This design comes from an exercise in tuning for small area and a short achievable clock period on the open sky130 flow, not from production work. Where RTL was checked, it was by simulation tests only, not by an equivalence proof against the original. Not every run is shown, and edits may drop behaviour that the tests do not exercise. Function not checked in runs 1 to 7 and 9 to 11: the RTL went through the layout flow alone. Power is estimated from default activity; no workload was simulated.

==> design/flow/flow/u3000.abc <==
strash; dch -f; map -D 3000 -f; topo; buffer -N 8; upsize -D 3000; dnsize -D 3000; stime -p
==> design/flow/flow/u2500.abc <==
strash; dch -f; map -D 2500 -f; topo; buffer -N 8; upsize -D 2500; dnsize -D 2500; stime -p
==> design/flow/flow/settings.sh <==
SETUP_MARGIN=8.5
PORT_BUF=sky130_fd_sc_hd__buf_1
ABC_SCRIPT=u2500.abc
EXTRA_MK='export ADDER_MAP_FILE ='
==> design/flow/flow/run.sh <==
#!/bin/bash
# Own layout flow: the standard ORFS flow with a different ABC mapping script for synthesis,
# smaller port buffers and timing repair aimed below the clock period (a setup margin).
# Every tool's output goes to a log file in the work folder (and ORFS's own logs under orfs/logs).
set -euo pipefail
WORK=$(pwd)
FLOWDIR=$WORK/flow
source $FLOWDIR/settings.sh

cp config.mk my_config.mk
cat >> my_config.mk <<EOC
export SETUP_SLACK_MARGIN = ${SETUP_MARGIN}
export TNS_END_PERCENT = 100
export BUFFER_PORTS_ARGS = -buffer_cell ${PORT_BUF}
EOC
[ -n "${EXTRA_MK:-}" ] && printf '%s\n' "$EXTRA_MK" >> my_config.mk

# synthesis script: the standard flow's, with abc's script replaced
{
  echo "proc abc {args} {"
  echo "  set i [lsearch -exact \$args -script]"
  echo "  if {\$i >= 0} { lset args [expr {\$i + 1}] $FLOWDIR/${ABC_SCRIPT} }"
  echo "  yosys abc {*}\$args"
  echo "}"
  cat synth_recipe.tcl
} > my_synth.tcl

make -C "$FLOW_HOME" DESIGN_CONFIG=$WORK/my_config.mk WORK_HOME=$WORK/orfs CLKGATE_MAP_FILE= \
  SYNTH_SCRIPT=$WORK/my_synth.tcl finish > $WORK/make_finish.log 2>&1

RES=$WORK/orfs/results/$FLOW_PLATFORM/top/base
: # left out here: write the final layout as DEF
==> design/flow/constraint.sdc <==
create_clock -name core_clock -period 14.0 [get_ports {clk}]
set_input_delay 2.8000 -clock core_clock [delete_from_list [all_inputs] [get_ports {clk}]]
set_output_delay 2.8000 -clock core_clock [all_outputs]
set_load 0.01 [all_outputs]
==> design/flow/standard.sh <==
#!/bin/bash
# synth_recipe.tcl (not shown) runs the flow's synth.tcl, then flattens the netlist and writes it again
# the make line also repeats each setting of config.mk as NAME=value (left out here)
make -C /OpenROAD-flow-scripts/flow DESIGN_CONFIG=/design/flow/config.mk WORK_HOME=/design/flow/orfs CLKGATE_MAP_FILE= SYNTH_SCRIPT=/design/flow/synth_recipe.tcl "${@:-finish}"
==> design/flow/flow/p2.abc <==
strash; map -a
==> design/flow/flow/area.abc <==
strash; dch -f; map -D 3000; topo; stime -p
==> design/flow/design.v <==
`timescale 1ns / 1ps
module top (
    input             clk,
    input      [15:0] x,
    input      [15:0] y,
    output reg [31:0] Q_p
);
  wire [15:0] ax, ay;
  wire        nzx, nzy;
  roba_abs absx (.v(x), .a(ax), .nz(nzx));
  roba_abs absy (.v(y), .a(ay), .nz(nzy));
  reg  [15:0] ax_r, ay_r;
  reg         s_r;
  always @(posedge clk) begin
    ax_r <= ax & {16{nzy}};
    ay_r <= ay & {16{nzx}};
    s_r  <= (x[15] ^ y[15]) & nzx & nzy;
  end
  wire [3:0]  ex, ey;
  wire [13:0] dx;
  roba_exp rx (.a(ax_r), .e(ex), .d(dx));
  roba_exp ry (.a(ay_r), .e(ey), .d());
  wire [30:0] a0 = {15'd0, ay_r};
  wire [30:0] a1 = ex[3] ? {a0[22:0], 8'd0} : a0;
  wire [30:0] a2 = ex[2] ? {a1[26:0], 4'd0} : a1;
  wire [30:0] a3 = ex[1] ? {a2[28:0], 2'd0} : a2;
  wire [30:0] A  = ex[0] ? {a3[29:0], 1'd0} : a3;
  wire [30:0] b0 = {{17{dx[13]}}, dx};
  wire [30:0] b1 = ey[3] ? {b0[22:0], 8'd0} : b0;
  wire [30:0] b2 = ey[2] ? {b1[26:0], 4'd0} : b1;
  wire [30:0] b3 = ey[1] ? {b2[28:0], 2'd0} : b2;
  wire [30:0] B  = ey[0] ? {b3[29:0], 1'd0} : b3;
  wire [30:0] Pn;
  roba_add #(.N(31)) add (.a(A), .b(B), .inv(s_r), .s(Pn));
  always @(posedge clk)
    Q_p <= {s_r, Pn};
endmodule
module roba_abs (
    input  [15:0] v,
    output [15:0] a,
    output        nz
);
  wire [15:0] c;
  wire [15:0] o;    
  roba_por #(.N(16)) por (.i(v), .o(o));
  assign c = {o[14:0], 1'b0};
  assign a  = v ^ (c & {16{v[15]}});
  assign nz = c[15] | v[15];
endmodule
module roba_exp (
    input  [15:0] a,
    output [3:0]  e,
    output [13:0] d
);
  wire [15:0] m;
  wire [15:0] ar, orr;    
  genvar j;
  generate
    for (j = 0; j < 16; j = j + 1) begin : g_r
      assign ar[j] = a[15-j];
      assign m[15-j] = (j == 0) ? 1'b0 : orr[j-1];
    end
  endgenerate
  roba_por #(.N(16)) por (.i(ar), .o(orr));
  wire [16:1] ge;
  assign ge[1]  = m[0];
  assign ge[2]  = m[1];
  generate
    for (j = 3; j < 16; j = j + 1) begin : g_ge
      assign ge[j] = m[j-1] | (a[j-1] & a[j-2]);
    end
  endgenerate
  assign ge[16] = 1'b0;
  assign e[3] = ge[8];
  assign e[2] = ge[4] & ~ge[8] | ge[12];
  assign e[1] = ge[2] & ~ge[4] | ge[6] & ~ge[8] | ge[10] & ~ge[12] | ge[14];
  assign e[0] = ge[1] & ~ge[2] | ge[3] & ~ge[4] | ge[5] & ~ge[6] | ge[7] & ~ge[8]
              | ge[9] & ~ge[10] | ge[11] & ~ge[12] | ge[13] & ~ge[14] | ge[15];
  wire [15:3] upt;
  generate
    for (j = 3; j < 16; j = j + 1) begin : g_up
      assign upt[j] = a[j-1] & a[j-2] & ~m[j-1];
    end
  endgenerate
  wire up = |upt;
  generate
    for (j = 0; j < 14; j = j + 1) begin : g_d
      assign d[j] = m[j] ? a[j] : up;
    end
  endgenerate
endmodule
module roba_por #(parameter N = 16) (
    input  [N-1:0] i,
    output [N-1:0] o
);
  localparam L = $clog2(N);
  wire [N-1:0] t [0:L];
  assign t[0] = i;
  genvar l, k;
  generate
    for (l = 0; l < L; l = l + 1) begin : lv
      for (k = 0; k < N; k = k + 1) begin : bt
        if ((k >> l) & 1) begin : op
          assign t[l+1][k] = t[l][k] | t[l][((k >> l) << l) - 1];
        end else begin : pass
          assign t[l+1][k] = t[l][k];
        end
      end
    end
  endgenerate
  assign o = t[L];
endmodule
module roba_add #(parameter N = 31) (
    input  [N-1:0] a,
    input  [N-1:0] b,
    input          inv,
    output [N-1:0] s
);
  localparam L = $clog2(N);
  wire [N-1:0] G [0:L];
  wire [N-1:0] P [0:L];
  assign G[0] = a & b;
  assign P[0] = a ^ b;
  genvar l, i;
  generate
    for (l = 0; l < L; l = l + 1) begin : lv
      for (i = 0; i < N; i = i + 1) begin : bt
        if ((i >> l) & 1) begin : op
          assign G[l+1][i] = G[l][i] | (P[l][i] & G[l][((i >> l) << l) - 1]);
          assign P[l+1][i] = P[l][i] & P[l][((i >> l) << l) - 1];
        end else begin : pass
          assign G[l+1][i] = G[l][i];
          assign P[l+1][i] = P[l][i];
        end
      end
    end
  endgenerate
  assign s = (P[0] ^ {N{inv}}) ^ {G[L][N-2:0], 1'b0};
endmodule
==> design/flow/flow/amap.abc <==
strash; dch -f; amap
==> design/flow/config.mk <==
export PLATFORM = sky130hd
export DESIGN_NAME = top
export DESIGN_NICKNAME = top
export VERILOG_FILES = /design/flow/design.v
export SDC_FILE = /design/flow/constraint.sdc
export NUM_CORES = 8
export LEC_CHECK = 0
export CAP_MARGIN = 20
export CORE_MARGIN = 2
export CORE_UTILIZATION = 40
export SLEW_MARGIN = 20
run_1/power_grid.png
Scale: 3 px per µm. Pins as bars on the die edge. Tap cells in grey.
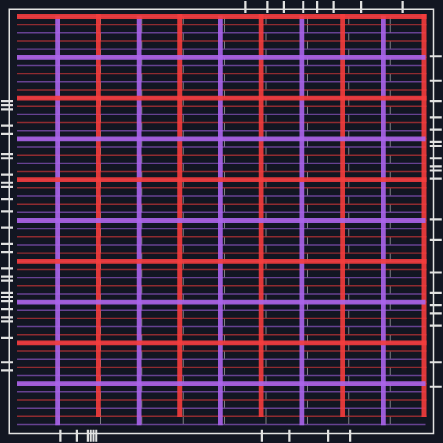
- VDD: red
- VSS: purple
- signal pins: 65
- met1 rails: 51
- met4 straps: 10

run_1/worst_path.png
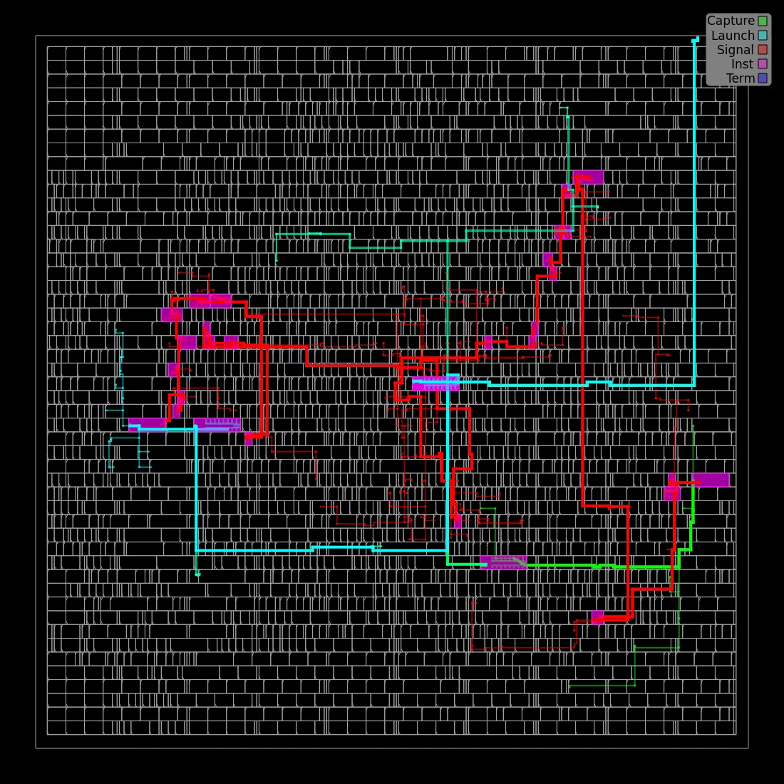
Cell Count, Final, Fillers Out: 1,647
Final WS setup: 9.15 ns

run_1/chip.png
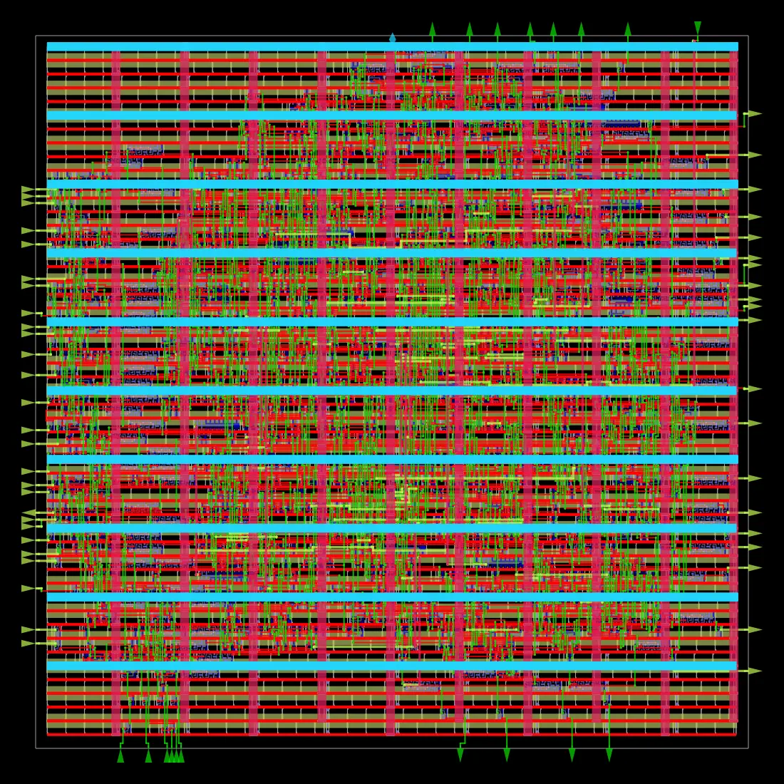
row count: 50
I/O Pins: 65
die area: 19,800 µm²
Die X: 141 µm

==> flow_summary.json, run 1 <==
{
  "overflow": 0,
  "synth_top_family_by_area": "simple AND/OR/NAND/NOR gates",
  "clkbuf_count": 11,
  "drt_iter0_markers": 521,
  "grt_pass1_vias": 7406,
  "dr.pass1.iters": 5,
  "cts_num_sinks": 65,
  "final.setup.tns_ns": 0,
  "final_area_um2": 8110,
  "met2_length_um": 8740,
  "worstSetupPathType": "reg -> reg",
  "grt_use_met1": 0.293,
  "synthArstFlopShare": 0,
  "slew_violations": 0,
  "maxCapViolations": 0,
  "dr_wl_met3_um": 773,
  "grt_util_met3": 0.0350,
  "syn_nets": 1425,
  "syn_inst": 1392,
  "top_register": "Q_p",
  "rsz0062_at_grt": "false",
  "cts-buffers-inserted": 9,
  "cp-end-kind": "flop",
  "synth_top_area_frac": 0.255,
  "wl_met1_um": 10300,
  "peakVddDrop_v": 0.0000560,
  "routed-via-count": 8156,
  "place_congestion": 0.909,
  "antennaDiodeCount": 0,
  "min_from": "s_r",
  "mostFrequentLayoutCells": "510 x nand2_1, 209 x nor2_1, 131 x inv_1",
  "synthesis.area_um2": 7490,
  "core_um2": 18500,
  "drive_gt1_frac": 0.0573,
  "grt_antenna_before_repair": 0,
  "nFlopsAndLatches": 65,
  "synth-edff-count": 0,
  "sh_seq_area": 0.160,
  "status": "complete, no violations",
  "synthFlopType": "dfxtp_1",
  "fin_skew_ns": 0.0102,
  "seqCellArea_um2": 1300,
  "root_buffer": "clkbuf_16",
  "nNonClkBuffers": 70,
  "synthMuxAreaShare": 0.00668,
  "cts_max_path_buffers": 2,
  "largest_cell_class": "multi-input gates",
  "viasPerCell": 4.95,
  "setup_viol": 0,
  "yosysTopAreaCell": "nand2_1",
  "yosys.cell_types.count": 62,
  "grt_first_pass_wirelength_um": 34700,
  "slowest_stage": "inv_1",
  "leakagePower_nw": 4.20,
  "synth_seq_area_share": 0.174
}
## run 1: stage by stage
step / cells / setup WS (ns) / hold slack [ns] / util / power [mW]
6_report: 1647 / 9.15 / 0.611 / 0.438 / 1.17
5_1_grt: 1647 / 8.58 / 0.619 / 0.438 / 1.28
4_1_cts: 1647 / 8.90 / 0.612 / 0.437 / 1.18
3_5_place_dp: 1632 / 8.54 / 0.618 / 0.419 / 0.919
3_3_place_gp: 1632 / 8.63 / 0.618 / 0.419 / 0.911
2_1_floorplan: 1392 / 9.36 / 0.349 / - / 0.785
## run 1: power breakdown
| part | switching [mW] | internal [mW] | total [mW] |
|---|---|---|---|
| sequential | 0.0181 | 0.238 | 0.257 |
| clock | 0.0886 | 0.165 | 0.253 |
| combinational | 0.445 | 0.218 | 0.663 |
## run 1: path summary, 6_finish.rpt
path,endpoint,slack (ns),depth (start not counted)
max reg2reg,Q_p[19],9.15,24
min reg2reg,Q_p[31],0.61,1
min,Q_p[31],0.61,1
max,Q_p[19],9.15,24
## run 1: worst max-delay path: cells and delay by family, from the launching register on
kind	cells	cell delay, ns
buffers and inverters	3	1.03
AND/OR/NAND/NOR	16	2.47
AO/OA/AOI/OAI	5	0.94
flip-flops	1	0.33
run_1/detail.png
Window x 15 to 55, y 86 to 126 µm. Cells in grey, sequential cells in the stronger grey; small squares are vias.
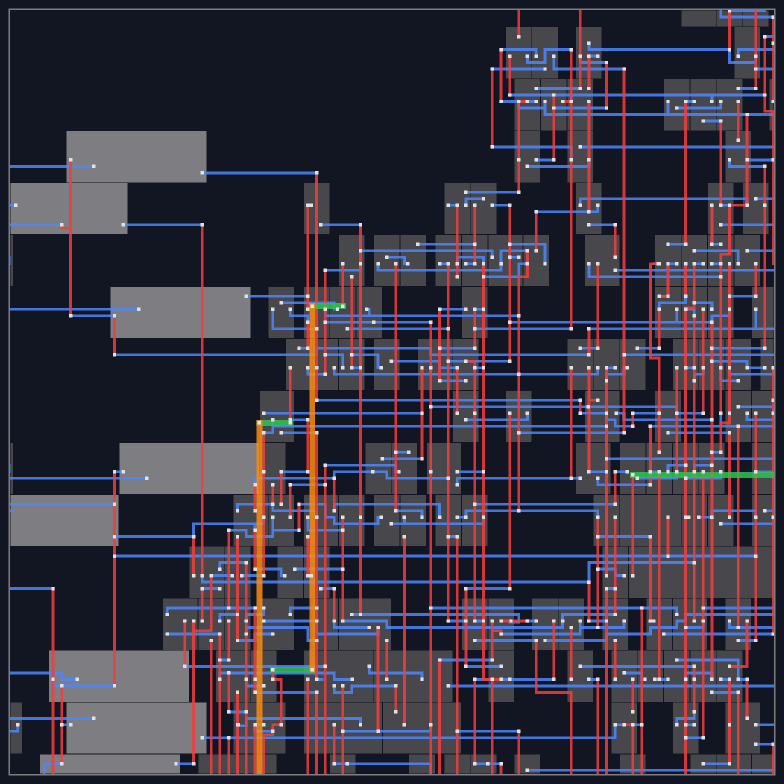

==> run 2, diff against run 1 <==
==> design/flow/flow/settings.sh (replaced) <==
SETUP_MARGIN=8
PORT_BUF=sky130_fd_sc_hd__buf_1
ABC_SCRIPT=u3000.abc
EXTRA_MK='export ADDER_MAP_FILE ='
run_2/detail.png
Window x 14 to 54, y 83 to 123 µm. Cells in grey, sequential cells in the stronger grey; small squares are vias.
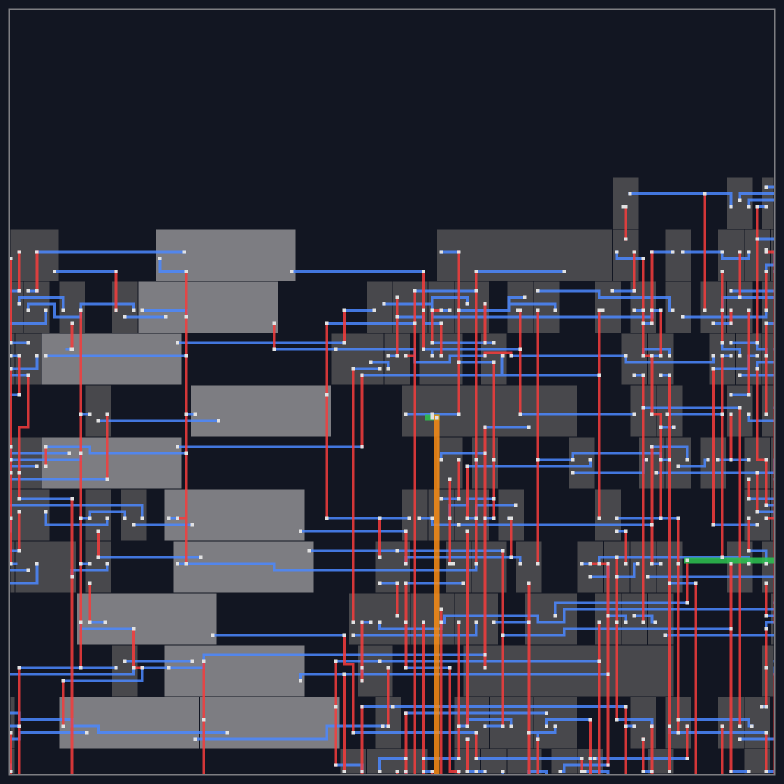
- metal 3: green
- metal 4: orange
- metal 2: red
- metal 1: blue
- sequential cells in the window: 11
- cells with their middle in the window: 93
- netlist names of flops here include: `ay_r` (11)
- most frequent: nor2_1 (26), nand2_1 (18), inv_1 (16)

==> run 2 against run 1 <==
Effect of this change:
- combinational power down about 10%
- sequential share of layout area is 0.80 points higher
- final cell count fell by 6.7%
- largest power group unchanged
- synthesized cell count shrank 7.1%
- first-iteration DRC count fell by 29%
- synthesized area shrank 4.6%
- via count decreased by 12%
- sequential power about the same
==> flow_summary.json, run 2 <==
{
  "syn_inst": 1293,
  "viasPerCell": 4.68,
  "setup_viol": 0,
  "overflow": 0,
  "yosys.cell_types.count": 61,
  "mostFrequentLayoutCells": "442 x nand2_1, 207 x nor2_1, 109 x inv_1",
  "top_register": "Q_p",
  "final.setup.tns_ns": 0,
  "cts-buffers-inserted": 9,
  "hold_ws_ns": 0.371,
  "synth_top_family_by_area": "simple AND/OR/NAND/NOR gates",
  "finalPower_mw": 1.10,
  "wl_met1_um": 9240,
  "dp_slack_ns": 8.55,
  "maxCapViolations": 0,
  "root_buffer": "clkbuf_16",
  "min_from": "s_r",
  "drt_iter0_markers": 371,
  "slew_violations": 0,
  "rsz0062_at_grt": "false",
  "grt_pass1_vias": 6202,
  "dr.pass1.iters": 5,
  "cts_max_path_buffers": 2,
  "hold_buffers": 0,
  "clkPwrFrac": 0.220,
  "syn_nets": 1326,
  "drive_gt1_frac": 0.0709,
  "grt_first_pass_wirelength_um": 29800,
  "p_seq_mw": 0.259,
  "antennaDiodeCount": 0,
  "ioPinCount": 65,
  "synth_top_area_frac": 0.232,
  "reg2reg_slack_ns": 8.92,
  "worstSetupPathType": "in -> reg",
  "core_um2": 17400,
  "power-top-group": "combinational cells",
  "switchingPower_mw": 0.486,
  "power_frac_comb": 0.544,
  "routed-via-count": 7194,
  "final_area_um2": 7720,
  "fin_skew_ns": 0.0141,
  "whs_endpoint": "Q_p[31]",
  "powerClk_mw": 0.241,
  "status": "complete, no violations",
  "pwr-share-seq": 0.236,
  "stdcell_count": 1537,
  "slowest_stage": "nor2_1",
  "synthArstFlopShare": 0,
  "clkLatencyLatePin_ns": 0.35,
  "seqCellArea_um2": 1300,
  "grt_antenna_before_repair": 0,
  "dp.cells": 1522,
  "synthesis.area_um2": 7150,
  "peakVddDrop_v": 0.0000967,
  "synth_seq_area_share": 0.182,
  "cp-end-kind": "flop",
  "dr_wl_met3_um": 731,
  "place_congestion": 0.921,
  "reg2regPathDepth": 23,
  "synthFlopType": "dfxtp_1",
  "grt_util_met3": 0.0228,
  "critPathMaxFanout": 16,
  "die_area_um2": 19000,
  "hold_depth": 0,
  "synthMuxAreaShare": 0.00420,
  "comb_cell_power_mw": 0.596,
  "slew_headroom": 0.364,
  "switching_share": 0.444,
  "met2_length_um": 7440,
  "synth-edff-count": 0
}
run_2/chip.png
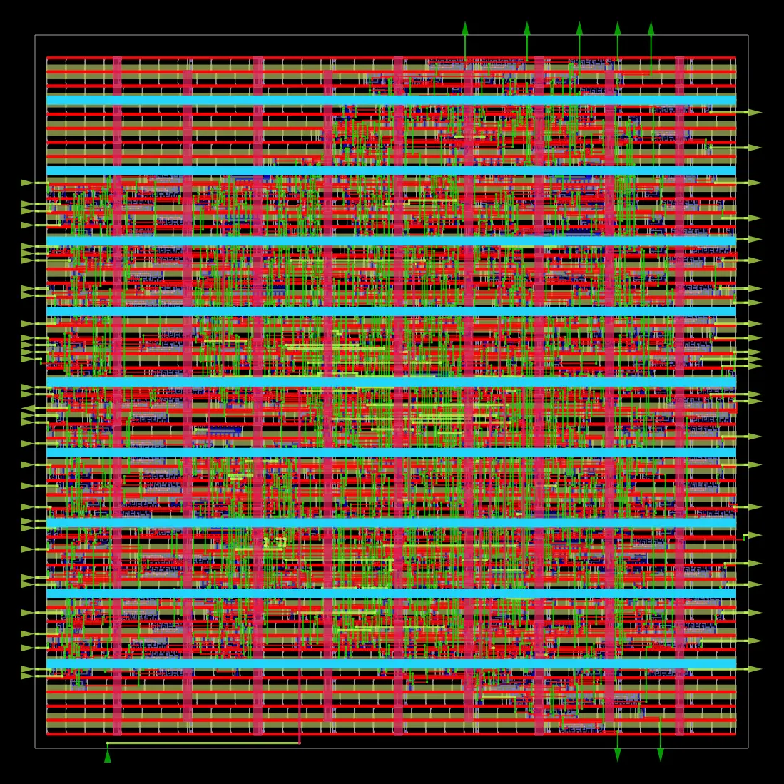
Die X: 138 µm
row count: 48
final wirelength: 17,800 µm
Final Util: 0.445
Die H: 138 µm

[run 2: cell count changes in the layout (fill, tap and decap cells not counted), moves of 6 or more]
cell and delta:
inv_2 +7, or2_1 +12, inv_1 -22, nand3_1 -38, xnor2_1 +6, a21oi_1 -18, o21ai_0 -9, o21ai_1 +16
xor2_1 +17, nand2_1 -68
[run 2: worst max-delay path by stage]
stage | startpoint | end | cells after the start
2_1_floorplan | x[1] | ay_r[13] | 15
3_3_place_gp | x[1] | ay_r[14] | 15
3_5_place_dp | y[1] | ax_r[13] | 15
4_1_cts | y[1] | ax_r[13] | 15
5_1_grt | y[1] | ax_r[8] | 15
6_report | y[1] | ax_r[13] | 15
[run 2: logic make-up after synthesis]
kind of cell              count (synthesis)
AOI/OAI and AO/OA                       159
xor gates and xnor gates                 86
buffers and inverters                   184
DFF                                      65
muxes                                     3
and+or+nand+nor                         796
[run 2: area by class of cell]
class	count	share of cell area
clock buffers	12	0.0319
clock inverters	3	0.00843
inverters	120	0.0583
multi-input cells	1044	0.661
flip-flops and latches	65	0.169
well taps	225	0.0365
repair buffers	68	0.0350
[run 2: critical path, delay by kind of cell]
kind                   cells  cell delay, ns
buffers and inverters      1            0.09
AND/OR/NAND/NOR           14            2.40
run_2/worst_path.png
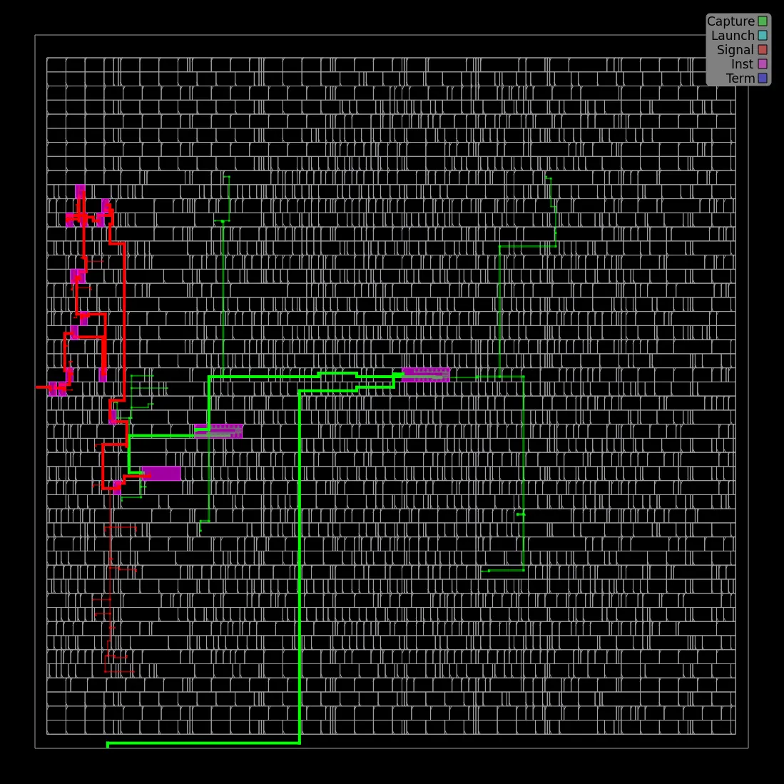

==> run 3, diff against run 2 <==
==> design/flow/flow/settings.sh (replaced) <==
SETUP_MARGIN=9.5
PORT_BUF=sky130_fd_sc_hd__buf_1
ABC_SCRIPT=amap.abc
EXTRA_MK='export ADDER_MAP_FILE ='
run_3/worst_path.png
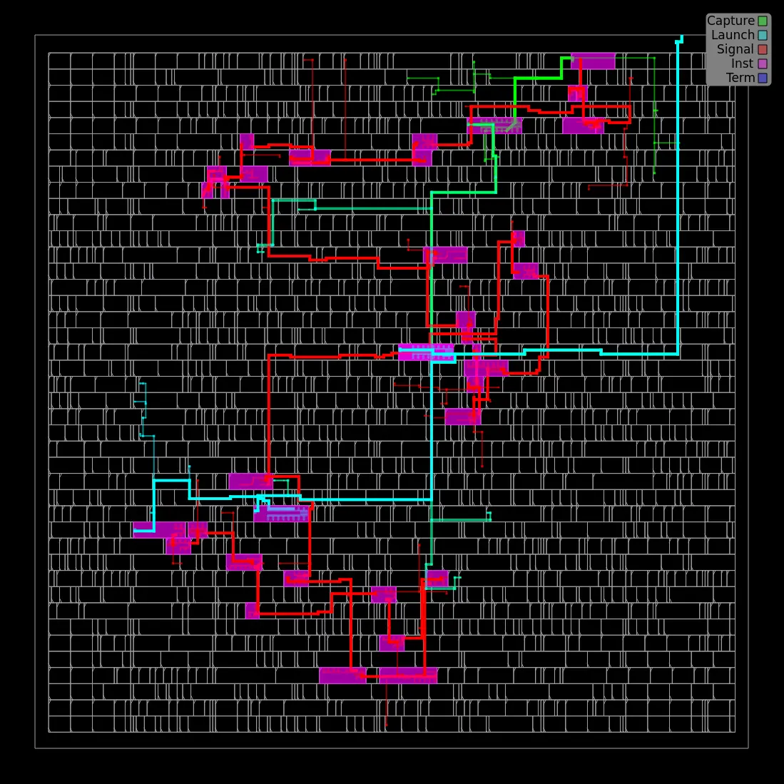
TNS Setup: 0 ns
Final Util: 0.701
Final WS setup: 8.97 ns
minimum clock period: 5.03 ns

==> run 3 against run 2 <==
Effect of this change:
- maximum frequency is 1.4% higher
- highest routed layer unchanged
- non-clock buffer count grew 146
- worst hold slack better by 0.25 ns
- via count up 5.2%
- still clean
- worst setup slack better by 0.069 ns
- global-route usage is 7.4 points higher
- clock-buffer cell count rose by 1
- combinational power down 11%
- clock power hardly changed
==> flow_summary.json, run 3 <==
{
  "status": "complete, no violations",
  "finalPower_mw": 1.01,
  "syn_inst": 843,
  "reg2reg_slack_ns": 8.97,
  "antennaDiodeCount": 0,
  "hpwlAfterDp_um": 11600,
  "hp-class": "reg -> reg",
  "largest_reg_flops": 32,
  "cp.depth": 33,
  "cp_top_family": "simple AND/OR/NAND/NOR gates",
  "cp-startpoint": "ax_r[15]",
  "post_cts_buffers": 97,
  "synth-compound-area-share": 0.452,
  "clkLatencyLatePin_ns": 0.34,
  "leakagePower_nw": 3.26,
  "synth_common_cells": "184 x nor2_1, 88 x nand2_1, 86 x o21ai_0",
  "synthMuxAreaShare": 0,
  "top_register": "Q_p",
  "powerDensity_nw_per_um2": 109,
  "grt_pass1_vias": 6537,
  "arrival_ns": 5.30,
  "drt_iter0_markers": 816,
  "grt_antenna_before_repair": 0,
  "dp.cells": 1087,
  "place_area_um2": 6140,
  "synthArstFlopShare": 0,
  "fin_skew_ns": 0.00745,
  "drive_gt1_frac": 0.384,
  "root_buffer": "clkbuf_16",
  "dr.pass1.iters": 6,
  "row_count": 42,
  "die_w_um": 120,
  "top_regs": "Q_p: 32 flops, ax_r: 16 flops, ay_r: 16 flops",
  "wl_um": 21400,
  "cts-buffers-inserted": 9,
  "routed-via-count": 7571,
  "stdcell_count": 1258,
  "synthesis.area_um2": 5380,
  "slowest_delay_ns": 0.48,
  "cp-endpoint": "Q_p[27]",
  "synth_seq_area_share": 0.242,
  "area_growth_pct": 71.8,
  "slew_violations": 0,
  "reg2regPathDepth": 33,
  "yosys.area_share.simple": 0.258,
  "htree_levels": 3,
  "synth-edff-count": 0,
  "core_um2": 13200,
  "yosys.area_share.xor_xnor": 0.00163,
  "ys_top_cells_by_area": "dfxtp_1 24%, nor2_1 13%, o22ai_1 9.4%",
  "peakVddDrop_v": 0.0000611,
  "final_hold_viol_count": 0,
  "fmax_mhz": 199,
  "maxCapViolations": 0,
  "cts_tree": "yes",
  "yosysTopAreaCell": "dfxtp_1",
  "critPathMaxFanout": 8,
  "cp-start-kind": "flop",
  "r2r-end": "Q_p[27]",
  "yosysMostFrequentCell": "nor2_1",
  "hold_depth": 1,
  "synth_fa_ha_area_frac": 0,
  "tightest_slew_ns": 1.13,
  "min_from": "s_r",
  "die_area_um2": 14400,
  "worstSetupPathType": "reg -> reg",
  "regToRegStartpoint": "ax_r[15]",
  "mostFrequentLayoutCells": "150 x nor2_1, 117 x buf_4, 75 x nand2_1",
  "slowest_stage": "or3_4",
  "cts.repair.resized": 209,
  "hold_buffers": 0,
  "slew_headroom": 0.243,
  "cp.required_ns": 14.27,
  "drc": 0,
  "yosys_warnings": 3,
  "layout_commonest_cell": "nor2_1",
  "synth_top_family_by_area": "compound AO/OA/AOI/OAI gates",
  "antenna_left": 0,
  "cp-end-kind": "flop",
  "place_congestion": 0.977,
  "viasPerCell": 6.02,
  "io_buffer_count": 64,
  "cts_max_path_buffers": 2,
  "wl_per_cell_um": 17.0,
  "rsz0062_at_grt": "true",
  "dp_slack_ns": 7.62,
  "initial_core_util": 0.408,
  "yosys.cell_types.count": 40,
  "whs_endpoint": "Q_p[31]",
  "syn_nets": 876,
  "cts_num_sinks": 65,
  "overflow": 0,
  "ioPinCount": 65,
  "grt_first_pass_wirelength_um": 31900,
  "crit_buf_inv": 7,
  "synth_top_area_frac": 0.242,
  "track_usage": 0.270,
  "clk_pin_slew_ns": 0.05,
  "grt_max_degree": 39,
  "setup_viol": 0,
  "ys_ff_latch": 65,
  "hold_ws_ns": 0.625,
  "synthFlopType": "dfxtp_1"
}
run_3/chip.png
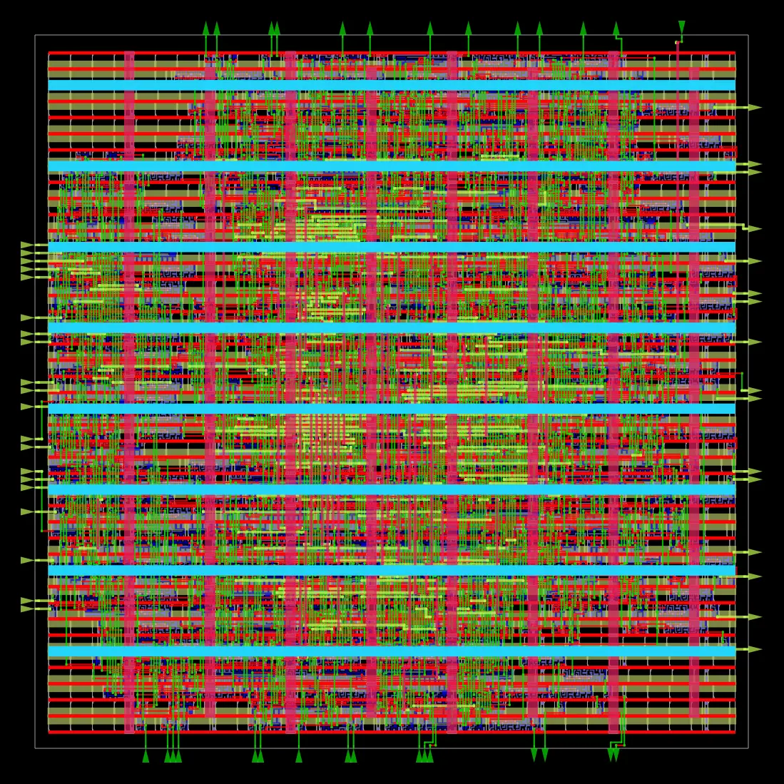
Die H: 120 µm
cell area after layout: 9250 µm²

==> run 3: cell count changes after synthesis, moves of 26 or more <==
cell | before | now
clkbuf_1 | 44 | 0
clkinv_1 | 1 | 67
inv_1 | 109 | 0
nand2_1 | 442 | 88
nand3_1 | 45 | 7
o21ai_0 | 60 | 86
o21ai_1 | 26 | 0
o22a_1 | 0 | 53
o22ai_1 | 1 | 81
xor2_1 | 74 | 0
==> run 3: layout make-up <==
type | count | area, µm²
Timing Repair inverter | 3 | 28.8
Fill cell | 1019 | 3950
Tap cell | 176 | 220
Inverter | 67 | 345
Timing Repair Buffer | 214 | 1650
Clock inverter | 3 | 65.1
Multi-Input combinational cell | 717 | 5390
Clock buffer | 13 | 240
Sequential cell | 65 | 1310
==> run 3: power breakdown <==
part / switching (mW) / internal, mW / leakage [nW]
clock: 0.0818 / 0.156 / 0.148
combinational: 0.310 / 0.219 / 2.56
sequential: 0.0171 / 0.223 / 0.548
total: 0.409 / 0.597 / 3.26
==> run 3: per-layer routing <==
layer / share of wire / wire length, µm / global-route usage
met3: 0.070 / 1490 / 0.0404
met1: 0.42 / 8900 / 0.355
met5: 0 / 0 / 0
met4: 0.042 / 909 / 0.107
met2: 0.47 / 10100 / 0.442
run_3/power_grid.png
Scale: 4 px per µm. Pins as bars on the die edge. Tap cells in grey.
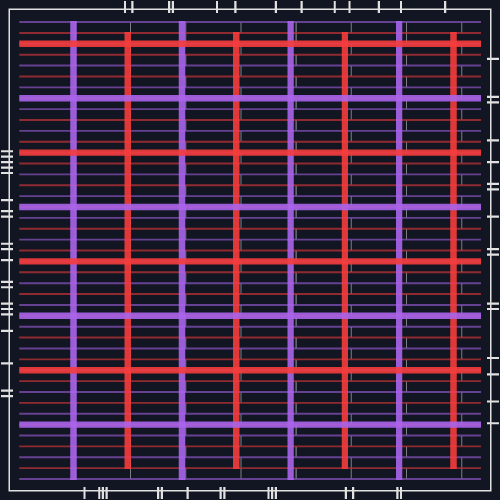

==> run 4: a larger rewrite; changed files in full <==
removed: design/flow/flow/area.abc
removed: design/flow/flow/p2.abc
==> design/flow/design.v <==
`timescale 1ns / 1ps
module top (
    input             clk,
    input      [15:0] x,
    input      [15:0] y,
    output reg [31:0] Q_p
);
  wire [15:0] ax, ay;
  wire        s;
  roba_in u_in (.x(x), .y(y), .ax(ax), .ay(ay), .s(s));
  reg  [15:0] ax_r, ay_r;
  reg         s_r;
  always @(posedge clk) begin
    ax_r <= ax;
    ay_r <= ay;
    s_r  <= s;
  end
  wire [30:0] p;
  roba_mid u_mid (.ax(ax_r), .ay(ay_r), .s(s_r), .p(p));
  always @(posedge clk)
    Q_p <= {s_r, p};
endmodule
module roba_in (
    input  [15:0] x,
    input  [15:0] y,
    output [15:0] ax,
    output [15:0] ay,
    output        s
);
  wire [15:0] mx, my;
  wire        nzx, nzy;
  roba_abs absx (.v(x), .a(mx), .nz(nzx));
  roba_abs absy (.v(y), .a(my), .nz(nzy));
  assign ax = mx & {16{nzy}};
  assign ay = my & {16{nzx}};
  assign s  = (x[15] ^ y[15]) & nzx & nzy;
endmodule
module roba_abs (
    input  [15:0] v,
    output [15:0] a,
    output        nz
);
  wire [15:0] o;    
  roba_por #(.N(16)) por (.i(v), .o(o));
  assign a  = v ^ ({o[14:0], 1'b0} & {16{v[15]}});
  assign nz = o[15];
endmodule
module roba_mid (
    input  [15:0] ax,
    input  [15:0] ay,
    input         s,
    output [30:0] p
);
  wire [3:0]  ex, ey;
  wire [13:0] dx;
  roba_exp rx (.a(ax), .e(ex), .d(dx));
  roba_exp ry (.a(ay), .e(ey), .d());
  wire [30:0] a0 = {15'd0, ay};
  wire [30:0] a1 = ex[0] ? {a0[29:0], 1'd0} : a0;
  wire [30:0] a2 = ex[1] ? {a1[28:0], 2'd0} : a1;
  wire [30:0] a3 = ex[2] ? {a2[26:0], 4'd0} : a2;
  wire [30:0] A  = ex[3] ? {a3[22:0], 8'd0} : a3;
  wire [30:0] b0 = {{17{dx[13]}}, dx};
  wire [30:0] b1 = ey[0] ? {b0[29:0], 1'd0} : b0;
  wire [30:0] b2 = ey[1] ? {b1[28:0], 2'd0} : b1;
  wire [30:0] b3 = ey[2] ? {b2[26:0], 4'd0} : b2;
  wire [30:0] B  = ey[3] ? {b3[22:0], 8'd0} : b3;
  roba_add #(.N(31)) add (.a(A), .b(B), .inv(s), .s(p));
endmodule
module roba_exp (
    input  [15:0] a,
    output [3:0]  e,
    output [13:0] d
);
  wire [15:0] m;
  wire [15:0] ar, orr;    
  genvar j;
  generate
    for (j = 0; j < 16; j = j + 1) begin : g_r
      assign ar[j] = a[15-j];
      assign m[15-j] = (j == 0) ? 1'b0 : orr[j-1];
    end
  endgenerate
  roba_por #(.N(16)) por (.i(ar), .o(orr));
  wire [16:1] ge;
  assign ge[1]  = m[0];
  assign ge[2]  = m[1];
  generate
    for (j = 3; j < 16; j = j + 1) begin : g_ge
      assign ge[j] = m[j-1] | (a[j-1] & a[j-2]);
    end
  endgenerate
  assign ge[16] = 1'b0;
  assign e[3] = ge[8];
  assign e[2] = ge[4] & ~ge[8] | ge[12];
  assign e[1] = ge[2] & ~ge[4] | ge[6] & ~ge[8] | ge[10] & ~ge[12] | ge[14];
  assign e[0] = ge[1] & ~ge[2] | ge[3] & ~ge[4] | ge[5] & ~ge[6] | ge[7] & ~ge[8]
              | ge[9] & ~ge[10] | ge[11] & ~ge[12] | ge[13] & ~ge[14] | ge[15];
  wire [15:3] upt;
  generate
    for (j = 3; j < 16; j = j + 1) begin : g_up
      assign upt[j] = a[j-1] & a[j-2] & ~m[j-1];
    end
  endgenerate
  wire up = |upt;
  generate
    for (j = 0; j < 14; j = j + 1) begin : g_d
      assign d[j] = m[j] ? a[j] : up;
    end
  endgenerate
endmodule
module roba_por #(parameter N = 16) (
    input  [N-1:0] i,
    output [N-1:0] o
);
  localparam L = $clog2(N);
  wire [N-1:0] t [0:L];
  assign t[0] = i;
  genvar l, k;
  generate
    for (l = 0; l < L; l = l + 1) begin : lv
      for (k = 0; k < N; k = k + 1) begin : bt
        if ((k >> l) & 1) begin : op
          assign t[l+1][k] = t[l][k] | t[l][((k >> l) << l) - 1];
        end else begin : pass
          assign t[l+1][k] = t[l][k];
        end
      end
    end
  endgenerate
  assign o = t[L];
endmodule
module roba_add #(parameter N = 31) (
    input  [N-1:0] a,
    input  [N-1:0] b,
    input          inv,
    output [N-1:0] s
);
  localparam L = $clog2(N);
  wire [N-1:0] G [0:2*L-1];
  wire [N-1:0] P [0:2*L-1];
  assign G[0] = a & b;
  assign P[0] = a ^ b;
  genvar l, i;
  generate
    for (l = 0; l < L; l = l + 1) begin : up
      for (i = 0; i < N; i = i + 1) begin : bt
        if (((i + 1) % (1 << (l + 1))) == 0) begin : op
          assign G[l+1][i] = G[l][i] | (P[l][i] & G[l][i-(1<<l)]);
          assign P[l+1][i] = P[l][i] & P[l][i-(1<<l)];
        end else begin : pass
          assign G[l+1][i] = G[l][i];
          assign P[l+1][i] = P[l][i];
        end
      end
    end
    for (l = L - 1; l >= 1; l = l - 1) begin : dn
      for (i = 0; i < N; i = i + 1) begin : bt
        if (((i + 1) % (1 << l)) == (1 << (l - 1)) && i >= (1 << l)) begin : op
          assign G[2*L-l][i] = G[2*L-l-1][i] | (P[2*L-l-1][i] & G[2*L-l-1][i-(1<<(l-1))]);
          assign P[2*L-l][i] = P[2*L-l-1][i] & P[2*L-l-1][i-(1<<(l-1))];
        end else begin : pass
          assign G[2*L-l][i] = G[2*L-l-1][i];
          assign P[2*L-l][i] = P[2*L-l-1][i];
        end
      end
    end
  endgenerate
  assign s = (P[0] ^ {N{inv}}) ^ {G[2*L-1][N-2:0], 1'b0};
endmodule
==> design/flow/flow/run.sh <==
#!/bin/bash
# Own layout flow: the standard ORFS flow with these changes:
#  - synthesis keeps the modules named in KEEP (flattened again at the end, as the standard flow's script
#    does) so that ABC maps each with a script of its own (ABC_PLAN: module:script pairs);
#  - ports get PORT_BUF buffers;
#  - timing repair aims SETUP_MARGIN ns below the clock period.
# Every tool's output goes to a log file in the work folder (and ORFS's own logs under orfs/logs).
set -euo pipefail
WORK=$(pwd)
FLOWDIR=$WORK/flow
source $FLOWDIR/settings.sh

cp config.mk my_config.mk
cat >> my_config.mk <<EOC
export SETUP_SLACK_MARGIN = ${SETUP_MARGIN}
export TNS_END_PERCENT = 100
export BUFFER_PORTS_ARGS = -buffer_cell ${PORT_BUF}
export SYNTH_KEEP_MODULES = ${KEEP:-}
EOC
[ -n "${EXTRA_MK:-}" ] && printf '%b\n' "$EXTRA_MK" >> my_config.mk

# synthesis script: the standard flow's, with abc run once per module of ABC_PLAN, each with its own script
{
  echo "proc abc {args} {"
  echo "  set i [lsearch -exact \$args -script]"
  echo "  foreach {mod scr} {${ABC_PLAN}} {"
  echo "    set a \$args"
  echo "    lset a [expr {\$i + 1}] $FLOWDIR/\$scr"
  echo "    yosys abc {*}\$a \$mod"
  echo "  }"
  echo "}"
  cat synth_recipe.tcl
} > my_synth.tcl

make -C "$FLOW_HOME" DESIGN_CONFIG=$WORK/my_config.mk WORK_HOME=$WORK/orfs CLKGATE_MAP_FILE= \
  SYNTH_SCRIPT=$WORK/my_synth.tcl finish > $WORK/make_finish.log 2>&1

RES=$WORK/orfs/results/$FLOW_PLATFORM/top/base
: # left out here: write the final layout as DEF
==> design/flow/flow/fast.abc <==
strash; dch -f; map -D 700; topo; buffer -N 6; upsize -D 700; dnsize -D 700; stime -p
==> design/flow/flow/mid.abc <==
strash; dch -f; map -D 2600 -f; topo; buffer -N 8; upsize -D 2600; dnsize -D 2600; stime -p
==> design/flow/flow/settings.sh <==
SETUP_MARGIN=8
PORT_BUF=sky130_fd_sc_hd__buf_1
KEEP="roba_in roba_mid"
ABC_PLAN="roba_in fast.abc roba_mid mid.abc top amap.abc"
EXTRA_MK='export ADDER_MAP_FILE ='
run_4/power_grid.png
Scale: 4 px per µm. Pins as bars on the die edge. Tap cells in grey.
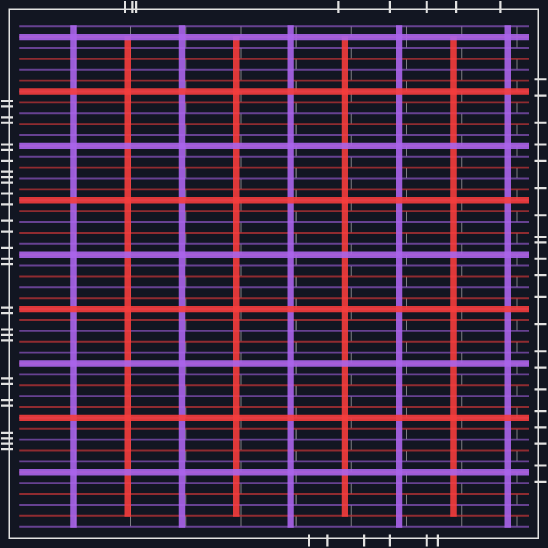
- VSS: purple
- VDD: red
- met1 rails: 47
- tap cells: 216
- signal pins: 65
- rows: 46
- met5 straps: 9

run_4/layer_met1.png
Scale: 4 px per µm.
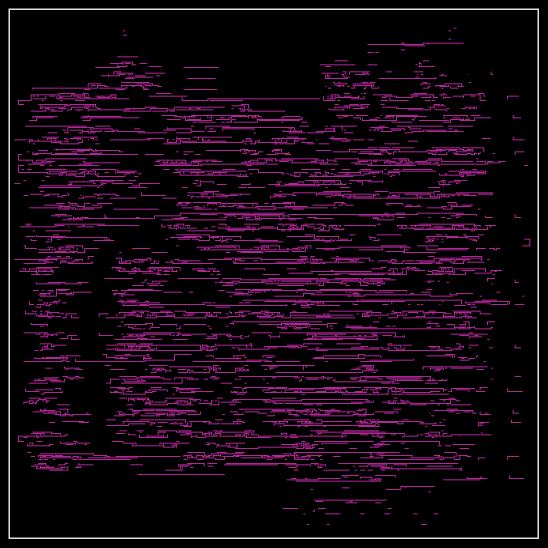
- share of all routed wire: 49%
- longest straight run: 35.0 µm
- nets with wire on the layer: 1,077
- wire length on this layer: 8,160 µm
- main direction: horizontal

==> run 4 against run 3 <==
Effect of this change:
- register-to-register slack got worse by 0.07 ns
- sequential cell count did not move
- worst setup slack got worse by 0.066 ns
- clock skew is 0.0030 ns higher
- via count shrank 14%
- utilization is 25 points lower
- final cell count rose by 7.7%
- synthesized area up 22%
- critical endpoint unchanged
==> flow_summary.json, run 4 <==
{
  "yosysTopAreaCell": "nand2_1",
  "hp-class": "reg -> reg",
  "arrival_ns": 5.34,
  "syn_nets": 1140,
  "yosysMostFrequentCell": "nand2_1",
  "area_growth_pct": 8.72,
  "post_cts_buffers": 0,
  "pwr-share-seq": 0.276,
  "maxCapViolations": 0,
  "synth-compound-area-share": 0.160,
  "fin_skew_ns": 0.0105,
  "row_count": 46,
  "place_congestion": 0.961,
  "yosys.area_share.simple": 0.452,
  "final_area_um2": 7110,
  "grt_max_degree": 34,
  "ys_ff_latch": 65,
  "initial_core_util": 0.410,
  "synth_seq_area_share": 0.199,
  "slew_violations": 0,
  "dp_slack_ns": 8.94,
  "clk_pin_slew_ns": 0.06,
  "setup_viol": 0,
  "grt_first_pass_wirelength_um": 27800,
  "switchingPower_mw": 0.356,
  "drive_gt1_frac": 0.0957,
  "worstSetupPathType": "reg -> reg",
  "dp.cells": 1339,
  "comb_cell_power_mw": 0.393,
  "wl_um": 16700,
  "grt_antenna_before_repair": 0,
  "drt_iter0_markers": 298,
  "ioPinCount": 65,
  "cp.required_ns": 14.24,
  "overflow": 0,
  "cp-startpoint": "ax_r[14]",
  "hold_ws_ns": 0.613,
  "cp-start-kind": "flop",
  "die_y_um": 132,
  "switching_share": 0.411,
  "hold_buffers": 0,
  "power-top-group": "combinational cells",
  "clkPwrFrac": 0.270,
  "powerClk_mw": 0.234,
  "status": "complete, no violations",
  "synth_top_area_frac": 0.224,
  "cp-endpoint": "Q_p[27]",
  "synthFlopType": "dfxtp_1",
  "final.setup.tns_ns": 0,
  "track_usage": 0.193,
  "yosys.area_share.xor_xnor": 0.0937,
  "yosys_warnings": 3
}
==> run 4: cell type report <==
type	count	area, µm²
Clock buffer	12	256
Clock inverter	4	51.3
Fill cell	1787	8830
Inverter	94	355
Multi-Input combinational cell	898	4620
Sequential cell	65	1300
Tap cell	216	270
Timing Repair Buffer	66	255
==> run 4: worst max-delay path: stages, from the launching register on <==
cell and delay, ns:
dfxtp_1 0.33, nor2_2 0.16, nand2_2 0.11, nor2_2 0.36, inv_4 0.09, nor2_2 0.79, inv_2 0.45, nor2_1 0.24
nor2_2 0.17, inv_1 0.43, nand3_1 0.14, nand2_1 0.18, o21ai_1 0.10, inv_1 0.11, nor2_2 0.06, nor2_1 0.24
nand2_1 0.11, nor2_1 0.17, nand3_1 0.14, a31oi_4 0.22, o21ai_1 0.10, nand2_1 0.12, nand2_1 0.06, nand3_1 0.06
nand2_1 0.05
==> run 4: layer usage <==
metal  vias up  GRT usage  routed length, µm
met4         0     0.0882                489
li1       3570          -                  -
met1      2779      0.253               8160
met3        37     0.0292                629
met5         -          0                  0
met2       159      0.312               7380
==> run 4: kinds of logic after synthesis <==
group / after synthesis
xor+xnor: 65
buf+inv: 144
flops: 65
compound gates: 172
simple gates: 661
run_4/flops_by_reg.png
Scale: 4 px per µm. Other sequential cells in the stronger grey, the rest of the logic in the fainter grey.
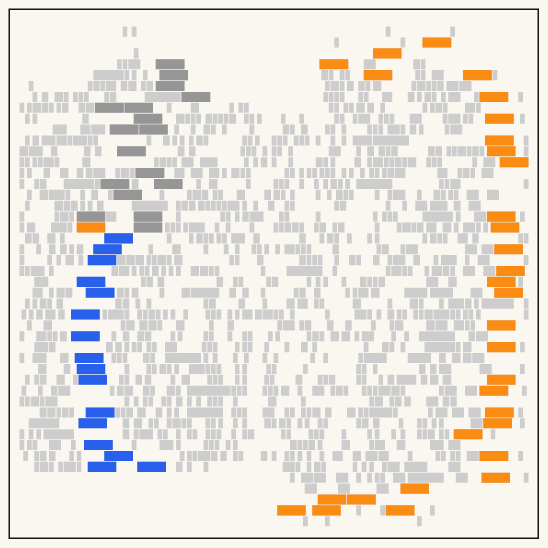

==> run 5, diff against run 4 <==
==> design/flow/flow/settings.sh (replaced) <==
SETUP_MARGIN=9
PORT_BUF=sky130_fd_sc_hd__buf_1
KEEP="roba_in roba_mid"
ABC_PLAN="roba_in fast.abc roba_mid mid.abc top amap.abc"
EXTRA_MK='export ADDER_MAP_FILE ='
run_5/flops_by_reg.png
Scale: 4 px per µm. Other sequential cells in the stronger grey, the rest of the logic in the fainter grey.
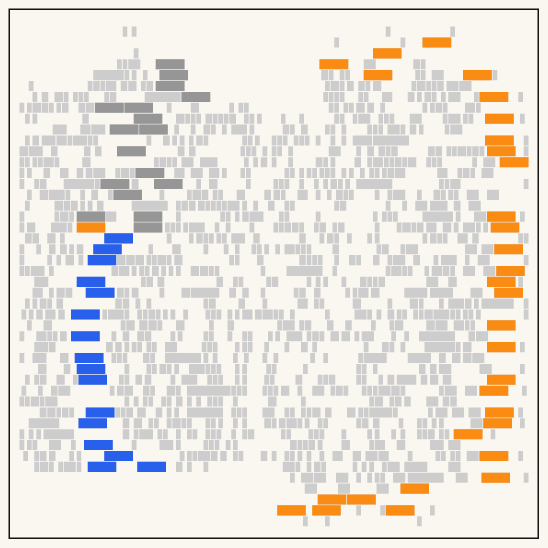
- `Q_p`: orange (sequential cells 32)
- `ax_r`: blue (sequential cells 16)

run_5/worst_path.png
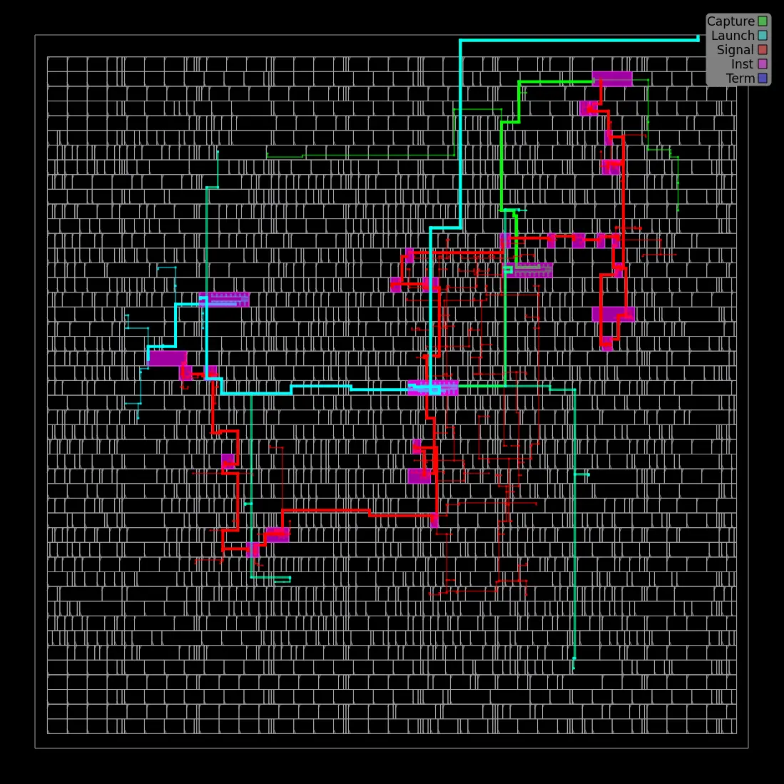
Final WS setup: 9.52 ns
Final Util: 0.448

==> run 5 against run 4 <==
Effect of this change:
- maximum frequency up 14%
- non-clock buffer count unchanged
- worst hold slack better by 0.00064 ns
- sequential cell count unchanged
- still clean on timing, DRC and antenna
- power about the same
- first-iteration DRC count up 8.1%
- synthesized cell count unchanged
- final cell count unchanged
==> flow_summary.json, run 5 <==
{
  "tightest_slew_ns": 0.727,
  "syn_nets": 1140,
  "cp.required_ns": 14.24,
  "final.setup.tns_ns": 0,
  "dr.pass1.iters": 8,
  "slew_violations": 0,
  "internal_power_mw": 0.510,
  "top_regs": "Q_p: 32 flops, ax_r: 16 flops, ay_r: 16 flops",
  "final_hold_viol_count": 0,
  "cp-start-kind": "flop",
  "synthArstFlopShare": 0,
  "grt_max_degree": 34,
  "clk_pin_slew_ns": 0.06,
  "synth_seq_area_share": 0.199,
  "synthFlopType": "dfxtp_1",
  "cp-end-kind": "flop",
  "arrival_ns": 4.73,
  "status": "complete, no violations",
  "place_congestion": 0.961,
  "clkLatencyLatePin_ns": 0.35,
  "syn_inst": 1107,
  "cp_top_family": "simple AND/OR/NAND/NOR gates",
  "slowest_delay_ns": 0.49,
  "layout_commonest_cell": "nand2_1",
  "cp-startpoint": "ax_r[14]",
  "yosys.area_share.simple": 0.452,
  "io_buffer_count": 64,
  "dr_wl_met3_um": 628,
  "cts_num_sinks": 65,
  "mostFrequentLayoutCells": "390 x nand2_1, 118 x nor2_1, 82 x inv_1",
  "drt_iter0_markers": 322,
  "switchingPower_mw": 0.356,
  "place_area_um2": 6810,
  "multi_input_area_um2": 4640,
  "initial_core_util": 0.410,
  "fmax_mhz": 223,
  "seqCellArea_um2": 1300,
  "cts_max_path_buffers": 2,
  "area_growth_pct": 9.06,
  "whs_endpoint": "Q_p[31]",
  "hold_buffers": 0,
  "dp.cells": 1339,
  "maxCapViolations": 0,
  "pwr-share-seq": 0.276,
  "reg2regPathDepth": 24
}
==> run 5: metal layers <==
metal | global-route usage | vias up
li1 | - | 3568
met1 | 0.253 | 2809
met2 | 0.312 | 153
met3 | 0.0292 | 38
met4 | 0.0882 | 0
met5 | 0 | -
==> run 5: cell type report <==
| class | count | share of cell area |
|---|---|---|
| repair buffers | 66 | 0.0358 |
| well taps | 216 | 0.0379 |
| flip-flops and latches | 65 | 0.182 |
| multi-input cells | 898 | 0.650 |
| clock buffers | 12 | 0.0359 |
| inverters | 94 | 0.0509 |
| clock inverters | 4 | 0.00719 |
==> run 5: worst reg2reg max path: stages, from the launching register on <==
cell        delay, ns
dfxtp_1          0.33
nor2_2           0.16
nand2_2          0.11
nor2_2           0.36
inv_4            0.10
nor2_4           0.49
inv_2            0.36
nor2_1           0.28
nor2_4           0.13
clkinvlp_4       0.27
nand3_1          0.12
nand2_1          0.16
o21ai_1          0.10
inv_1            0.10
nor2_2           0.06
nor2_1           0.24
nand2_1          0.11
nor2_1           0.17
nand3_1          0.14
a31oi_4          0.22
o21ai_1          0.10
nand2_1          0.12
nand2_1          0.06
nand3_1          0.06
nand2_1          0.05
run_5/chip.png
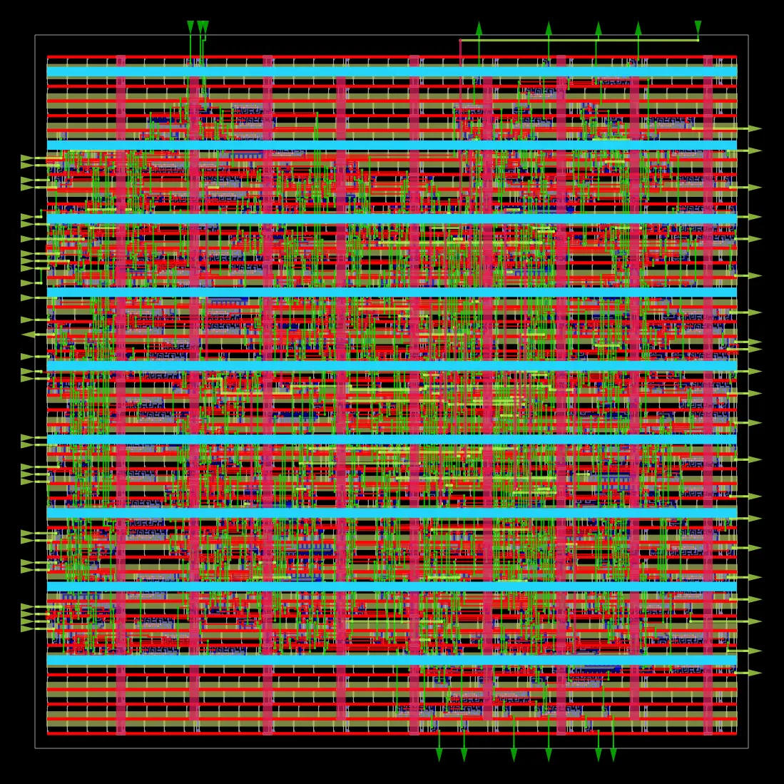

==> run 6, diff against run 5 <==
--- a/design/flow/design.v
+++ b/design/flow/design.v
@@ -55,17 +55,32 @@
   wire [13:0] dx;
   roba_exp rx (.a(ax), .e(ex), .d(dx));
   roba_exp ry (.a(ay), .e(ey), .d());
-  wire [30:0] a0 = {15'd0, ay};
-  wire [30:0] a1 = ex[0] ? {a0[29:0], 1'd0} : a0;
-  wire [30:0] a2 = ex[1] ? {a1[28:0], 2'd0} : a1;
-  wire [30:0] a3 = ex[2] ? {a2[26:0], 4'd0} : a2;
-  wire [30:0] A  = ex[3] ? {a3[22:0], 8'd0} : a3;
-  wire [30:0] b0 = {{17{dx[13]}}, dx};
-  wire [30:0] b1 = ey[0] ? {b0[29:0], 1'd0} : b0;
-  wire [30:0] b2 = ey[1] ? {b1[28:0], 2'd0} : b1;
-  wire [30:0] b3 = ey[2] ? {b2[26:0], 4'd0} : b2;
-  wire [30:0] B  = ey[3] ? {b3[22:0], 8'd0} : b3;
-  roba_add #(.N(31)) add (.a(A), .b(B), .inv(s), .s(p));
+  wire [30:0] A, B;
+  roba_shl_a sha (.d(ay), .e(ex), .o(A));    
+  roba_shl_b shb (.d(dx), .e(ey), .o(B));    
+  roba_add add (.a(A), .b(B), .inv(s), .s(p));
+endmodule
+module roba_shl_a (
+    input  [15:0] d,
+    input  [3:0]  e,
+    output [30:0] o
+);
+  wire [30:0] a0 = {15'd0, d};
+  wire [30:0] a1 = e[0] ? {a0[29:0], 1'd0} : a0;
+  wire [30:0] a2 = e[1] ? {a1[28:0], 2'd0} : a1;
+  wire [30:0] a3 = e[2] ? {a2[26:0], 4'd0} : a2;
+  assign o = e[3] ? {a3[22:0], 8'd0} : a3;
+endmodule
+module roba_shl_b (
+    input  [13:0] d,
+    input  [3:0]  e,
+    output [30:0] o
+);
+  wire [30:0] b0 = {{17{d[13]}}, d};
+  wire [30:0] b1 = e[0] ? {b0[29:0], 1'd0} : b0;
+  wire [30:0] b2 = e[1] ? {b1[28:0], 2'd0} : b1;
+  wire [30:0] b3 = e[2] ? {b2[26:0], 4'd0} : b2;
+  assign o = e[3] ? {b3[22:0], 8'd0} : b3;
 endmodule
 module roba_exp (
     input  [15:0] a,
@@ -130,13 +145,14 @@
   endgenerate
   assign o = t[L];
 endmodule
-module roba_add #(parameter N = 31) (
-    input  [N-1:0] a,
-    input  [N-1:0] b,
-    input          inv,
-    output [N-1:0] s
+module roba_add (
+    input  [30:0] a,
+    input  [30:0] b,
+    input         inv,
+    output [30:0] s
 );
-  localparam L = $clog2(N);
+  localparam N = 31;
+  localparam L = 5;
   wire [N-1:0] G [0:2*L-1];
   wire [N-1:0] P [0:2*L-1];
   assign G[0] = a & b;
==> design/flow/flow/add.abc (new file) <==
strash; dch -f; map -D 1300; topo; buffer -N 8; upsize -D 1300; dnsize -D 1300; stime -p
==> design/flow/flow/exp.abc (new file) <==
strash; dch -f; map -D 900; topo; buffer -N 8; upsize -D 900; dnsize -D 900; stime -p
==> design/flow/flow/settings.sh (replaced) <==
SETUP_MARGIN=9
PORT_BUF=sky130_fd_sc_hd__buf_1
KEEP="roba_in roba_exp roba_shl_a roba_shl_b roba_add"
ABC_PLAN="roba_in fast.abc roba_exp exp.abc roba_shl_a amap.abc roba_shl_b amap.abc roba_add add.abc top amap.abc"
EXTRA_MK='export ADDER_MAP_FILE ='
run_6/chip.png
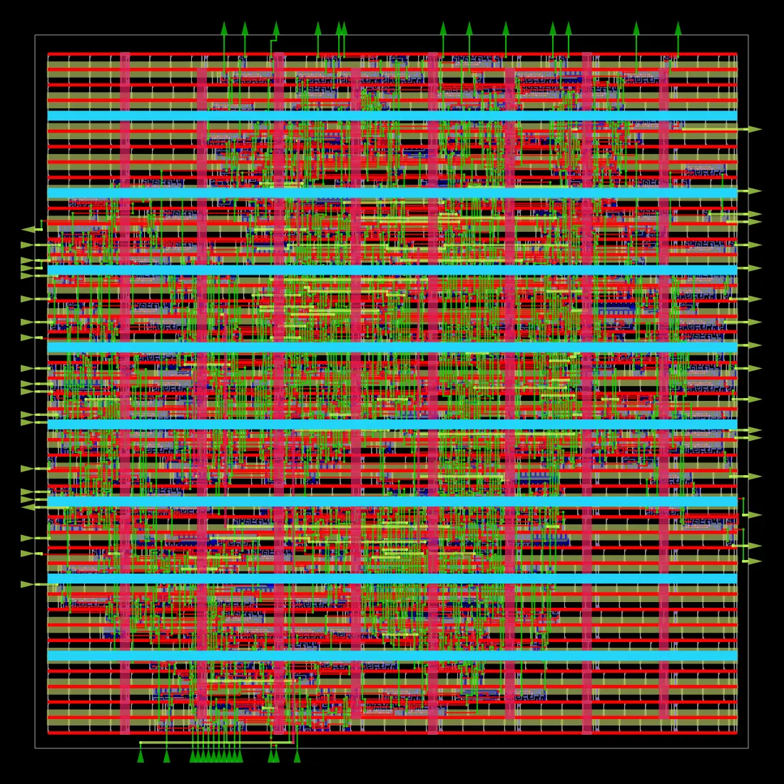
cell area after layout: 6760 µm²
row count: 44
final wirelength: 15,700 µm

run_6/power_grid.png
Scale: 4 px per µm. Pins as bars on the die edge. Tap cells in grey.
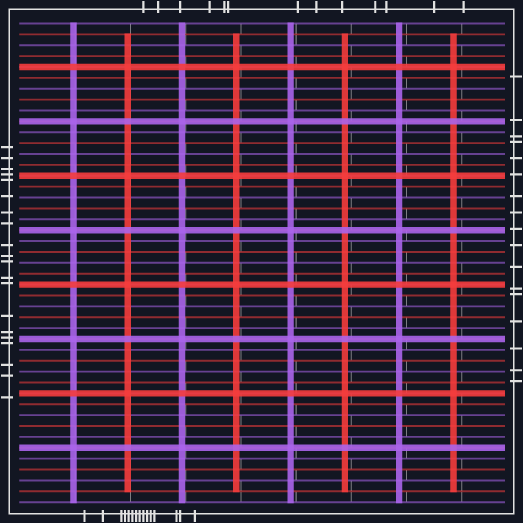
- VSS: purple
- VDD: red
- met5 straps: 8
- met1 rails: 45
- signal pins: 65

==> run 6 against run 5 <==
Effect of this change:
- still clean on timing, DRC and antenna
- die area fell by 9.1%
- maximum frequency fell by 2.1%
- routed wire length is 5.9% lower
==> flow_summary.json, run 6 <==
{
  "dp_slack_ns": 8.57,
  "top_regs": "Q_p: 32 flops, ax_r: 16 flops, ay_r: 16 flops",
  "min_period_ns": 4.58,
  "grt_pass1_vias": 5514,
  "slew_headroom": 0.378,
  "wl_per_cell_um": 13.8,
  "place_area_um2": 6330,
  "drc": 0,
  "drive_gt1_frac": 0.105,
  "peakVddDrop_v": 0.0000625,
  "cp.depth": 25,
  "nNonClkBuffers": 78,
  "hold_ws_ns": 0.586,
  "hp-class": "reg -> reg",
  "cp-start-kind": "flop",
  "grt_first_pass_wirelength_um": 26600,
  "area_growth_pct": 13.9,
  "taps": 184,
  "die_area_um2": 15800,
  "clk_pin_slew_ns": 0.05,
  "status": "complete, no violations",
  "multi_input_area_share": 0.618,
  "sh_seq_area": 0.193,
  "multi_input_gates": 702,
  "slowest_delay_ns": 0.43,
  "dr.pass1.iters": 5,
  "clkLatencyLatePin_ns": 0.34,
  "finalPower_mw": 0.871,
  "regToRegStartpoint": "ay_r[13]",
  "fin_skew_ns": 0.00344,
  "cts-buffers-inserted": 9,
  "cp.required_ns": 14.23,
  "worst_slack_ns": 9.42,
  "leakagePower_nw": 2.82,
  "io_buffer_count": 64,
  "largest_cell_class": "multi-input gates",
  "die_y_um": 126,
  "final_hold_viol_count": 0,
  "setup_viol": 0,
  "nonClkBufAreaFrac": 0.0511,
  "top_register": "Q_p",
  "dp.cells": 1114,
  "viasPerCell": 5.29,
  "post-route-util": 0.465,
  "final-clk-cell-share": 0.0489,
  "whs_endpoint": "Q_p[31]",
  "nFlopsAndLatches": 65,
  "cp-startpoint": "ay_r[13]",
  "seqCellArea_um2": 1300,
  "r2r-end": "Q_p[30]",
  "slew_violations": 0,
  "inverters": 95,
  "maxCapViolations": 0,
  "cts_max_path_buffers": 2,
  "antennaDiodeCount": 0,
  "arrival_ns": 4.81,
  "stdcell_count": 1140,
  "hold_buffers": 0,
  "overflow": 0,
  "layout_commonest_cell": "nor2_1",
  "rsz0062_at_grt": "false",
  "fmax_mhz": 218,
  "reg2reg_slack_ns": 9.42,
  "tightest_slew_ns": 0.928,
  "multi_input_area_um2": 4180,
  "cp-endpoint": "Q_p[30]",
  "routed-via-count": 6032,
  "cp-end-kind": "flop",
  "place_congestion": 0.886,
  "cp_top_family": "compound AO/OA/AOI/OAI gates",
  "yosys_warnings": 3,
  "critPathMaxFanout": 24,
  "drt_iter0_markers": 461,
  "die_w_um": 126,
  "crit_buf_inv": 6,
  "final.setup.tns_ns": 0,
  "grt_max_degree": 28,
  "synthesis.area_um2": 5930,
  "grt_antenna_before_repair": 0,
  "ioPinCount": 65,
  "initial_core_util": 0.408,
  "cp_common_cell": "inv_1",
  "root_buffer": "clkbuf_16",
  "hpwlAfterDp_um": 12400,
  "htree_levels": 3,
  "worstSetupPathType": "reg -> reg",
  "powerDensity_nw_per_um2": 129,
  "mostFrequentLayoutCells": "169 x nor2_1, 93 x nand2_1, 90 x a21oi_1",
  "min_from": "s_r",
  "cts_num_sinks": 65,
  "largest_reg_flops": 32,
  "hold_depth": 1
}
run 6: cell types whose count changed in the layout (fill, tap and decap cells not counted), moves of 9 or more:
cell,before,now
o22a_1,0,53
a41oi_1,0,9
o21ai_1,37,9
nand3_1,50,10
nand2_1,390,93
nor2_1,118,169
buf_4,2,14
o22ai_1,10,36
a21oi_1,53,90
run 6: timing repair:
| action | CTS | global route |
|---|---|---|
| gates resized for setup | 4 | 4 |
| pin swaps | 2 | 1 |
| cloned | 0 | 1 |
| endpoints found under the hold margin | 0 | 0 |
| setup endpoints to repair | 19 | 20 |
| buffers inserted | 1 | 8 |
run 6: layer usage:
| layer | vias up | wire, µm | part of all wire | GRT usage |
|---|---|---|---|---|
| met4 | 0 | 212 | 0.014 | 0.0517 |
| met1 | 2680 | 7600 | 0.48 | 0.276 |
| met3 | 15 | 708 | 0.045 | 0.0365 |
| met5 | - | 0 | 0 | 0 |
| met2 | 147 | 7180 | 0.46 | 0.332 |
| li1 | 3190 | - | - | - |
run 6: power by group:
part | internal, mW | switching [mW]
clock network | 0.165 | 0.0836
logic | 0.144 | 0.233
registers | 0.226 | 0.0186
run_6/flops_by_reg.png
Scale: 4 px per µm. Other sequential cells in the stronger grey, the rest of the logic in the fainter grey.
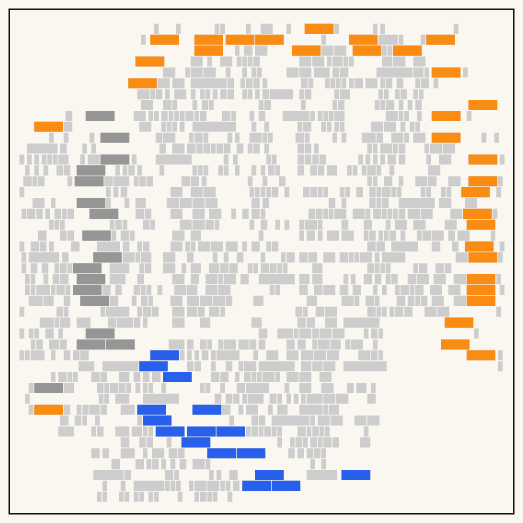

==> run 7, diff against run 6 <==
==> design/flow/flow/settings.sh (replaced) <==
SETUP_MARGIN=9.5
PORT_BUF=sky130_fd_sc_hd__buf_1
KEEP="roba_in roba_exp roba_shl_a roba_shl_b roba_add"
ABC_PLAN="roba_in fast.abc roba_exp exp.abc roba_shl_a amap.abc roba_shl_b amap.abc roba_add add.abc top amap.abc"
EXTRA_MK='export ADDER_MAP_FILE ='
run_7/flops_by_reg.png
Scale: 4 px per µm. Other sequential cells in the stronger grey, the rest of the logic in the fainter grey.
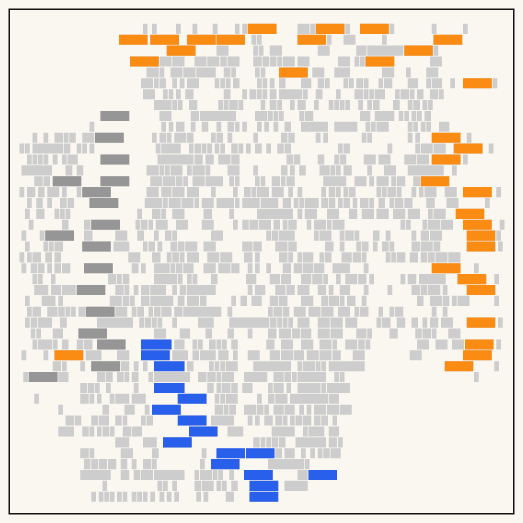
- `ax_r`: blue (sequential cells 16)
- `Q_p`: orange (sequential cells 32; where all over the die)

run_7/detail.png
Window x 11 to 51, y 74 to 114 µm. Cells in grey, sequential cells in the stronger grey; small squares are vias.
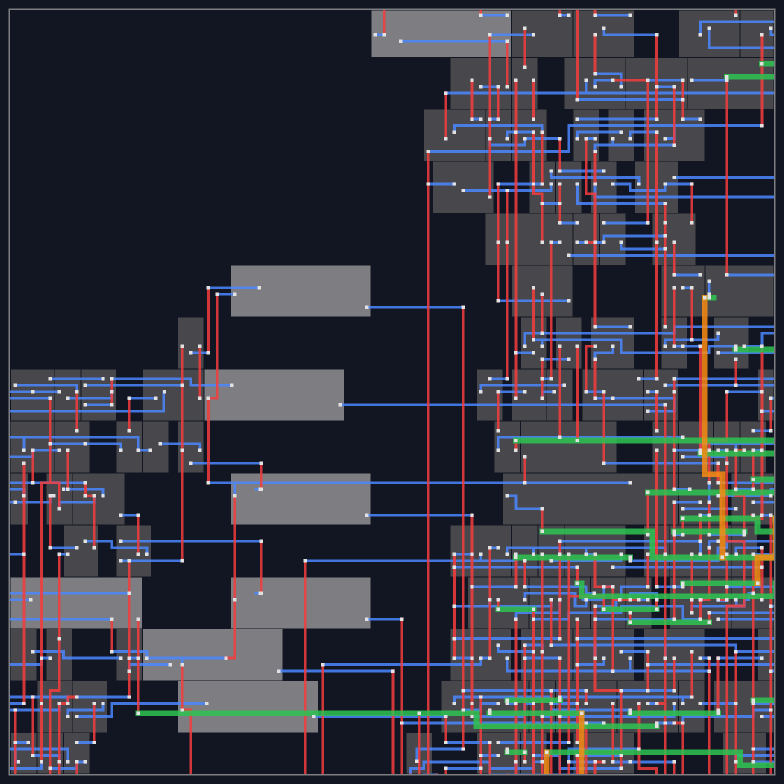
- metal 3: green
- metal 4: orange
- metal 2: red
- metal 1: blue
- most frequent: nor2_1 (23), nand2_1 (12), xor2_1 (12)
- sequential cells in the window: 8
- netlist names of flops here include: `ay_r` (7), `Q_p` (1)
- cells with their middle in the window: 103

==> run 7 against run 6 <==
Effect of this change:
- still clean on timing, DRC and antenna
- sequential share of layout area shrank 0.79 points
- power shrank 1.8%
- final cell count grew 1.2%
- clock skew grew 0.0038 ns
- clock-buffer cell count grew 2
- via count grew 3.2%
- first-iteration DRC count shrank 23%
- synthesized cell count is the same
- routed wire length grew 4.4%
- worst setup slack gained 0.27 ns
- critical path type unchanged
==> flow_summary.json, run 7 <==
{
  "hp-class": "reg -> reg",
  "largest_reg_flops": 32,
  "final_hold_viol_count": 0,
  "io_buffer_count": 64,
  "final.setup.tns_ns": 0,
  "hold_buffers": 0,
  "layout_commonest_cell": "nor2_1",
  "clkbuf_count": 13,
  "powerDensity_nw_per_um2": 121,
  "die_w_um": 126,
  "die_area_um2": 15800,
  "multi_input_area_share": 0.624,
  "critPathMaxFanout": 16,
  "cts_tree": "yes",
  "multi_input_area_um2": 4410,
  "cp.required_ns": 14.24,
  "routed-via-count": 6227,
  "status": "complete, no violations",
  "drc": 0,
  "viasPerCell": 5.40,
  "row_count": 44,
  "cp-start-kind": "flop",
  "cp_top_family": "compound AO/OA/AOI/OAI gates",
  "grt_first_pass_wirelength_um": 26000,
  "inverters": 95,
  "top_register": "Q_p",
  "die_y_um": 126,
  "crit_buf_inv": 5,
  "wl_um": 16400,
  "cts_num_sinks": 65,
  "antenna_left": 0,
  "place_area_um2": 6310,
  "clk_pin_slew_ns": 0.06,
  "drt_iter0_markers": 357,
  "setup_viol": 0,
  "top_regs": "Q_p: 32 flops, ax_r: 16 flops, ay_r: 16 flops",
  "final-clk-cell-share": 0.0400,
  "root_buffer": "clkbuf_16",
  "cp-end-kind": "flop",
  "mostFrequentLayoutCells": "159 x nor2_1, 93 x nand2_1, 81 x a21oi_1",
  "nFillCells": 1539,
  "slew_violations": 0,
  "clkLatencyLatePin_ns": 0.35,
  "place_congestion": 0.915,
  "tightest_slew_ns": 0.922,
  "peakVddDrop_v": 0.0000618,
  "drive_gt1_frac": 0.156,
  "fin_skew_ns": 0.00721,
  "final_area_um2": 7070,
  "hpwlAfterDp_um": 12300,
  "area_growth_pct": 19.2,
  "rsz0062_at_grt": "false",
  "dr.pass1.iters": 7,
  "reg2reg_slack_ns": 9.69,
  "nonClkBufAreaFrac": 0.0639,
  "nFlopsAndLatches": 65,
  "core_um2": 14500,
  "nNonClkBuffers": 92,
  "min_period_ns": 4.31,
  "finalPower_mw": 0.855,
  "maxCapViolations": 0,
  "largest_cell_class": "multi-input gates",
  "initial_core_util": 0.408,
  "sh_seq_area": 0.185,
  "taps": 184,
  "arrival_ns": 4.55,
  "cts_max_path_buffers": 2,
  "track_usage": 0.199,
  "grt_pass1_vias": 5438,
  "grt_antenna_before_repair": 0,
  "worst_slack_ns": 9.69,
  "antennaDiodeCount": 0,
  "worstSetupPathType": "reg -> reg",
  "wl_per_cell_um": 14.2
}
-- run 7: metrics by stage --
| step | utilization | std cells |
|---|---|---|
| 3_3_place_gp | 0.434 | 1111 |
| 5_1_grt | 0.486 | 1154 |
| 2_1_floorplan | - | 883 |
| 3_5_place_dp | 0.434 | 1111 |
| 4_1_cts | 0.461 | 1133 |
| 6_report | 0.486 | 1154 |
-- run 7: power breakdown --
group | internal, mW | switching [mW]
Combinational | 0.153 | 0.242
Clock | 0.133 | 0.0804
Sequential | 0.227 | 0.0201
Total | 0.512 | 0.343
-- run 7: timing repair --
action                     CTS  global route
cloned                       0             3
resized for setup           10            49
pin swaps                    3            13
setup buffers                7            18
setup endpoints to repair   27            20
-- run 7: routing by layer --
metal / share of wire / track usage / vias up
met3: 0.058 / 0.0395 / 38
li1: - / - / 3217
met5: 0 / 0 / -
met1: 0.47 / 0.267 / 2766
met4: 0.024 / 0.0776 / 0
met2: 0.45 / 0.316 / 206
-- run 7: final timing paths --
check,start,endpoint,cells past startpoint
hold / removal,s_r,Q_p[31],1
hold reg to reg,s_r,Q_p[31],1
setup / recovery,ax_r[11],Q_p[30],27
setup reg to reg,ax_r[11],Q_p[30],27
==> run 8, diff against run 7 <==
--- a/design/flow/design.v
+++ b/design/flow/design.v
@@ -124,11 +124,10 @@
     end
   endgenerate
 endmodule
-module roba_por #(parameter N = 16) (
+module roba_por #(parameter N = 16, parameter L = 4) (
     input  [N-1:0] i,
     output [N-1:0] o
 );
-  localparam L = $clog2(N);
   wire [N-1:0] t [0:L];
   assign t[0] = i;
   genvar l, k;
run_8/chip.png
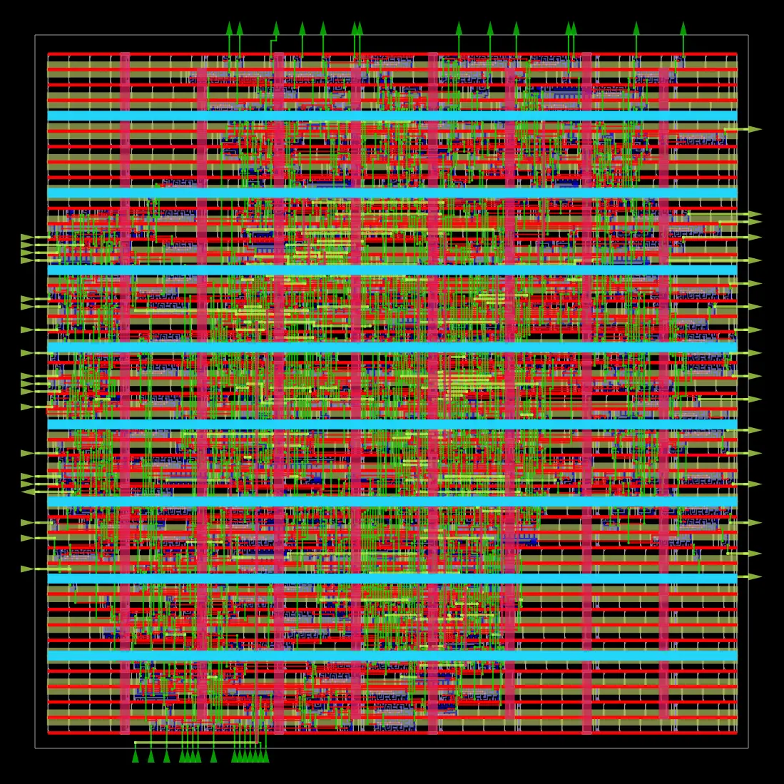
final wirelength: 16,400 µm
Cell Count, Final, Fillers Out: 1,154
die area: 15,800 µm²
Final Util: 0.486

run_8/layer_met1.png
Scale: 4 px per µm.
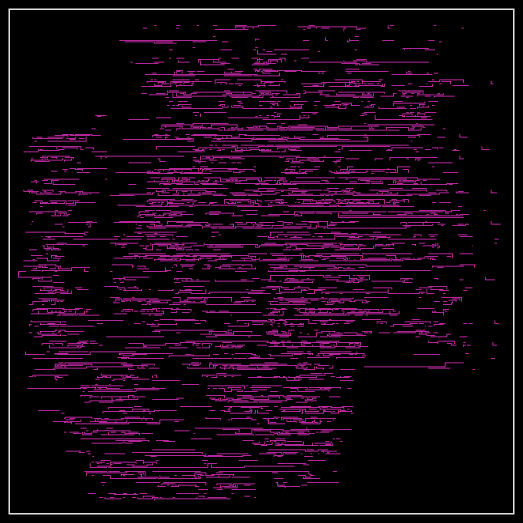
- main direction: horizontal
- share of all routed wire: 47%
- wire length on this layer: 7,640 µm

==> run 8 against run 7 <==
Effect of this change:
- non-clock buffer count is the same
- still clean
- power is the same
- clock skew is the same
- critical endpoint unchanged
- synthesized area is the same
- combinational power is essentially flat
==> flow_summary.json, run 8 <==
{
  "powerDensity_nw_per_um2": 121,
  "drive_gt1_frac": 0.156,
  "layout_commonest_cell": "nor2_1",
  "met2_length_um": 7400,
  "final.setup.tns_ns": 0,
  "routed-via-count": 6227,
  "slew_headroom": 0.382,
  "final_area_um2": 7070,
  "mostFrequentLayoutCells": "159 x nor2_1, 93 x nand2_1, 81 x a21oi_1",
  "place_area_um2": 6310,
  "cts_num_sinks": 65,
  "largest_reg_flops": 32,
  "cts-buffers-inserted": 9,
  "place_congestion": 0.915,
  "rsz0062_at_grt": "false",
  "reg2regPathDepth": 27,
  "top_regs": "Q_p: 32 flops, ax_r: 16 flops, ay_r: 16 flops",
  "syn_area_per_cell_um2": 6.72,
  "dp.cells": 1111,
  "grt_first_pass_wirelength_um": 26000,
  "dr.pass1.iters": 7,
  "cp_top_family": "compound AO/OA/AOI/OAI gates",
  "antennaDiodeCount": 0,
  "cp.required_ns": 14.24,
  "initial_core_util": 0.408,
  "hold_depth": 1,
  "cts_max_path_buffers": 2,
  "crit_buf_inv": 5,
  "die_y_um": 126,
  "syn_inst": 883,
  "grt_util_met3": 0.0395,
  "busiest_layer": "met2",
  "grt_antenna_before_repair": 0,
  "wl_per_cell_um": 14.2,
  "grt_pass1_vias": 5438,
  "slew_violations": 0,
  "clkLatencyLatePin_ns": 0.35,
  "top_register": "Q_p",
  "drc": 0,
  "maxCapViolations": 0,
  "tightest_slew_ns": 0.922,
  "status": "complete, no violations",
  "die_w_um": 126,
  "clk_pin_slew_ns": 0.06,
  "cts_tree": "yes",
  "hpwlAfterDp_um": 12300,
  "setup_viol": 0,
  "dp_slack_ns": 8.49,
  "hp-class": "reg -> reg",
  "htree_levels": 3,
  "wl_met1_um": 7640,
  "worstSetupPathType": "reg -> reg",
  "grt_max_degree": 28,
  "antenna_left": 0,
  "slowest_delay_ns": 0.39,
  "peakVddDrop_v": 0.0000618,
  "slowest_stage": "dfxtp_1",
  "dr_wl_met3_um": 947,
  "track_usage": 0.199,
  "cp-start-kind": "flop",
  "leakagePower_nw": 2.90,
  "worst_slack_ns": 9.69,
  "highest_layer": "met4",
  "period_share": 0.308,
  "grt_use_met1": 0.267,
  "synthesis.area_um2": 5930,
  "core_um2": 14500,
  "cp.depth": 27,
  "area_growth_pct": 19.2,
  "yosys_warnings": 3,
  "critPathMaxFanout": 16,
  "final_hold_viol_count": 0,
  "fmax_mhz": 232,
  "met2_usage": 0.316,
  "io_buffer_count": 64,
  "fin_skew_ns": 0.00721,
  "drt_iter0_markers": 357,
  "syn_nets": 916,
  "root_buffer": "clkbuf_16",
  "row_count": 44,
  "viasPerCell": 5.40,
  "cp-end-kind": "flop",
  "ioPinCount": 65,
  "min_period_ns": 4.31,
  "nets": 999,
  "overflow": 0,
  "arrival_ns": 4.55
}
## run 8: cell counts in the layout (fill, tap and decap cells not counted)
Identical to the previous run, type by type.
## run 8: final timing paths
check	from	to	slack [ns]
setup / recovery	ax_r[11]	Q_p[30]	9.69
setup reg to reg	ax_r[11]	Q_p[30]	9.69
hold / removal	s_r	Q_p[31]	0.59
hold reg to reg	s_r	Q_p[31]	0.59
## run 8: where the power goes
group	switching (mW)	internal (mW)	total, mW
clock network	0.0804	0.133	0.213
registers	0.0201	0.227	0.247
logic	0.242	0.153	0.395
total	0.343	0.512	0.855
## run 8: area by class of cell
type	instances	area, µm²
inverters	94	380
clock buffers	13	270
flip-flops and latches	65	1310
repair buffers	92	452
well taps	184	230
fillers	1539	7470
clock inverters	2	12.5
multi-input cells	703	4410
repair inverters	1	7.51
## run 8: metrics by stage
stage	hold slack (ns)	power, mW
floorplan	0.326	0.527
CTS	0.593	0.837
global placement	0.590	0.615
finish	0.589	0.855
detailed placement	0.594	0.614
global route	0.615	0.912
## run 8: repair_timing
action,4_1_cts,5_1_grt
endpoints found under the setup margin,27,20
hold buffers,0,0
pin swaps,3,13
gates cloned,0,3
resized for setup,10,49
setup buffers,7,18
run_8/power_grid.png
Scale: 4 px per µm. Pins as bars on the die edge. Tap cells in grey.
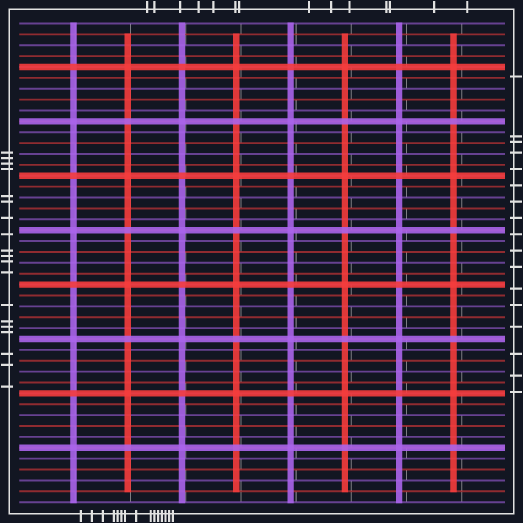

==> run 9: too many edits to list; what changed since run 8 <==
design/flow/design.v: 185 -> 693 lines; modules unchanged: 5
  roba_mid: edited, 15 -> 15 lines
  roba_sha: new, 132 lines
  roba_shb: new, 121 lines
  roba_add: edited, 39 -> 308 lines
  g_inv: new, 1 lines
  g_nand2: new, 1 lines
  g_nor2: new, 1 lines
  g_xor2: new, 1 lines
  g_xnor2: new, 1 lines
  g_a21oi: new, 1 lines
  g_o21ai: new, 1 lines
  g_o22ai: new, 1 lines
  removed: roba_shl_a, roba_shl_b
==> module g_xnor2 as of run 9 <==
module g_xnor2 (input a, input b, output y);          assign y = ~(a ^ b);                endmodule
==> module g_a21oi as of run 9 <==
module g_a21oi (input a1, input a2, input b1, output y); assign y = ~((a1 & a2) | b1);    endmodule
==> module g_nand2 as of run 9 <==
module g_nand2 (input a, input b, output y);          assign y = ~(a & b);                endmodule
==> module roba_shb as of run 9 <==
module roba_shb (
    input  [13:0] d,
    input  [3:0]  e,
    output [30:0] o
);
  wire en_1, en_2, en_3, en_4, sn_5, sh_6, sh_7, sh_8, sh_9, sh_10, sh_11, sh_12, sh_13, sh_14, sh_15, sh_16, sh_17, sh_18, sh_19, sh_20, sh_21, sh_22, sh_23, sh_24, sh_25, sh_26, sh_27, sh_28, sh_29, sh_30, sh_31, sh_32, sh_33, sh_34, sh_35, sh_36, sh_37, sh_38, sh_39, sh_40, sh_41, sh_42, sh_43, sh_44, sh_45, sh_46, sh_47, sh_48, sh_49, sh_50, sh_51, sh_52, sh_53, sh_54, sh_55, sh_56, sh_57, sh_58, sh_59, sh_60, sh_61, sh_62, sh_63, sh_64, sh_65, sh_66, sh_67, sh_68, sh_69, sh_70, sh_71, sh_72, sh_73, sh_74, sh_75, sh_76, sh_77, sh_78, sh_79, sh_80, sh_81, sh_82, sh_83;
  g_inv u1 (e[0], en_1);
  g_inv u2 (e[1], en_2);
  g_inv u3 (e[2], en_3);
  g_inv u4 (e[3], en_4);
  g_inv u5 (d[13], sn_5);
  g_nand2 u6 (en_1, d[0], sh_6);
  g_o22ai u7 (d[0], en_1, d[1], e[0], sh_7);
  g_o22ai u8 (d[1], en_1, d[2], e[0], sh_8);
  g_o22ai u9 (d[2], en_1, d[3], e[0], sh_9);
  g_o22ai u10 (d[3], en_1, d[4], e[0], sh_10);
  g_o22ai u11 (d[4], en_1, d[5], e[0], sh_11);
  g_o22ai u12 (d[5], en_1, d[6], e[0], sh_12);
  g_o22ai u13 (d[6], en_1, d[7], e[0], sh_13);
  g_o22ai u14 (d[7], en_1, d[8], e[0], sh_14);
  g_o22ai u15 (d[8], en_1, d[9], e[0], sh_15);
  g_o22ai u16 (d[9], en_1, d[10], e[0], sh_16);
  g_o22ai u17 (d[10], en_1, d[11], e[0], sh_17);
  g_o22ai u18 (d[11], en_1, d[12], e[0], sh_18);
  g_o22ai u19 (d[12], en_1, d[13], e[0], sh_19);
  g_nor2 u20 (e[1], sh_6, sh_20);
  g_nor2 u21 (e[1], sh_7, sh_21);
  g_o22ai u22 (sh_6, en_2, sh_8, e[1], sh_22);
  g_o22ai u23 (sh_7, en_2, sh_9, e[1], sh_23);
  g_o22ai u24 (sh_8, en_2, sh_10, e[1], sh_24);
  g_o22ai u25 (sh_9, en_2, sh_11, e[1], sh_25);
  g_o22ai u26 (sh_10, en_2, sh_12, e[1], sh_26);
  g_o22ai u27 (sh_11, en_2, sh_13, e[1], sh_27);
  g_o22ai u28 (sh_12, en_2, sh_14, e[1], sh_28);
  g_o22ai u29 (sh_13, en_2, sh_15, e[1], sh_29);
  g_o22ai u30 (sh_14, en_2, sh_16, e[1], sh_30);
  g_o22ai u31 (sh_15, en_2, sh_17, e[1], sh_31);
  g_o22ai u32 (sh_16, en_2, sh_18, e[1], sh_32);
  g_o22ai u33 (sh_17, en_2, sh_19, e[1], sh_33);
  g_o22ai u34 (sh_18, en_2, sn_5, e[1], sh_34);
  g_o22ai u35 (sh_19, en_2, sn_5, e[1], sh_35);
  g_nand2 u36 (en_3, sh_20, sh_36);
  g_nand2 u37 (en_3, sh_21, sh_37);
  g_nand2 u38 (en_3, sh_22, sh_38);
  g_nand2 u39 (en_3, sh_23, sh_39);
  g_o22ai u40 (sh_20, en_3, sh_24, e[2], sh_40);
  g_o22ai u41 (sh_21, en_3, sh_25, e[2], sh_41);
  g_o22ai u42 (sh_22, en_3, sh_26, e[2], sh_42);
  g_o22ai u43 (sh_23, en_3, sh_27, e[2], sh_43);
  g_o22ai u44 (sh_24, en_3, sh_28, e[2], sh_44);
  g_o22ai u45 (sh_25, en_3, sh_29, e[2], sh_45);
  g_o22ai u46 (sh_26, en_3, sh_30, e[2], sh_46);
  g_o22ai u47 (sh_27, en_3, sh_31, e[2], sh_47);
  g_o22ai u48 (sh_28, en_3, sh_32, e[2], sh_48);
  g_o22ai u49 (sh_29, en_3, sh_33, e[2], sh_49);
  g_o22ai u50 (sh_30, en_3, sh_34, e[2], sh_50);
  g_o22ai u51 (sh_31, en_3, sh_35, e[2], sh_51);
  g_o22ai u52 (sh_32, en_3, d[13], e[2], sh_52);
  g_o22ai u53 (sh_33, en_3, d[13], e[2], sh_53);
  g_o22ai u54 (sh_34, en_3, d[13], e[2], sh_54);
  g_o22ai u55 (sh_35, en_3, d[13], e[2], sh_55);
  g_nor2 u56 (e[3], sh_36, sh_56);
  g_nor2 u57 (e[3], sh_37, sh_57);
  g_nor2 u58 (e[3], sh_38, sh_58);
  g_nor2 u59 (e[3], sh_39, sh_59);
  g_nor2 u60 (e[3], sh_40, sh_60);
  g_nor2 u61 (e[3], sh_41, sh_61);
  g_nor2 u62 (e[3], sh_42, sh_62);
  g_nor2 u63 (e[3], sh_43, sh_63);
  g_o22ai u64 (sh_36, en_4, sh_44, e[3], sh_64);
  g_o22ai u65 (sh_37, en_4, sh_45, e[3], sh_65);
  g_o22ai u66 (sh_38, en_4, sh_46, e[3], sh_66);
  g_o22ai u67 (sh_39, en_4, sh_47, e[3], sh_67);
  g_o22ai u68 (sh_40, en_4, sh_48, e[3], sh_68);
  g_o22ai u69 (sh_41, en_4, sh_49, e[3], sh_69);
  g_o22ai u70 (sh_42, en_4, sh_50, e[3], sh_70);
  g_o22ai u71 (sh_43, en_4, sh_51, e[3], sh_71);
  g_o22ai u72 (sh_44, en_4, sh_52, e[3], sh_72);
  g_o22ai u73 (sh_45, en_4, sh_53, e[3], sh_73);
  g_o22ai u74 (sh_46, en_4, sh_54, e[3], sh_74);
  g_o22ai u75 (sh_47, en_4, sh_55, e[3], sh_75);
  g_o22ai u76 (sh_48, en_4, sn_5, e[3], sh_76);
  g_o22ai u77 (sh_49, en_4, sn_5, e[3], sh_77);
  g_o22ai u78 (sh_50, en_4, sn_5, e[3], sh_78);
  g_o22ai u79 (sh_51, en_4, sn_5, e[3], sh_79);
  g_o22ai u80 (sh_52, en_4, sn_5, e[3], sh_80);
  g_o22ai u81 (sh_53, en_4, sn_5, e[3], sh_81);
  g_o22ai u82 (sh_54, en_4, sn_5, e[3], sh_82);
  g_o22ai u83 (sh_55, en_4, sn_5, e[3], sh_83);
  assign o[0] = sh_56;
  assign o[1] = sh_57;
  assign o[2] = sh_58;
  assign o[3] = sh_59;
  assign o[4] = sh_60;
  assign o[5] = sh_61;
  assign o[6] = sh_62;
  assign o[7] = sh_63;
  assign o[8] = sh_64;
  assign o[9] = sh_65;
  assign o[10] = sh_66;
  assign o[11] = sh_67;
  assign o[12] = sh_68;
  assign o[13] = sh_69;
  assign o[14] = sh_70;
  assign o[15] = sh_71;
  assign o[16] = sh_72;
  assign o[17] = sh_73;
  assign o[18] = sh_74;
  assign o[19] = sh_75;
  assign o[20] = sh_76;
  assign o[21] = sh_77;
  assign o[22] = sh_78;
  assign o[23] = sh_79;
  assign o[24] = sh_80;
  assign o[25] = sh_81;
  assign o[26] = sh_82;
  assign o[27] = sh_83;
  assign o[28] = d[13];
  assign o[29] = d[13];
  assign o[30] = d[13];
endmodule
==> module g_nor2 as of run 9 <==
module g_nor2  (input a, input b, output y);          assign y = ~(a | b);                endmodule
==> module g_xor2 as of run 9 <==
module g_xor2  (input a, input b, output y);          assign y = a ^ b;                   endmodule
==> module g_o22ai as of run 9 <==
module g_o22ai (input a1, input a2, input b1, input b2, output y); assign y = ~((a1 | a2) & (b1 | b2)); endmodule
==> module roba_mid as of run 9 <==
module roba_mid (
    input  [15:0] ax,
    input  [15:0] ay,
    input         s,
    output [30:0] p
);
  wire [3:0]  ex, ey;
  wire [13:0] dx;
  roba_exp rx (.a(ax), .e(ex), .d(dx));
  roba_exp ry (.a(ay), .e(ey), .d());
  wire [30:0] A, B;
  roba_sha sha (.d(ay), .e(ex), .o(A));    
  roba_shb shb (.d(dx), .e(ey), .o(B));    
  roba_add add (.a(A), .b(B), .inv(s), .s(p));
endmodule
==> module g_inv as of run 9 <==
module g_inv   (input a, output y);                   assign y = ~a;                      endmodule
==> module g_o21ai as of run 9 <==
module g_o21ai (input a1, input a2, input b1, output y); assign y = ~((a1 | a2) & b1);    endmodule
==> design/flow/flow/gate.abc (new file) <==
strash; map -a
==> design/flow/flow/settings.sh (replaced) <==
SETUP_MARGIN=9
PORT_BUF=sky130_fd_sc_hd__buf_1
KEEP="roba_in roba_exp g_inv g_nand2 g_nor2 g_xor2 g_xnor2 g_a21oi g_o21ai g_o22ai"
ABC_PLAN="roba_in fast.abc roba_exp exp.abc g_* gate.abc top amap.abc"
EXTRA_MK='export ADDER_MAP_FILE ='
removed: design/flow/flow/add.abc
removed: design/flow/flow/mid.abc
removed: design/flow/flow/u2500.abc
removed: design/flow/flow/u3000.abc
run_9/power_grid.png
Scale: 4 px per µm. Pins as bars on the die edge. Tap cells in grey.
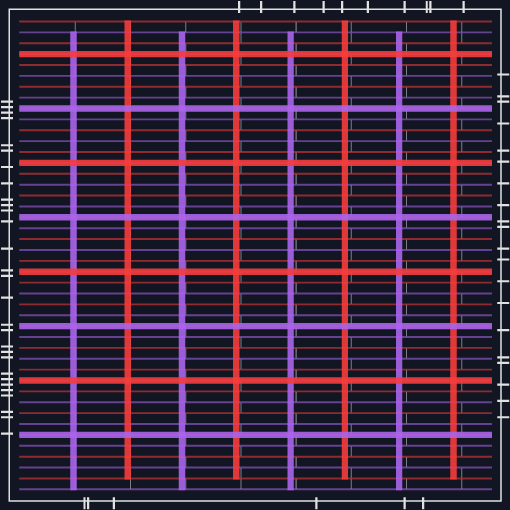
- VDD: red
- VSS: purple
- met4 straps: 8
- signal pins: 65
- met5 straps: 8
- rows: 43
- tap cells: 180

==> run 9 against run 8 <==
Effect of this change:
- still clean on timing, DRC and antenna
- synthesized area is 5.2% lower
- via count is 6.3% lower
- clock power is 2% higher
- final cell count is 6.7% lower
- maximum frequency is 5.8% lower
- clock-buffer cell count stayed put
- sequential share of layout area is 1.8 points higher
- sequential power hardly changed
- synthesized cell count is 6.8% lower
- worst setup slack worse by 0.27 ns
- sequential cell count stayed put
- critical endpoint is now Q_p[26]
- largest cell class unchanged
- largest power group unchanged
- highest routed layer unchanged
==> flow_summary.json, run 9 <==
{
  "status": "complete, no violations",
  "grt_first_pass_wirelength_um": 24300,
  "hp-class": "reg -> reg",
  "initial_core_util": 0.407,
  "syn_area_per_cell_um2": 6.83,
  "core_um2": 13800,
  "syn_nets": 856,
  "place_area_um2": 6040,
  "die_w_um": 123,
  "nets": 925,
  "yosys_warnings": 2,
  "overflow": 0,
  "syn_inst": 823,
  "internal_power_mw": 0.526,
  "viasPerCell": 5.42,
  "clk_pin_slew_ns": 0.05,
  "io_buffer_count": 64,
  "cp-startpoint": "ax_r[13]",
  "ioPinCount": 65,
  "hold_ws_ns": 0.794,
  "layout_commonest_cell": "o22ai_1",
  "mostFrequentLayoutCells": "127 x o22ai_1, 99 x nor2_1, 99 x nand2_1",
  "hold_buffers": 0,
  "slew_headroom": 0.345,
  "drt_iter0_markers": 434,
  "multi_input_area_um2": 3970,
  "fin_skew_ns": 0.00487,
  "leakagePower_nw": 2.28,
  "post-route-util": 0.465,
  "place_congestion": 0.945,
  "grt_antenna_before_repair": 0,
  "final_area_um2": 6430,
  "arrival_ns": 4.80,
  "slew_violations": 0,
  "cp.required_ns": 14.22,
  "regToRegStartpoint": "ax_r[13]",
  "finalPower_mw": 0.862,
  "antennaDiodeCount": 0,
  "tightest_slew_ns": 0.983,
  "period_share": 0.327,
  "peakVddDrop_v": 0.0000661,
  "cp-end-kind": "flop",
  "clkPwrFrac": 0.252,
  "track_usage": 0.200,
  "fmax_mhz": 218,
  "clkLatencyLatePin_ns": 0.34,
  "largest_reg_flops": 32,
  "cts_tree": "yes",
  "cts-buffers-inserted": 9,
  "cts_num_sinks": 65,
  "worstSetupPathType": "reg -> reg",
  "power_frac_comb": 0.458,
  "cp_common_cell": "o22ai_1"
}
run_9/flops_by_reg.png
Scale: 4 px per µm. Other sequential cells in the stronger grey, the rest of the logic in the fainter grey.
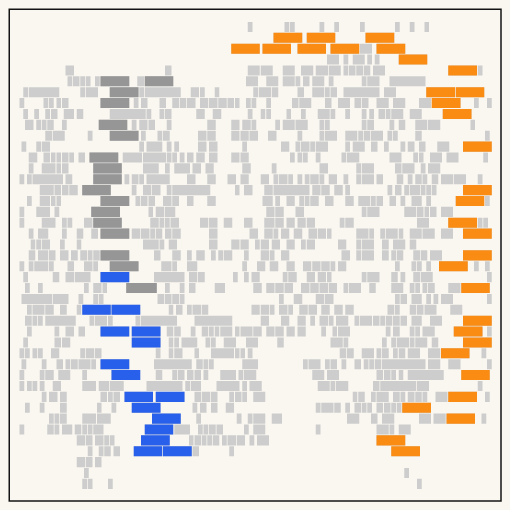
- `Q_p`: orange (sequential cells 32)
- `ax_r`: blue (sequential cells 16; where south-west)

[run 9: worst paths after layout]
check	to	cells after the start
worst min register to register	Q_p[1]	6
worst min-delay path	Q_p[1]	6
worst max register to register	Q_p[26]	21
worst max-delay path	Q_p[26]	21
[run 9: power by group through the flow]
stage	registers [mW]	logic [mW]	clock network, mW
detailed placement	0.254	0.378	0
global route	0.257	0.438	0.233
finish	0.250	0.395	0.217
global placement	0.254	0.378	0
floorplan	0.268	0.275	0
CTS	0.250	0.384	0.223
[run 9: final cells by class]
type | instances | area share
Timing Repair Buffer | 73 | 0.0478
Multi-Input combinational cell | 656 | 0.618
Inverter | 87 | 0.0521
Clock inverter | 3 | 0.00622
Clock buffer | 13 | 0.0389
Sequential cell | 65 | 0.202
Tap cell | 180 | 0.0350
[run 9: routing by layer]
layer	GRT usage	vias up	wire length, µm
li1	-	3056	-
met1	0.265	2521	6870
met2	0.318	219	6430
met3	0.0451	41	919
met4	0.0697	0	435
met5	0	-	0
[run 9: critical path, delay by kind of cell (launching register included)]
family / cells / cell delay (ns)
compound gates: 10 / 2.06
flops: 1 / 0.43
simple gates: 6 / 0.95
buf+inv: 3 / 0.43
xor+xnor: 2 / 0.59
run_9/layer_met1.png
Scale: 4 px per µm.
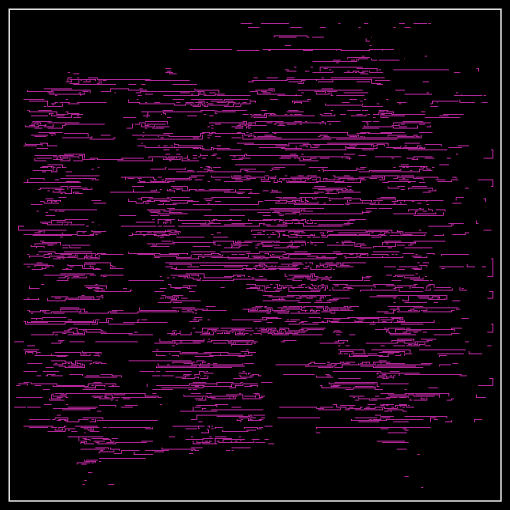

==> run 10, diff against run 9 <==
==> design/flow/flow/settings.sh (replaced) <==
SETUP_MARGIN=9.5
PORT_BUF=sky130_fd_sc_hd__buf_1
KEEP="roba_in roba_exp g_inv g_nand2 g_nor2 g_xor2 g_xnor2 g_a21oi g_o21ai g_o22ai"
ABC_PLAN="roba_in fast.abc roba_exp exp.abc g_* gate.abc top amap.abc"
EXTRA_MK='export ADDER_MAP_FILE ='
run_10/layer_met1.png
Scale: 4 px per µm.
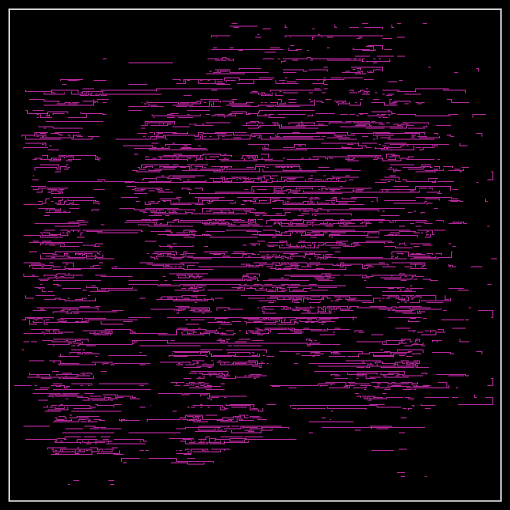
- longest straight run: 47.4 µm
- main direction: horizontal

==> run 10 against run 9 <==
Effect of this change:
- design area up 9.8%
- power grew 7.5%
- clock-buffer cell count decreased by 2
- sequential cell count stayed put
- synthesized cell count did not move
- final cell count up 1.0%
- combinational power increased by 9.1%
- critical endpoint is now Q_p[30]
==> flow_summary.json, run 10 <==
{
  "status": "complete, no violations",
  "final.setup.tns_ns": 0,
  "setup_viol": 0,
  "hold_buffers": 0,
  "worstSetupPathType": "reg -> reg",
  "top_regs": "Q_p: 32 flops, ax_r: 16 flops, ay_r: 16 flops",
  "cts_tree": "yes",
  "hpwlAfterDp_um": 11400,
  "crit_buf_inv": 5,
  "dr.pass1.iters": 6,
  "finalPower_mw": 0.927,
  "layout_commonest_cell": "nand2_1",
  "path_cells": "nor2_4 > nand2_2 > inv_4 > nand2_4 > nor3_4 > inv_1 > a21oi_2 > nand2_1 > nand4_1 > buf_4 > inv_4 > o22ai_1 > o22ai_2 > o22ai_2 > o22ai_1 > xnor2_1 > nor2_2 > nand2_1 > o21ai_2 > clkinv_1 > o21ai_0 > a21oi_1 > xnor2_1",
  "leakagePower_nw": 2.48,
  "slowest_delay_ns": 0.34,
  "root_buffer": "clkbuf_16",
  "syn_inst": 823,
  "nFillCells": 1374,
  "multi_input_gates": 658,
  "seqCellArea_um2": 1300,
  "cp-end-kind": "flop",
  "htree_levels": 3,
  "clkPwrFrac": 0.264,
  "nets": 938,
  "slew_headroom": 0.333,
  "critPathMaxFanout": 16,
  "switching_share": 0.390,
  "synthesis.area_um2": 5620,
  "reg2regPathDepth": 23,
  "multi_input_area_share": 0.633,
  "rsz0062_at_grt": "false",
  "cp_top_family": "compound AO/OA/AOI/OAI gates",
  "hold_depth": 0,
  "syn_area_per_cell_um2": 6.83,
  "regToRegStartpoint": "ax_r[15]",
  "antennaDiodeCount": 0,
  "final-clk-cell-share": 0.0450,
  "mostFrequentLayoutCells": "99 x nand2_1, 94 x nor2_1, 85 x o22ai_1",
  "taps": 180,
  "cts-buffers-inserted": 9,
  "largest_reg_flops": 32,
  "inverters": 88,
  "arrival_ns": 4.43,
  "post-route-util": 0.511,
  "internal_power_mw": 0.565,
  "peakVddDrop_v": 0.0000698,
  "grt_max_degree": 33,
  "overflow": 0,
  "cts.repair.resized": 16,
  "sh_seq_area": 0.185,
  "die_area_um2": 15000,
  "tightest_slew_ns": 1.00,
  "top_register": "Q_p",
  "period_share": 0.300,
  "min_from": "s_r",
  "cts_max_path_buffers": 2,
  "yosys_warnings": 2,
  "slew_violations": 0,
  "clkLatencyLatePin_ns": 0.34,
  "place_congestion": 0.914,
  "power_frac_comb": 0.465,
  "final_hold_viol_count": 0,
  "grt_first_pass_wirelength_um": 24900,
  "nNonClkBuffers": 83,
  "maxCapViolations": 0,
  "cp.depth": 23,
  "whs_endpoint": "Q_p[31]",
  "min_period_ns": 4.20,
  "cp-startpoint": "ax_r[15]",
  "drc": 0
}
run_10/detail.png
Window x 11 to 51, y 72 to 112 µm. Cells in grey, sequential cells in the stronger grey; small squares are vias.
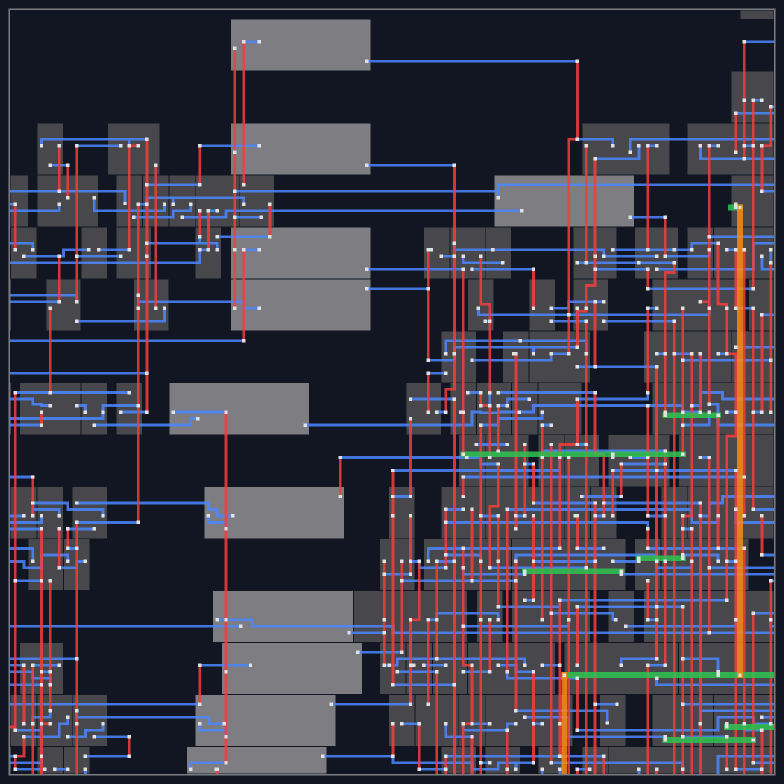
- metal 3: green
- metal 2: red
- metal 4: orange
- metal 1: blue
- sequential cells in the window: 11
- cells with their middle in the window: 102
- netlist names of flops here include: `ay_r` (11)
- most frequent: inv_1 (16), o22ai_2 (12)

## run 10: changes by cell type in the layout (fill, tap and decap cells not counted), sizes merged
cell      delta
bufinv       +1
clkbuf       -2
inv          +1
buf         +10
nand2        +1
clkinv       -5
clkinvlp     +4
o21ai        +1
## run 10: power by group through the flow
stage / logic [mW] / registers [mW] / clock network [mW]
after floorplan: 0.276 / 0.268 / 0
after global placement: 0.378 / 0.254 / 0
after detailed placement: 0.378 / 0.254 / 0
after CTS: 0.386 / 0.250 / 0.250
after global routing: 0.475 / 0.257 / 0.258
final: 0.431 / 0.251 / 0.245
## run 10: stage by stage
step / instance area, µm² / instances / worst slack, ns
2_1_floorplan: 5650 / 823 / 9.55
3_3_place_gp: 6040 / 1052 / 8.26
3_5_place_dp: 6040 / 1052 / 8.29
4_1_cts: 6470 / 1071 / 9.51
5_1_grt: 7060 / 1088 / 9.42
6_report: 7060 / 1088 / 9.80
## run 10: per-layer routing
metal,wire [µm],part of all wire,vias to the layer above,GRT usage
met5,0,0,-,0
met4,563,0.035,0,0.0718
met3,777,0.048,48,0.0237
met2,7380,0.46,222,0.325
met1,7360,0.46,2721,0.284
li1,-,-,3085,-
run_10/flops_by_reg.png
Scale: 4 px per µm. Other sequential cells in the stronger grey, the rest of the logic in the fainter grey.
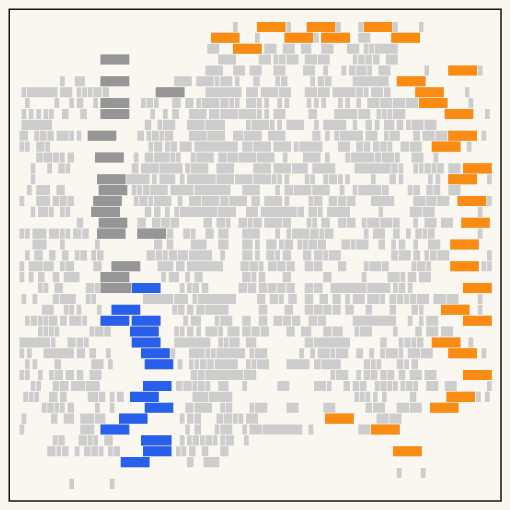

==> run 11, diff against run 10 <==
==> design/flow/flow/settings.sh (replaced) <==
SETUP_MARGIN=10
PORT_BUF=sky130_fd_sc_hd__buf_1
KEEP="roba_in roba_exp g_inv g_nand2 g_nor2 g_xor2 g_xnor2 g_a21oi g_o21ai g_o22ai"
ABC_PLAN="roba_in fast.abc roba_exp exp.abc g_* gate.abc top amap.abc"
EXTRA_MK='export ADDER_MAP_FILE ='
run_11/flops_by_reg.png
Scale: 4 px per µm. Other sequential cells in the stronger grey, the rest of the logic in the fainter grey.
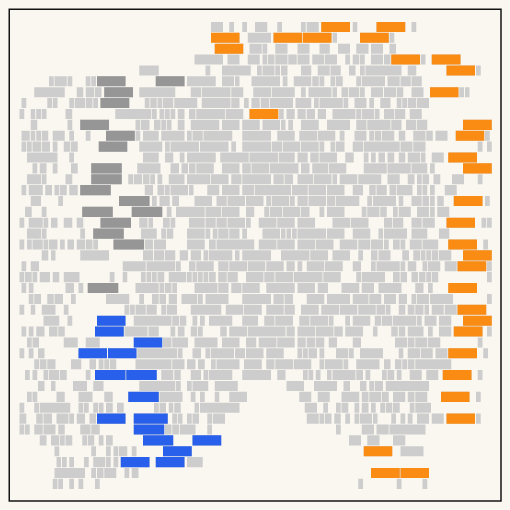
- `ax_r`: blue (sequential cells 16; where south-west)
- `Q_p`: orange (sequential cells 32)

run_11/detail.png
Window x 11 to 51, y 72 to 112 µm. Cells in grey, sequential cells in the stronger grey; small squares are vias.
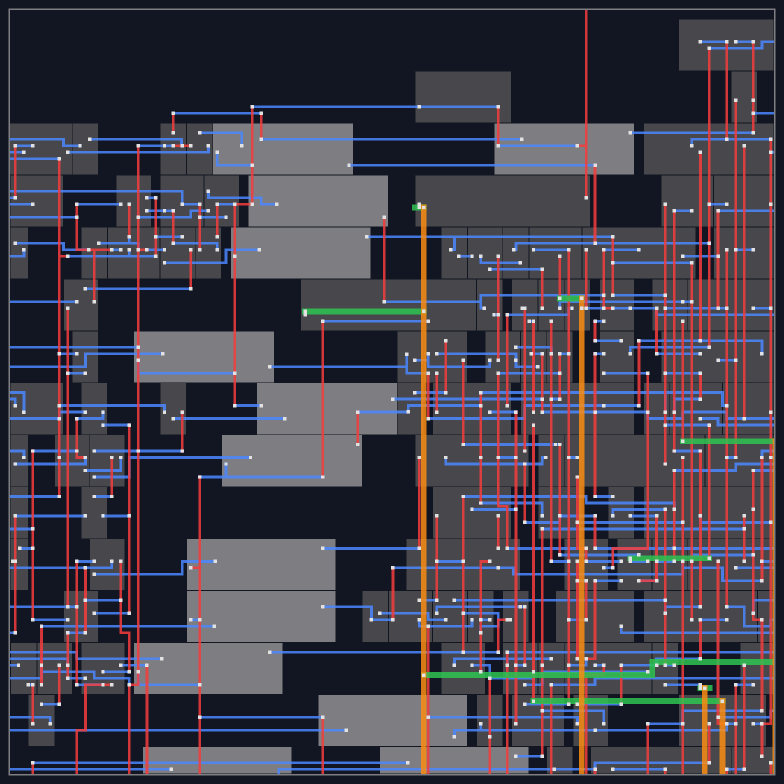
- metal 3: green
- metal 2: red
- metal 1: blue
- metal 4: orange
- netlist names of flops here include: `ay_r` (13)
- most frequent: inv_1 (16), nand2_1 (10), a21oi_1 (9)
- sequential cells in the window: 13
- cells with their middle in the window: 104

==> run 11 against run 10 <==
Effect of this change:
- clock power down 12%
- routed wire length increased by 14%
- synthesized cell count did not move
- critical endpoint is now Q_p[28]
- final cell count is 3.8% higher
- combinational power is 29% higher
- worst hold slack gained 0.011 ns
- maximum frequency increased by 6.0%
- register-to-register slack better by 0.24 ns
- critical path depth rose by 1
==> flow_summary.json, run 11 <==
{
  "clkLatencyLatePin_ns": 0.34,
  "largest_reg_flops": 32,
  "grt_util_met3": 0.0325,
  "initial_core_util": 0.407,
  "dp.cells": 1052,
  "cp-end-kind": "flop",
  "grt_pass1_vias": 5556,
  "status": "complete, no violations",
  "slew_violations": 0,
  "io_buffer_count": 64,
  "row_count": 43,
  "syn_nets": 856,
  "cts-buffers-inserted": 9,
  "setup_viol": 0,
  "powerDensity_nw_per_um2": 122,
  "antenna_left": 0,
  "crit_buf_inv": 6,
  "drc": 0,
  "place_congestion": 0.929,
  "synthesis.area_um2": 5620,
  "largest_cell_class": "multi-input gates",
  "critPathMaxFanout": 8,
  "fin_skew_ns": 0.00531,
  "post-route-util": 0.610,
  "nets": 979,
  "cp-start-kind": "flop",
  "root_buffer": "clkbuf_16",
  "met2_length_um": 8770,
  "cp.depth": 24,
  "mostFrequentLayoutCells": "94 x nand2_1, 88 x o22ai_2, 71 x nor2_1",
  "period_share": 0.283,
  "tightest_slew_ns": 1.03,
  "die_y_um": 123,
  "nFillCells": 1206,
  "worstSetupPathType": "reg -> reg",
  "hold_buffers": 0,
  "nFlopsAndLatches": 65,
  "busiest_layer": "met2",
  "peakVddDrop_v": 0.0000723,
  "stdcell_count": 1129,
  "slowest_delay_ns": 0.40,
  "pwr-share-seq": 0.249,
  "grt_use_met1": 0.273,
  "inverters": 88,
  "dr.pass1.iters": 6,
  "multi_input_area_um2": 5480,
  "maxCapViolations": 0,
  "cts_num_sinks": 65,
  "met2_usage": 0.356,
  "cp_top_family": "simple AND/OR/NAND/NOR gates",
  "comb_cell_power_mw": 0.557,
  "hpwlAfterDp_um": 11600,
  "clkbuf_count": 10,
  "area_growth_pct": 49.9,
  "final_hold_viol_count": 0,
  "power_frac_comb": 0.541,
  "syn_inst": 823,
  "core_um2": 13800,
  "drt_iter0_markers": 482,
  "reg2regPathDepth": 24,
  "final-clk-cell-share": 0.0337,
  "grt_first_pass_wirelength_um": 26300,
  "nonClkBufAreaFrac": 0.0865,
  "leakagePower_nw": 2.92,
  "wl_um": 18300,
  "rsz0062_at_grt": "true",
  "switching_share": 0.408,
  "nNonClkBuffers": 123,
  "r2r-end": "Q_p[28]",
  "cp-endpoint": "Q_p[28]"
}
-- run 11: how the worst min path moves through the flow --
stage                        from       to  slack [ns]  depth (start not counted)
after floorplan           ay_r[0]   Q_p[1]        0.72                          6
after global placement    ay_r[0]   Q_p[1]        0.84                          6
after detailed placement      s_r  Q_p[31]        0.84                          0
after CTS                     s_r  Q_p[31]        0.85                          0
after global routing          s_r  Q_p[31]        0.89                          0
final                         s_r  Q_p[31]        0.86                          0
-- run 11: repair_timing --
item	in CTS	in global routing
endpoints found under the setup margin	29	44
gates cloned	3	1
pin swaps	20	41
resized for setup	85	215
setup buffers	28	31
-- run 11: stage by stage --
stage | setup WS (ns) | cell area (µm²) | power, mW | hold WS (ns)
6_report | 10.03 | 8430 | 1.03 | 0.864
5_1_grt | 9.81 | 8430 | 1.09 | 0.894
4_1_cts | 9.99 | 7080 | 0.903 | 0.848
3_5_place_dp | 9.12 | 6100 | 0.636 | 0.845
3_3_place_gp | 9.15 | 6100 | 0.636 | 0.838
2_1_floorplan | 10.01 | 5710 | 0.549 | 0.723

==> gallery <==
Finished layout with every layer on.
image #1
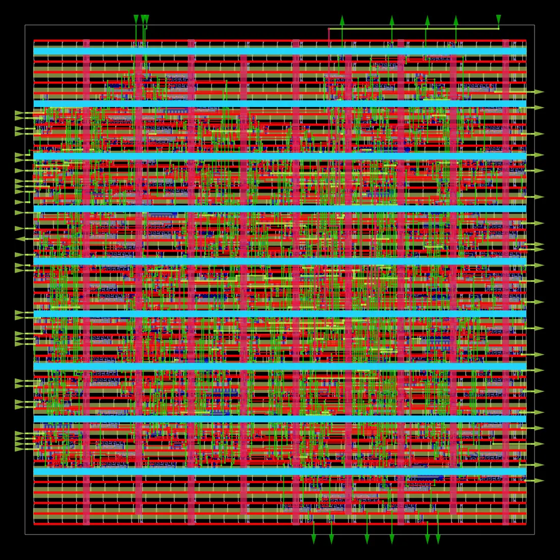
image #2
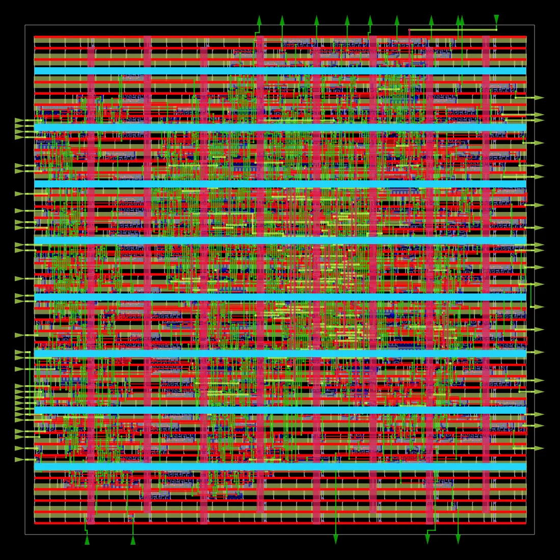
image #3
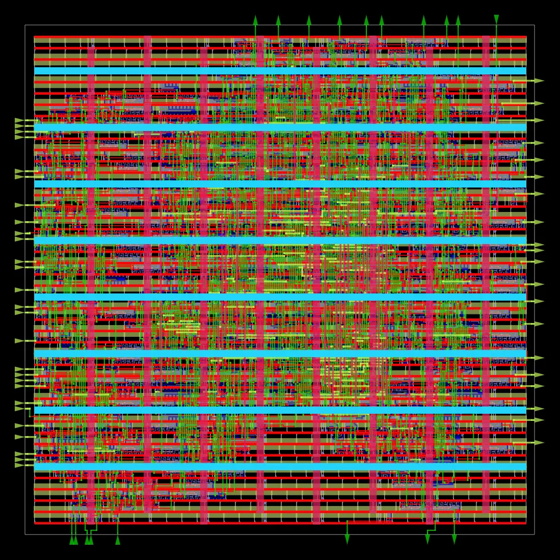
Of these, highest utilization: image #3
Of these, most cells: image #1
image #1: run 4
image #3: run 11
image #2: run 10

-- separate check: timing with driven ports --
No port has a modelled driver above. Below, the same layouts with a new extraction and two added sets of constraints.
Step 1 (the two cells are an assumption about what drives the block):
set clk [get_ports {clk}]
set_driving_cell -lib_cell sky130_fd_sc_hd__clkbuf_16 $clk
set_driving_cell -lib_cell sky130_fd_sc_hd__buf_2 [delete_from_list [all_inputs] $clk]
Step 2 also shifts input and output timing later by t, the mid clock arrival at the registers, as if the neighbouring blocks saw the same clock.
a / b / c = no drivers / after step 1 / after step 2; a / b = the first two.
| run | t (ns) | setup slack, ns | worst setup path at the end |
|---|---|---|---|
| run 1 | 0.389 | 9.153 / 9.153 / 8.829 | input to register |
| run 2 | 0.383 | 8.899 / 8.918 / 8.539 | input to register |
| run 3 | 0.373 | 8.968 / 8.968 / 8.647 | input to register |
| run 4 | 0.383 | 8.902 / 8.902 / 8.902 | register to register |
| run 5 | 0.384 | 9.516 / 9.516 / 9.516 | register to register |
| run 6 | 0.380 | 9.418 / 9.418 / 9.418 | register to register |
| run 7 | 0.387 | 9.689 / 9.689 / 9.612 | input to register |
| run 8 | 0.387 | 9.689 / 9.689 / 9.612 | input to register |
| run 9 | 0.372 | 9.423 / 9.423 / 9.423 | register to register |
| run 10 | 0.375 | 9.797 / 9.797 / 9.565 | input to register |
| run 11 | 0.379 | 10.034 / 10.034 / 9.822 | input to register |
After both steps every run listed still meets setup and hold. The setup slack of run 2, which loses most, moves by +0.019 ns with the drivers and by -0.360 ns with both steps.
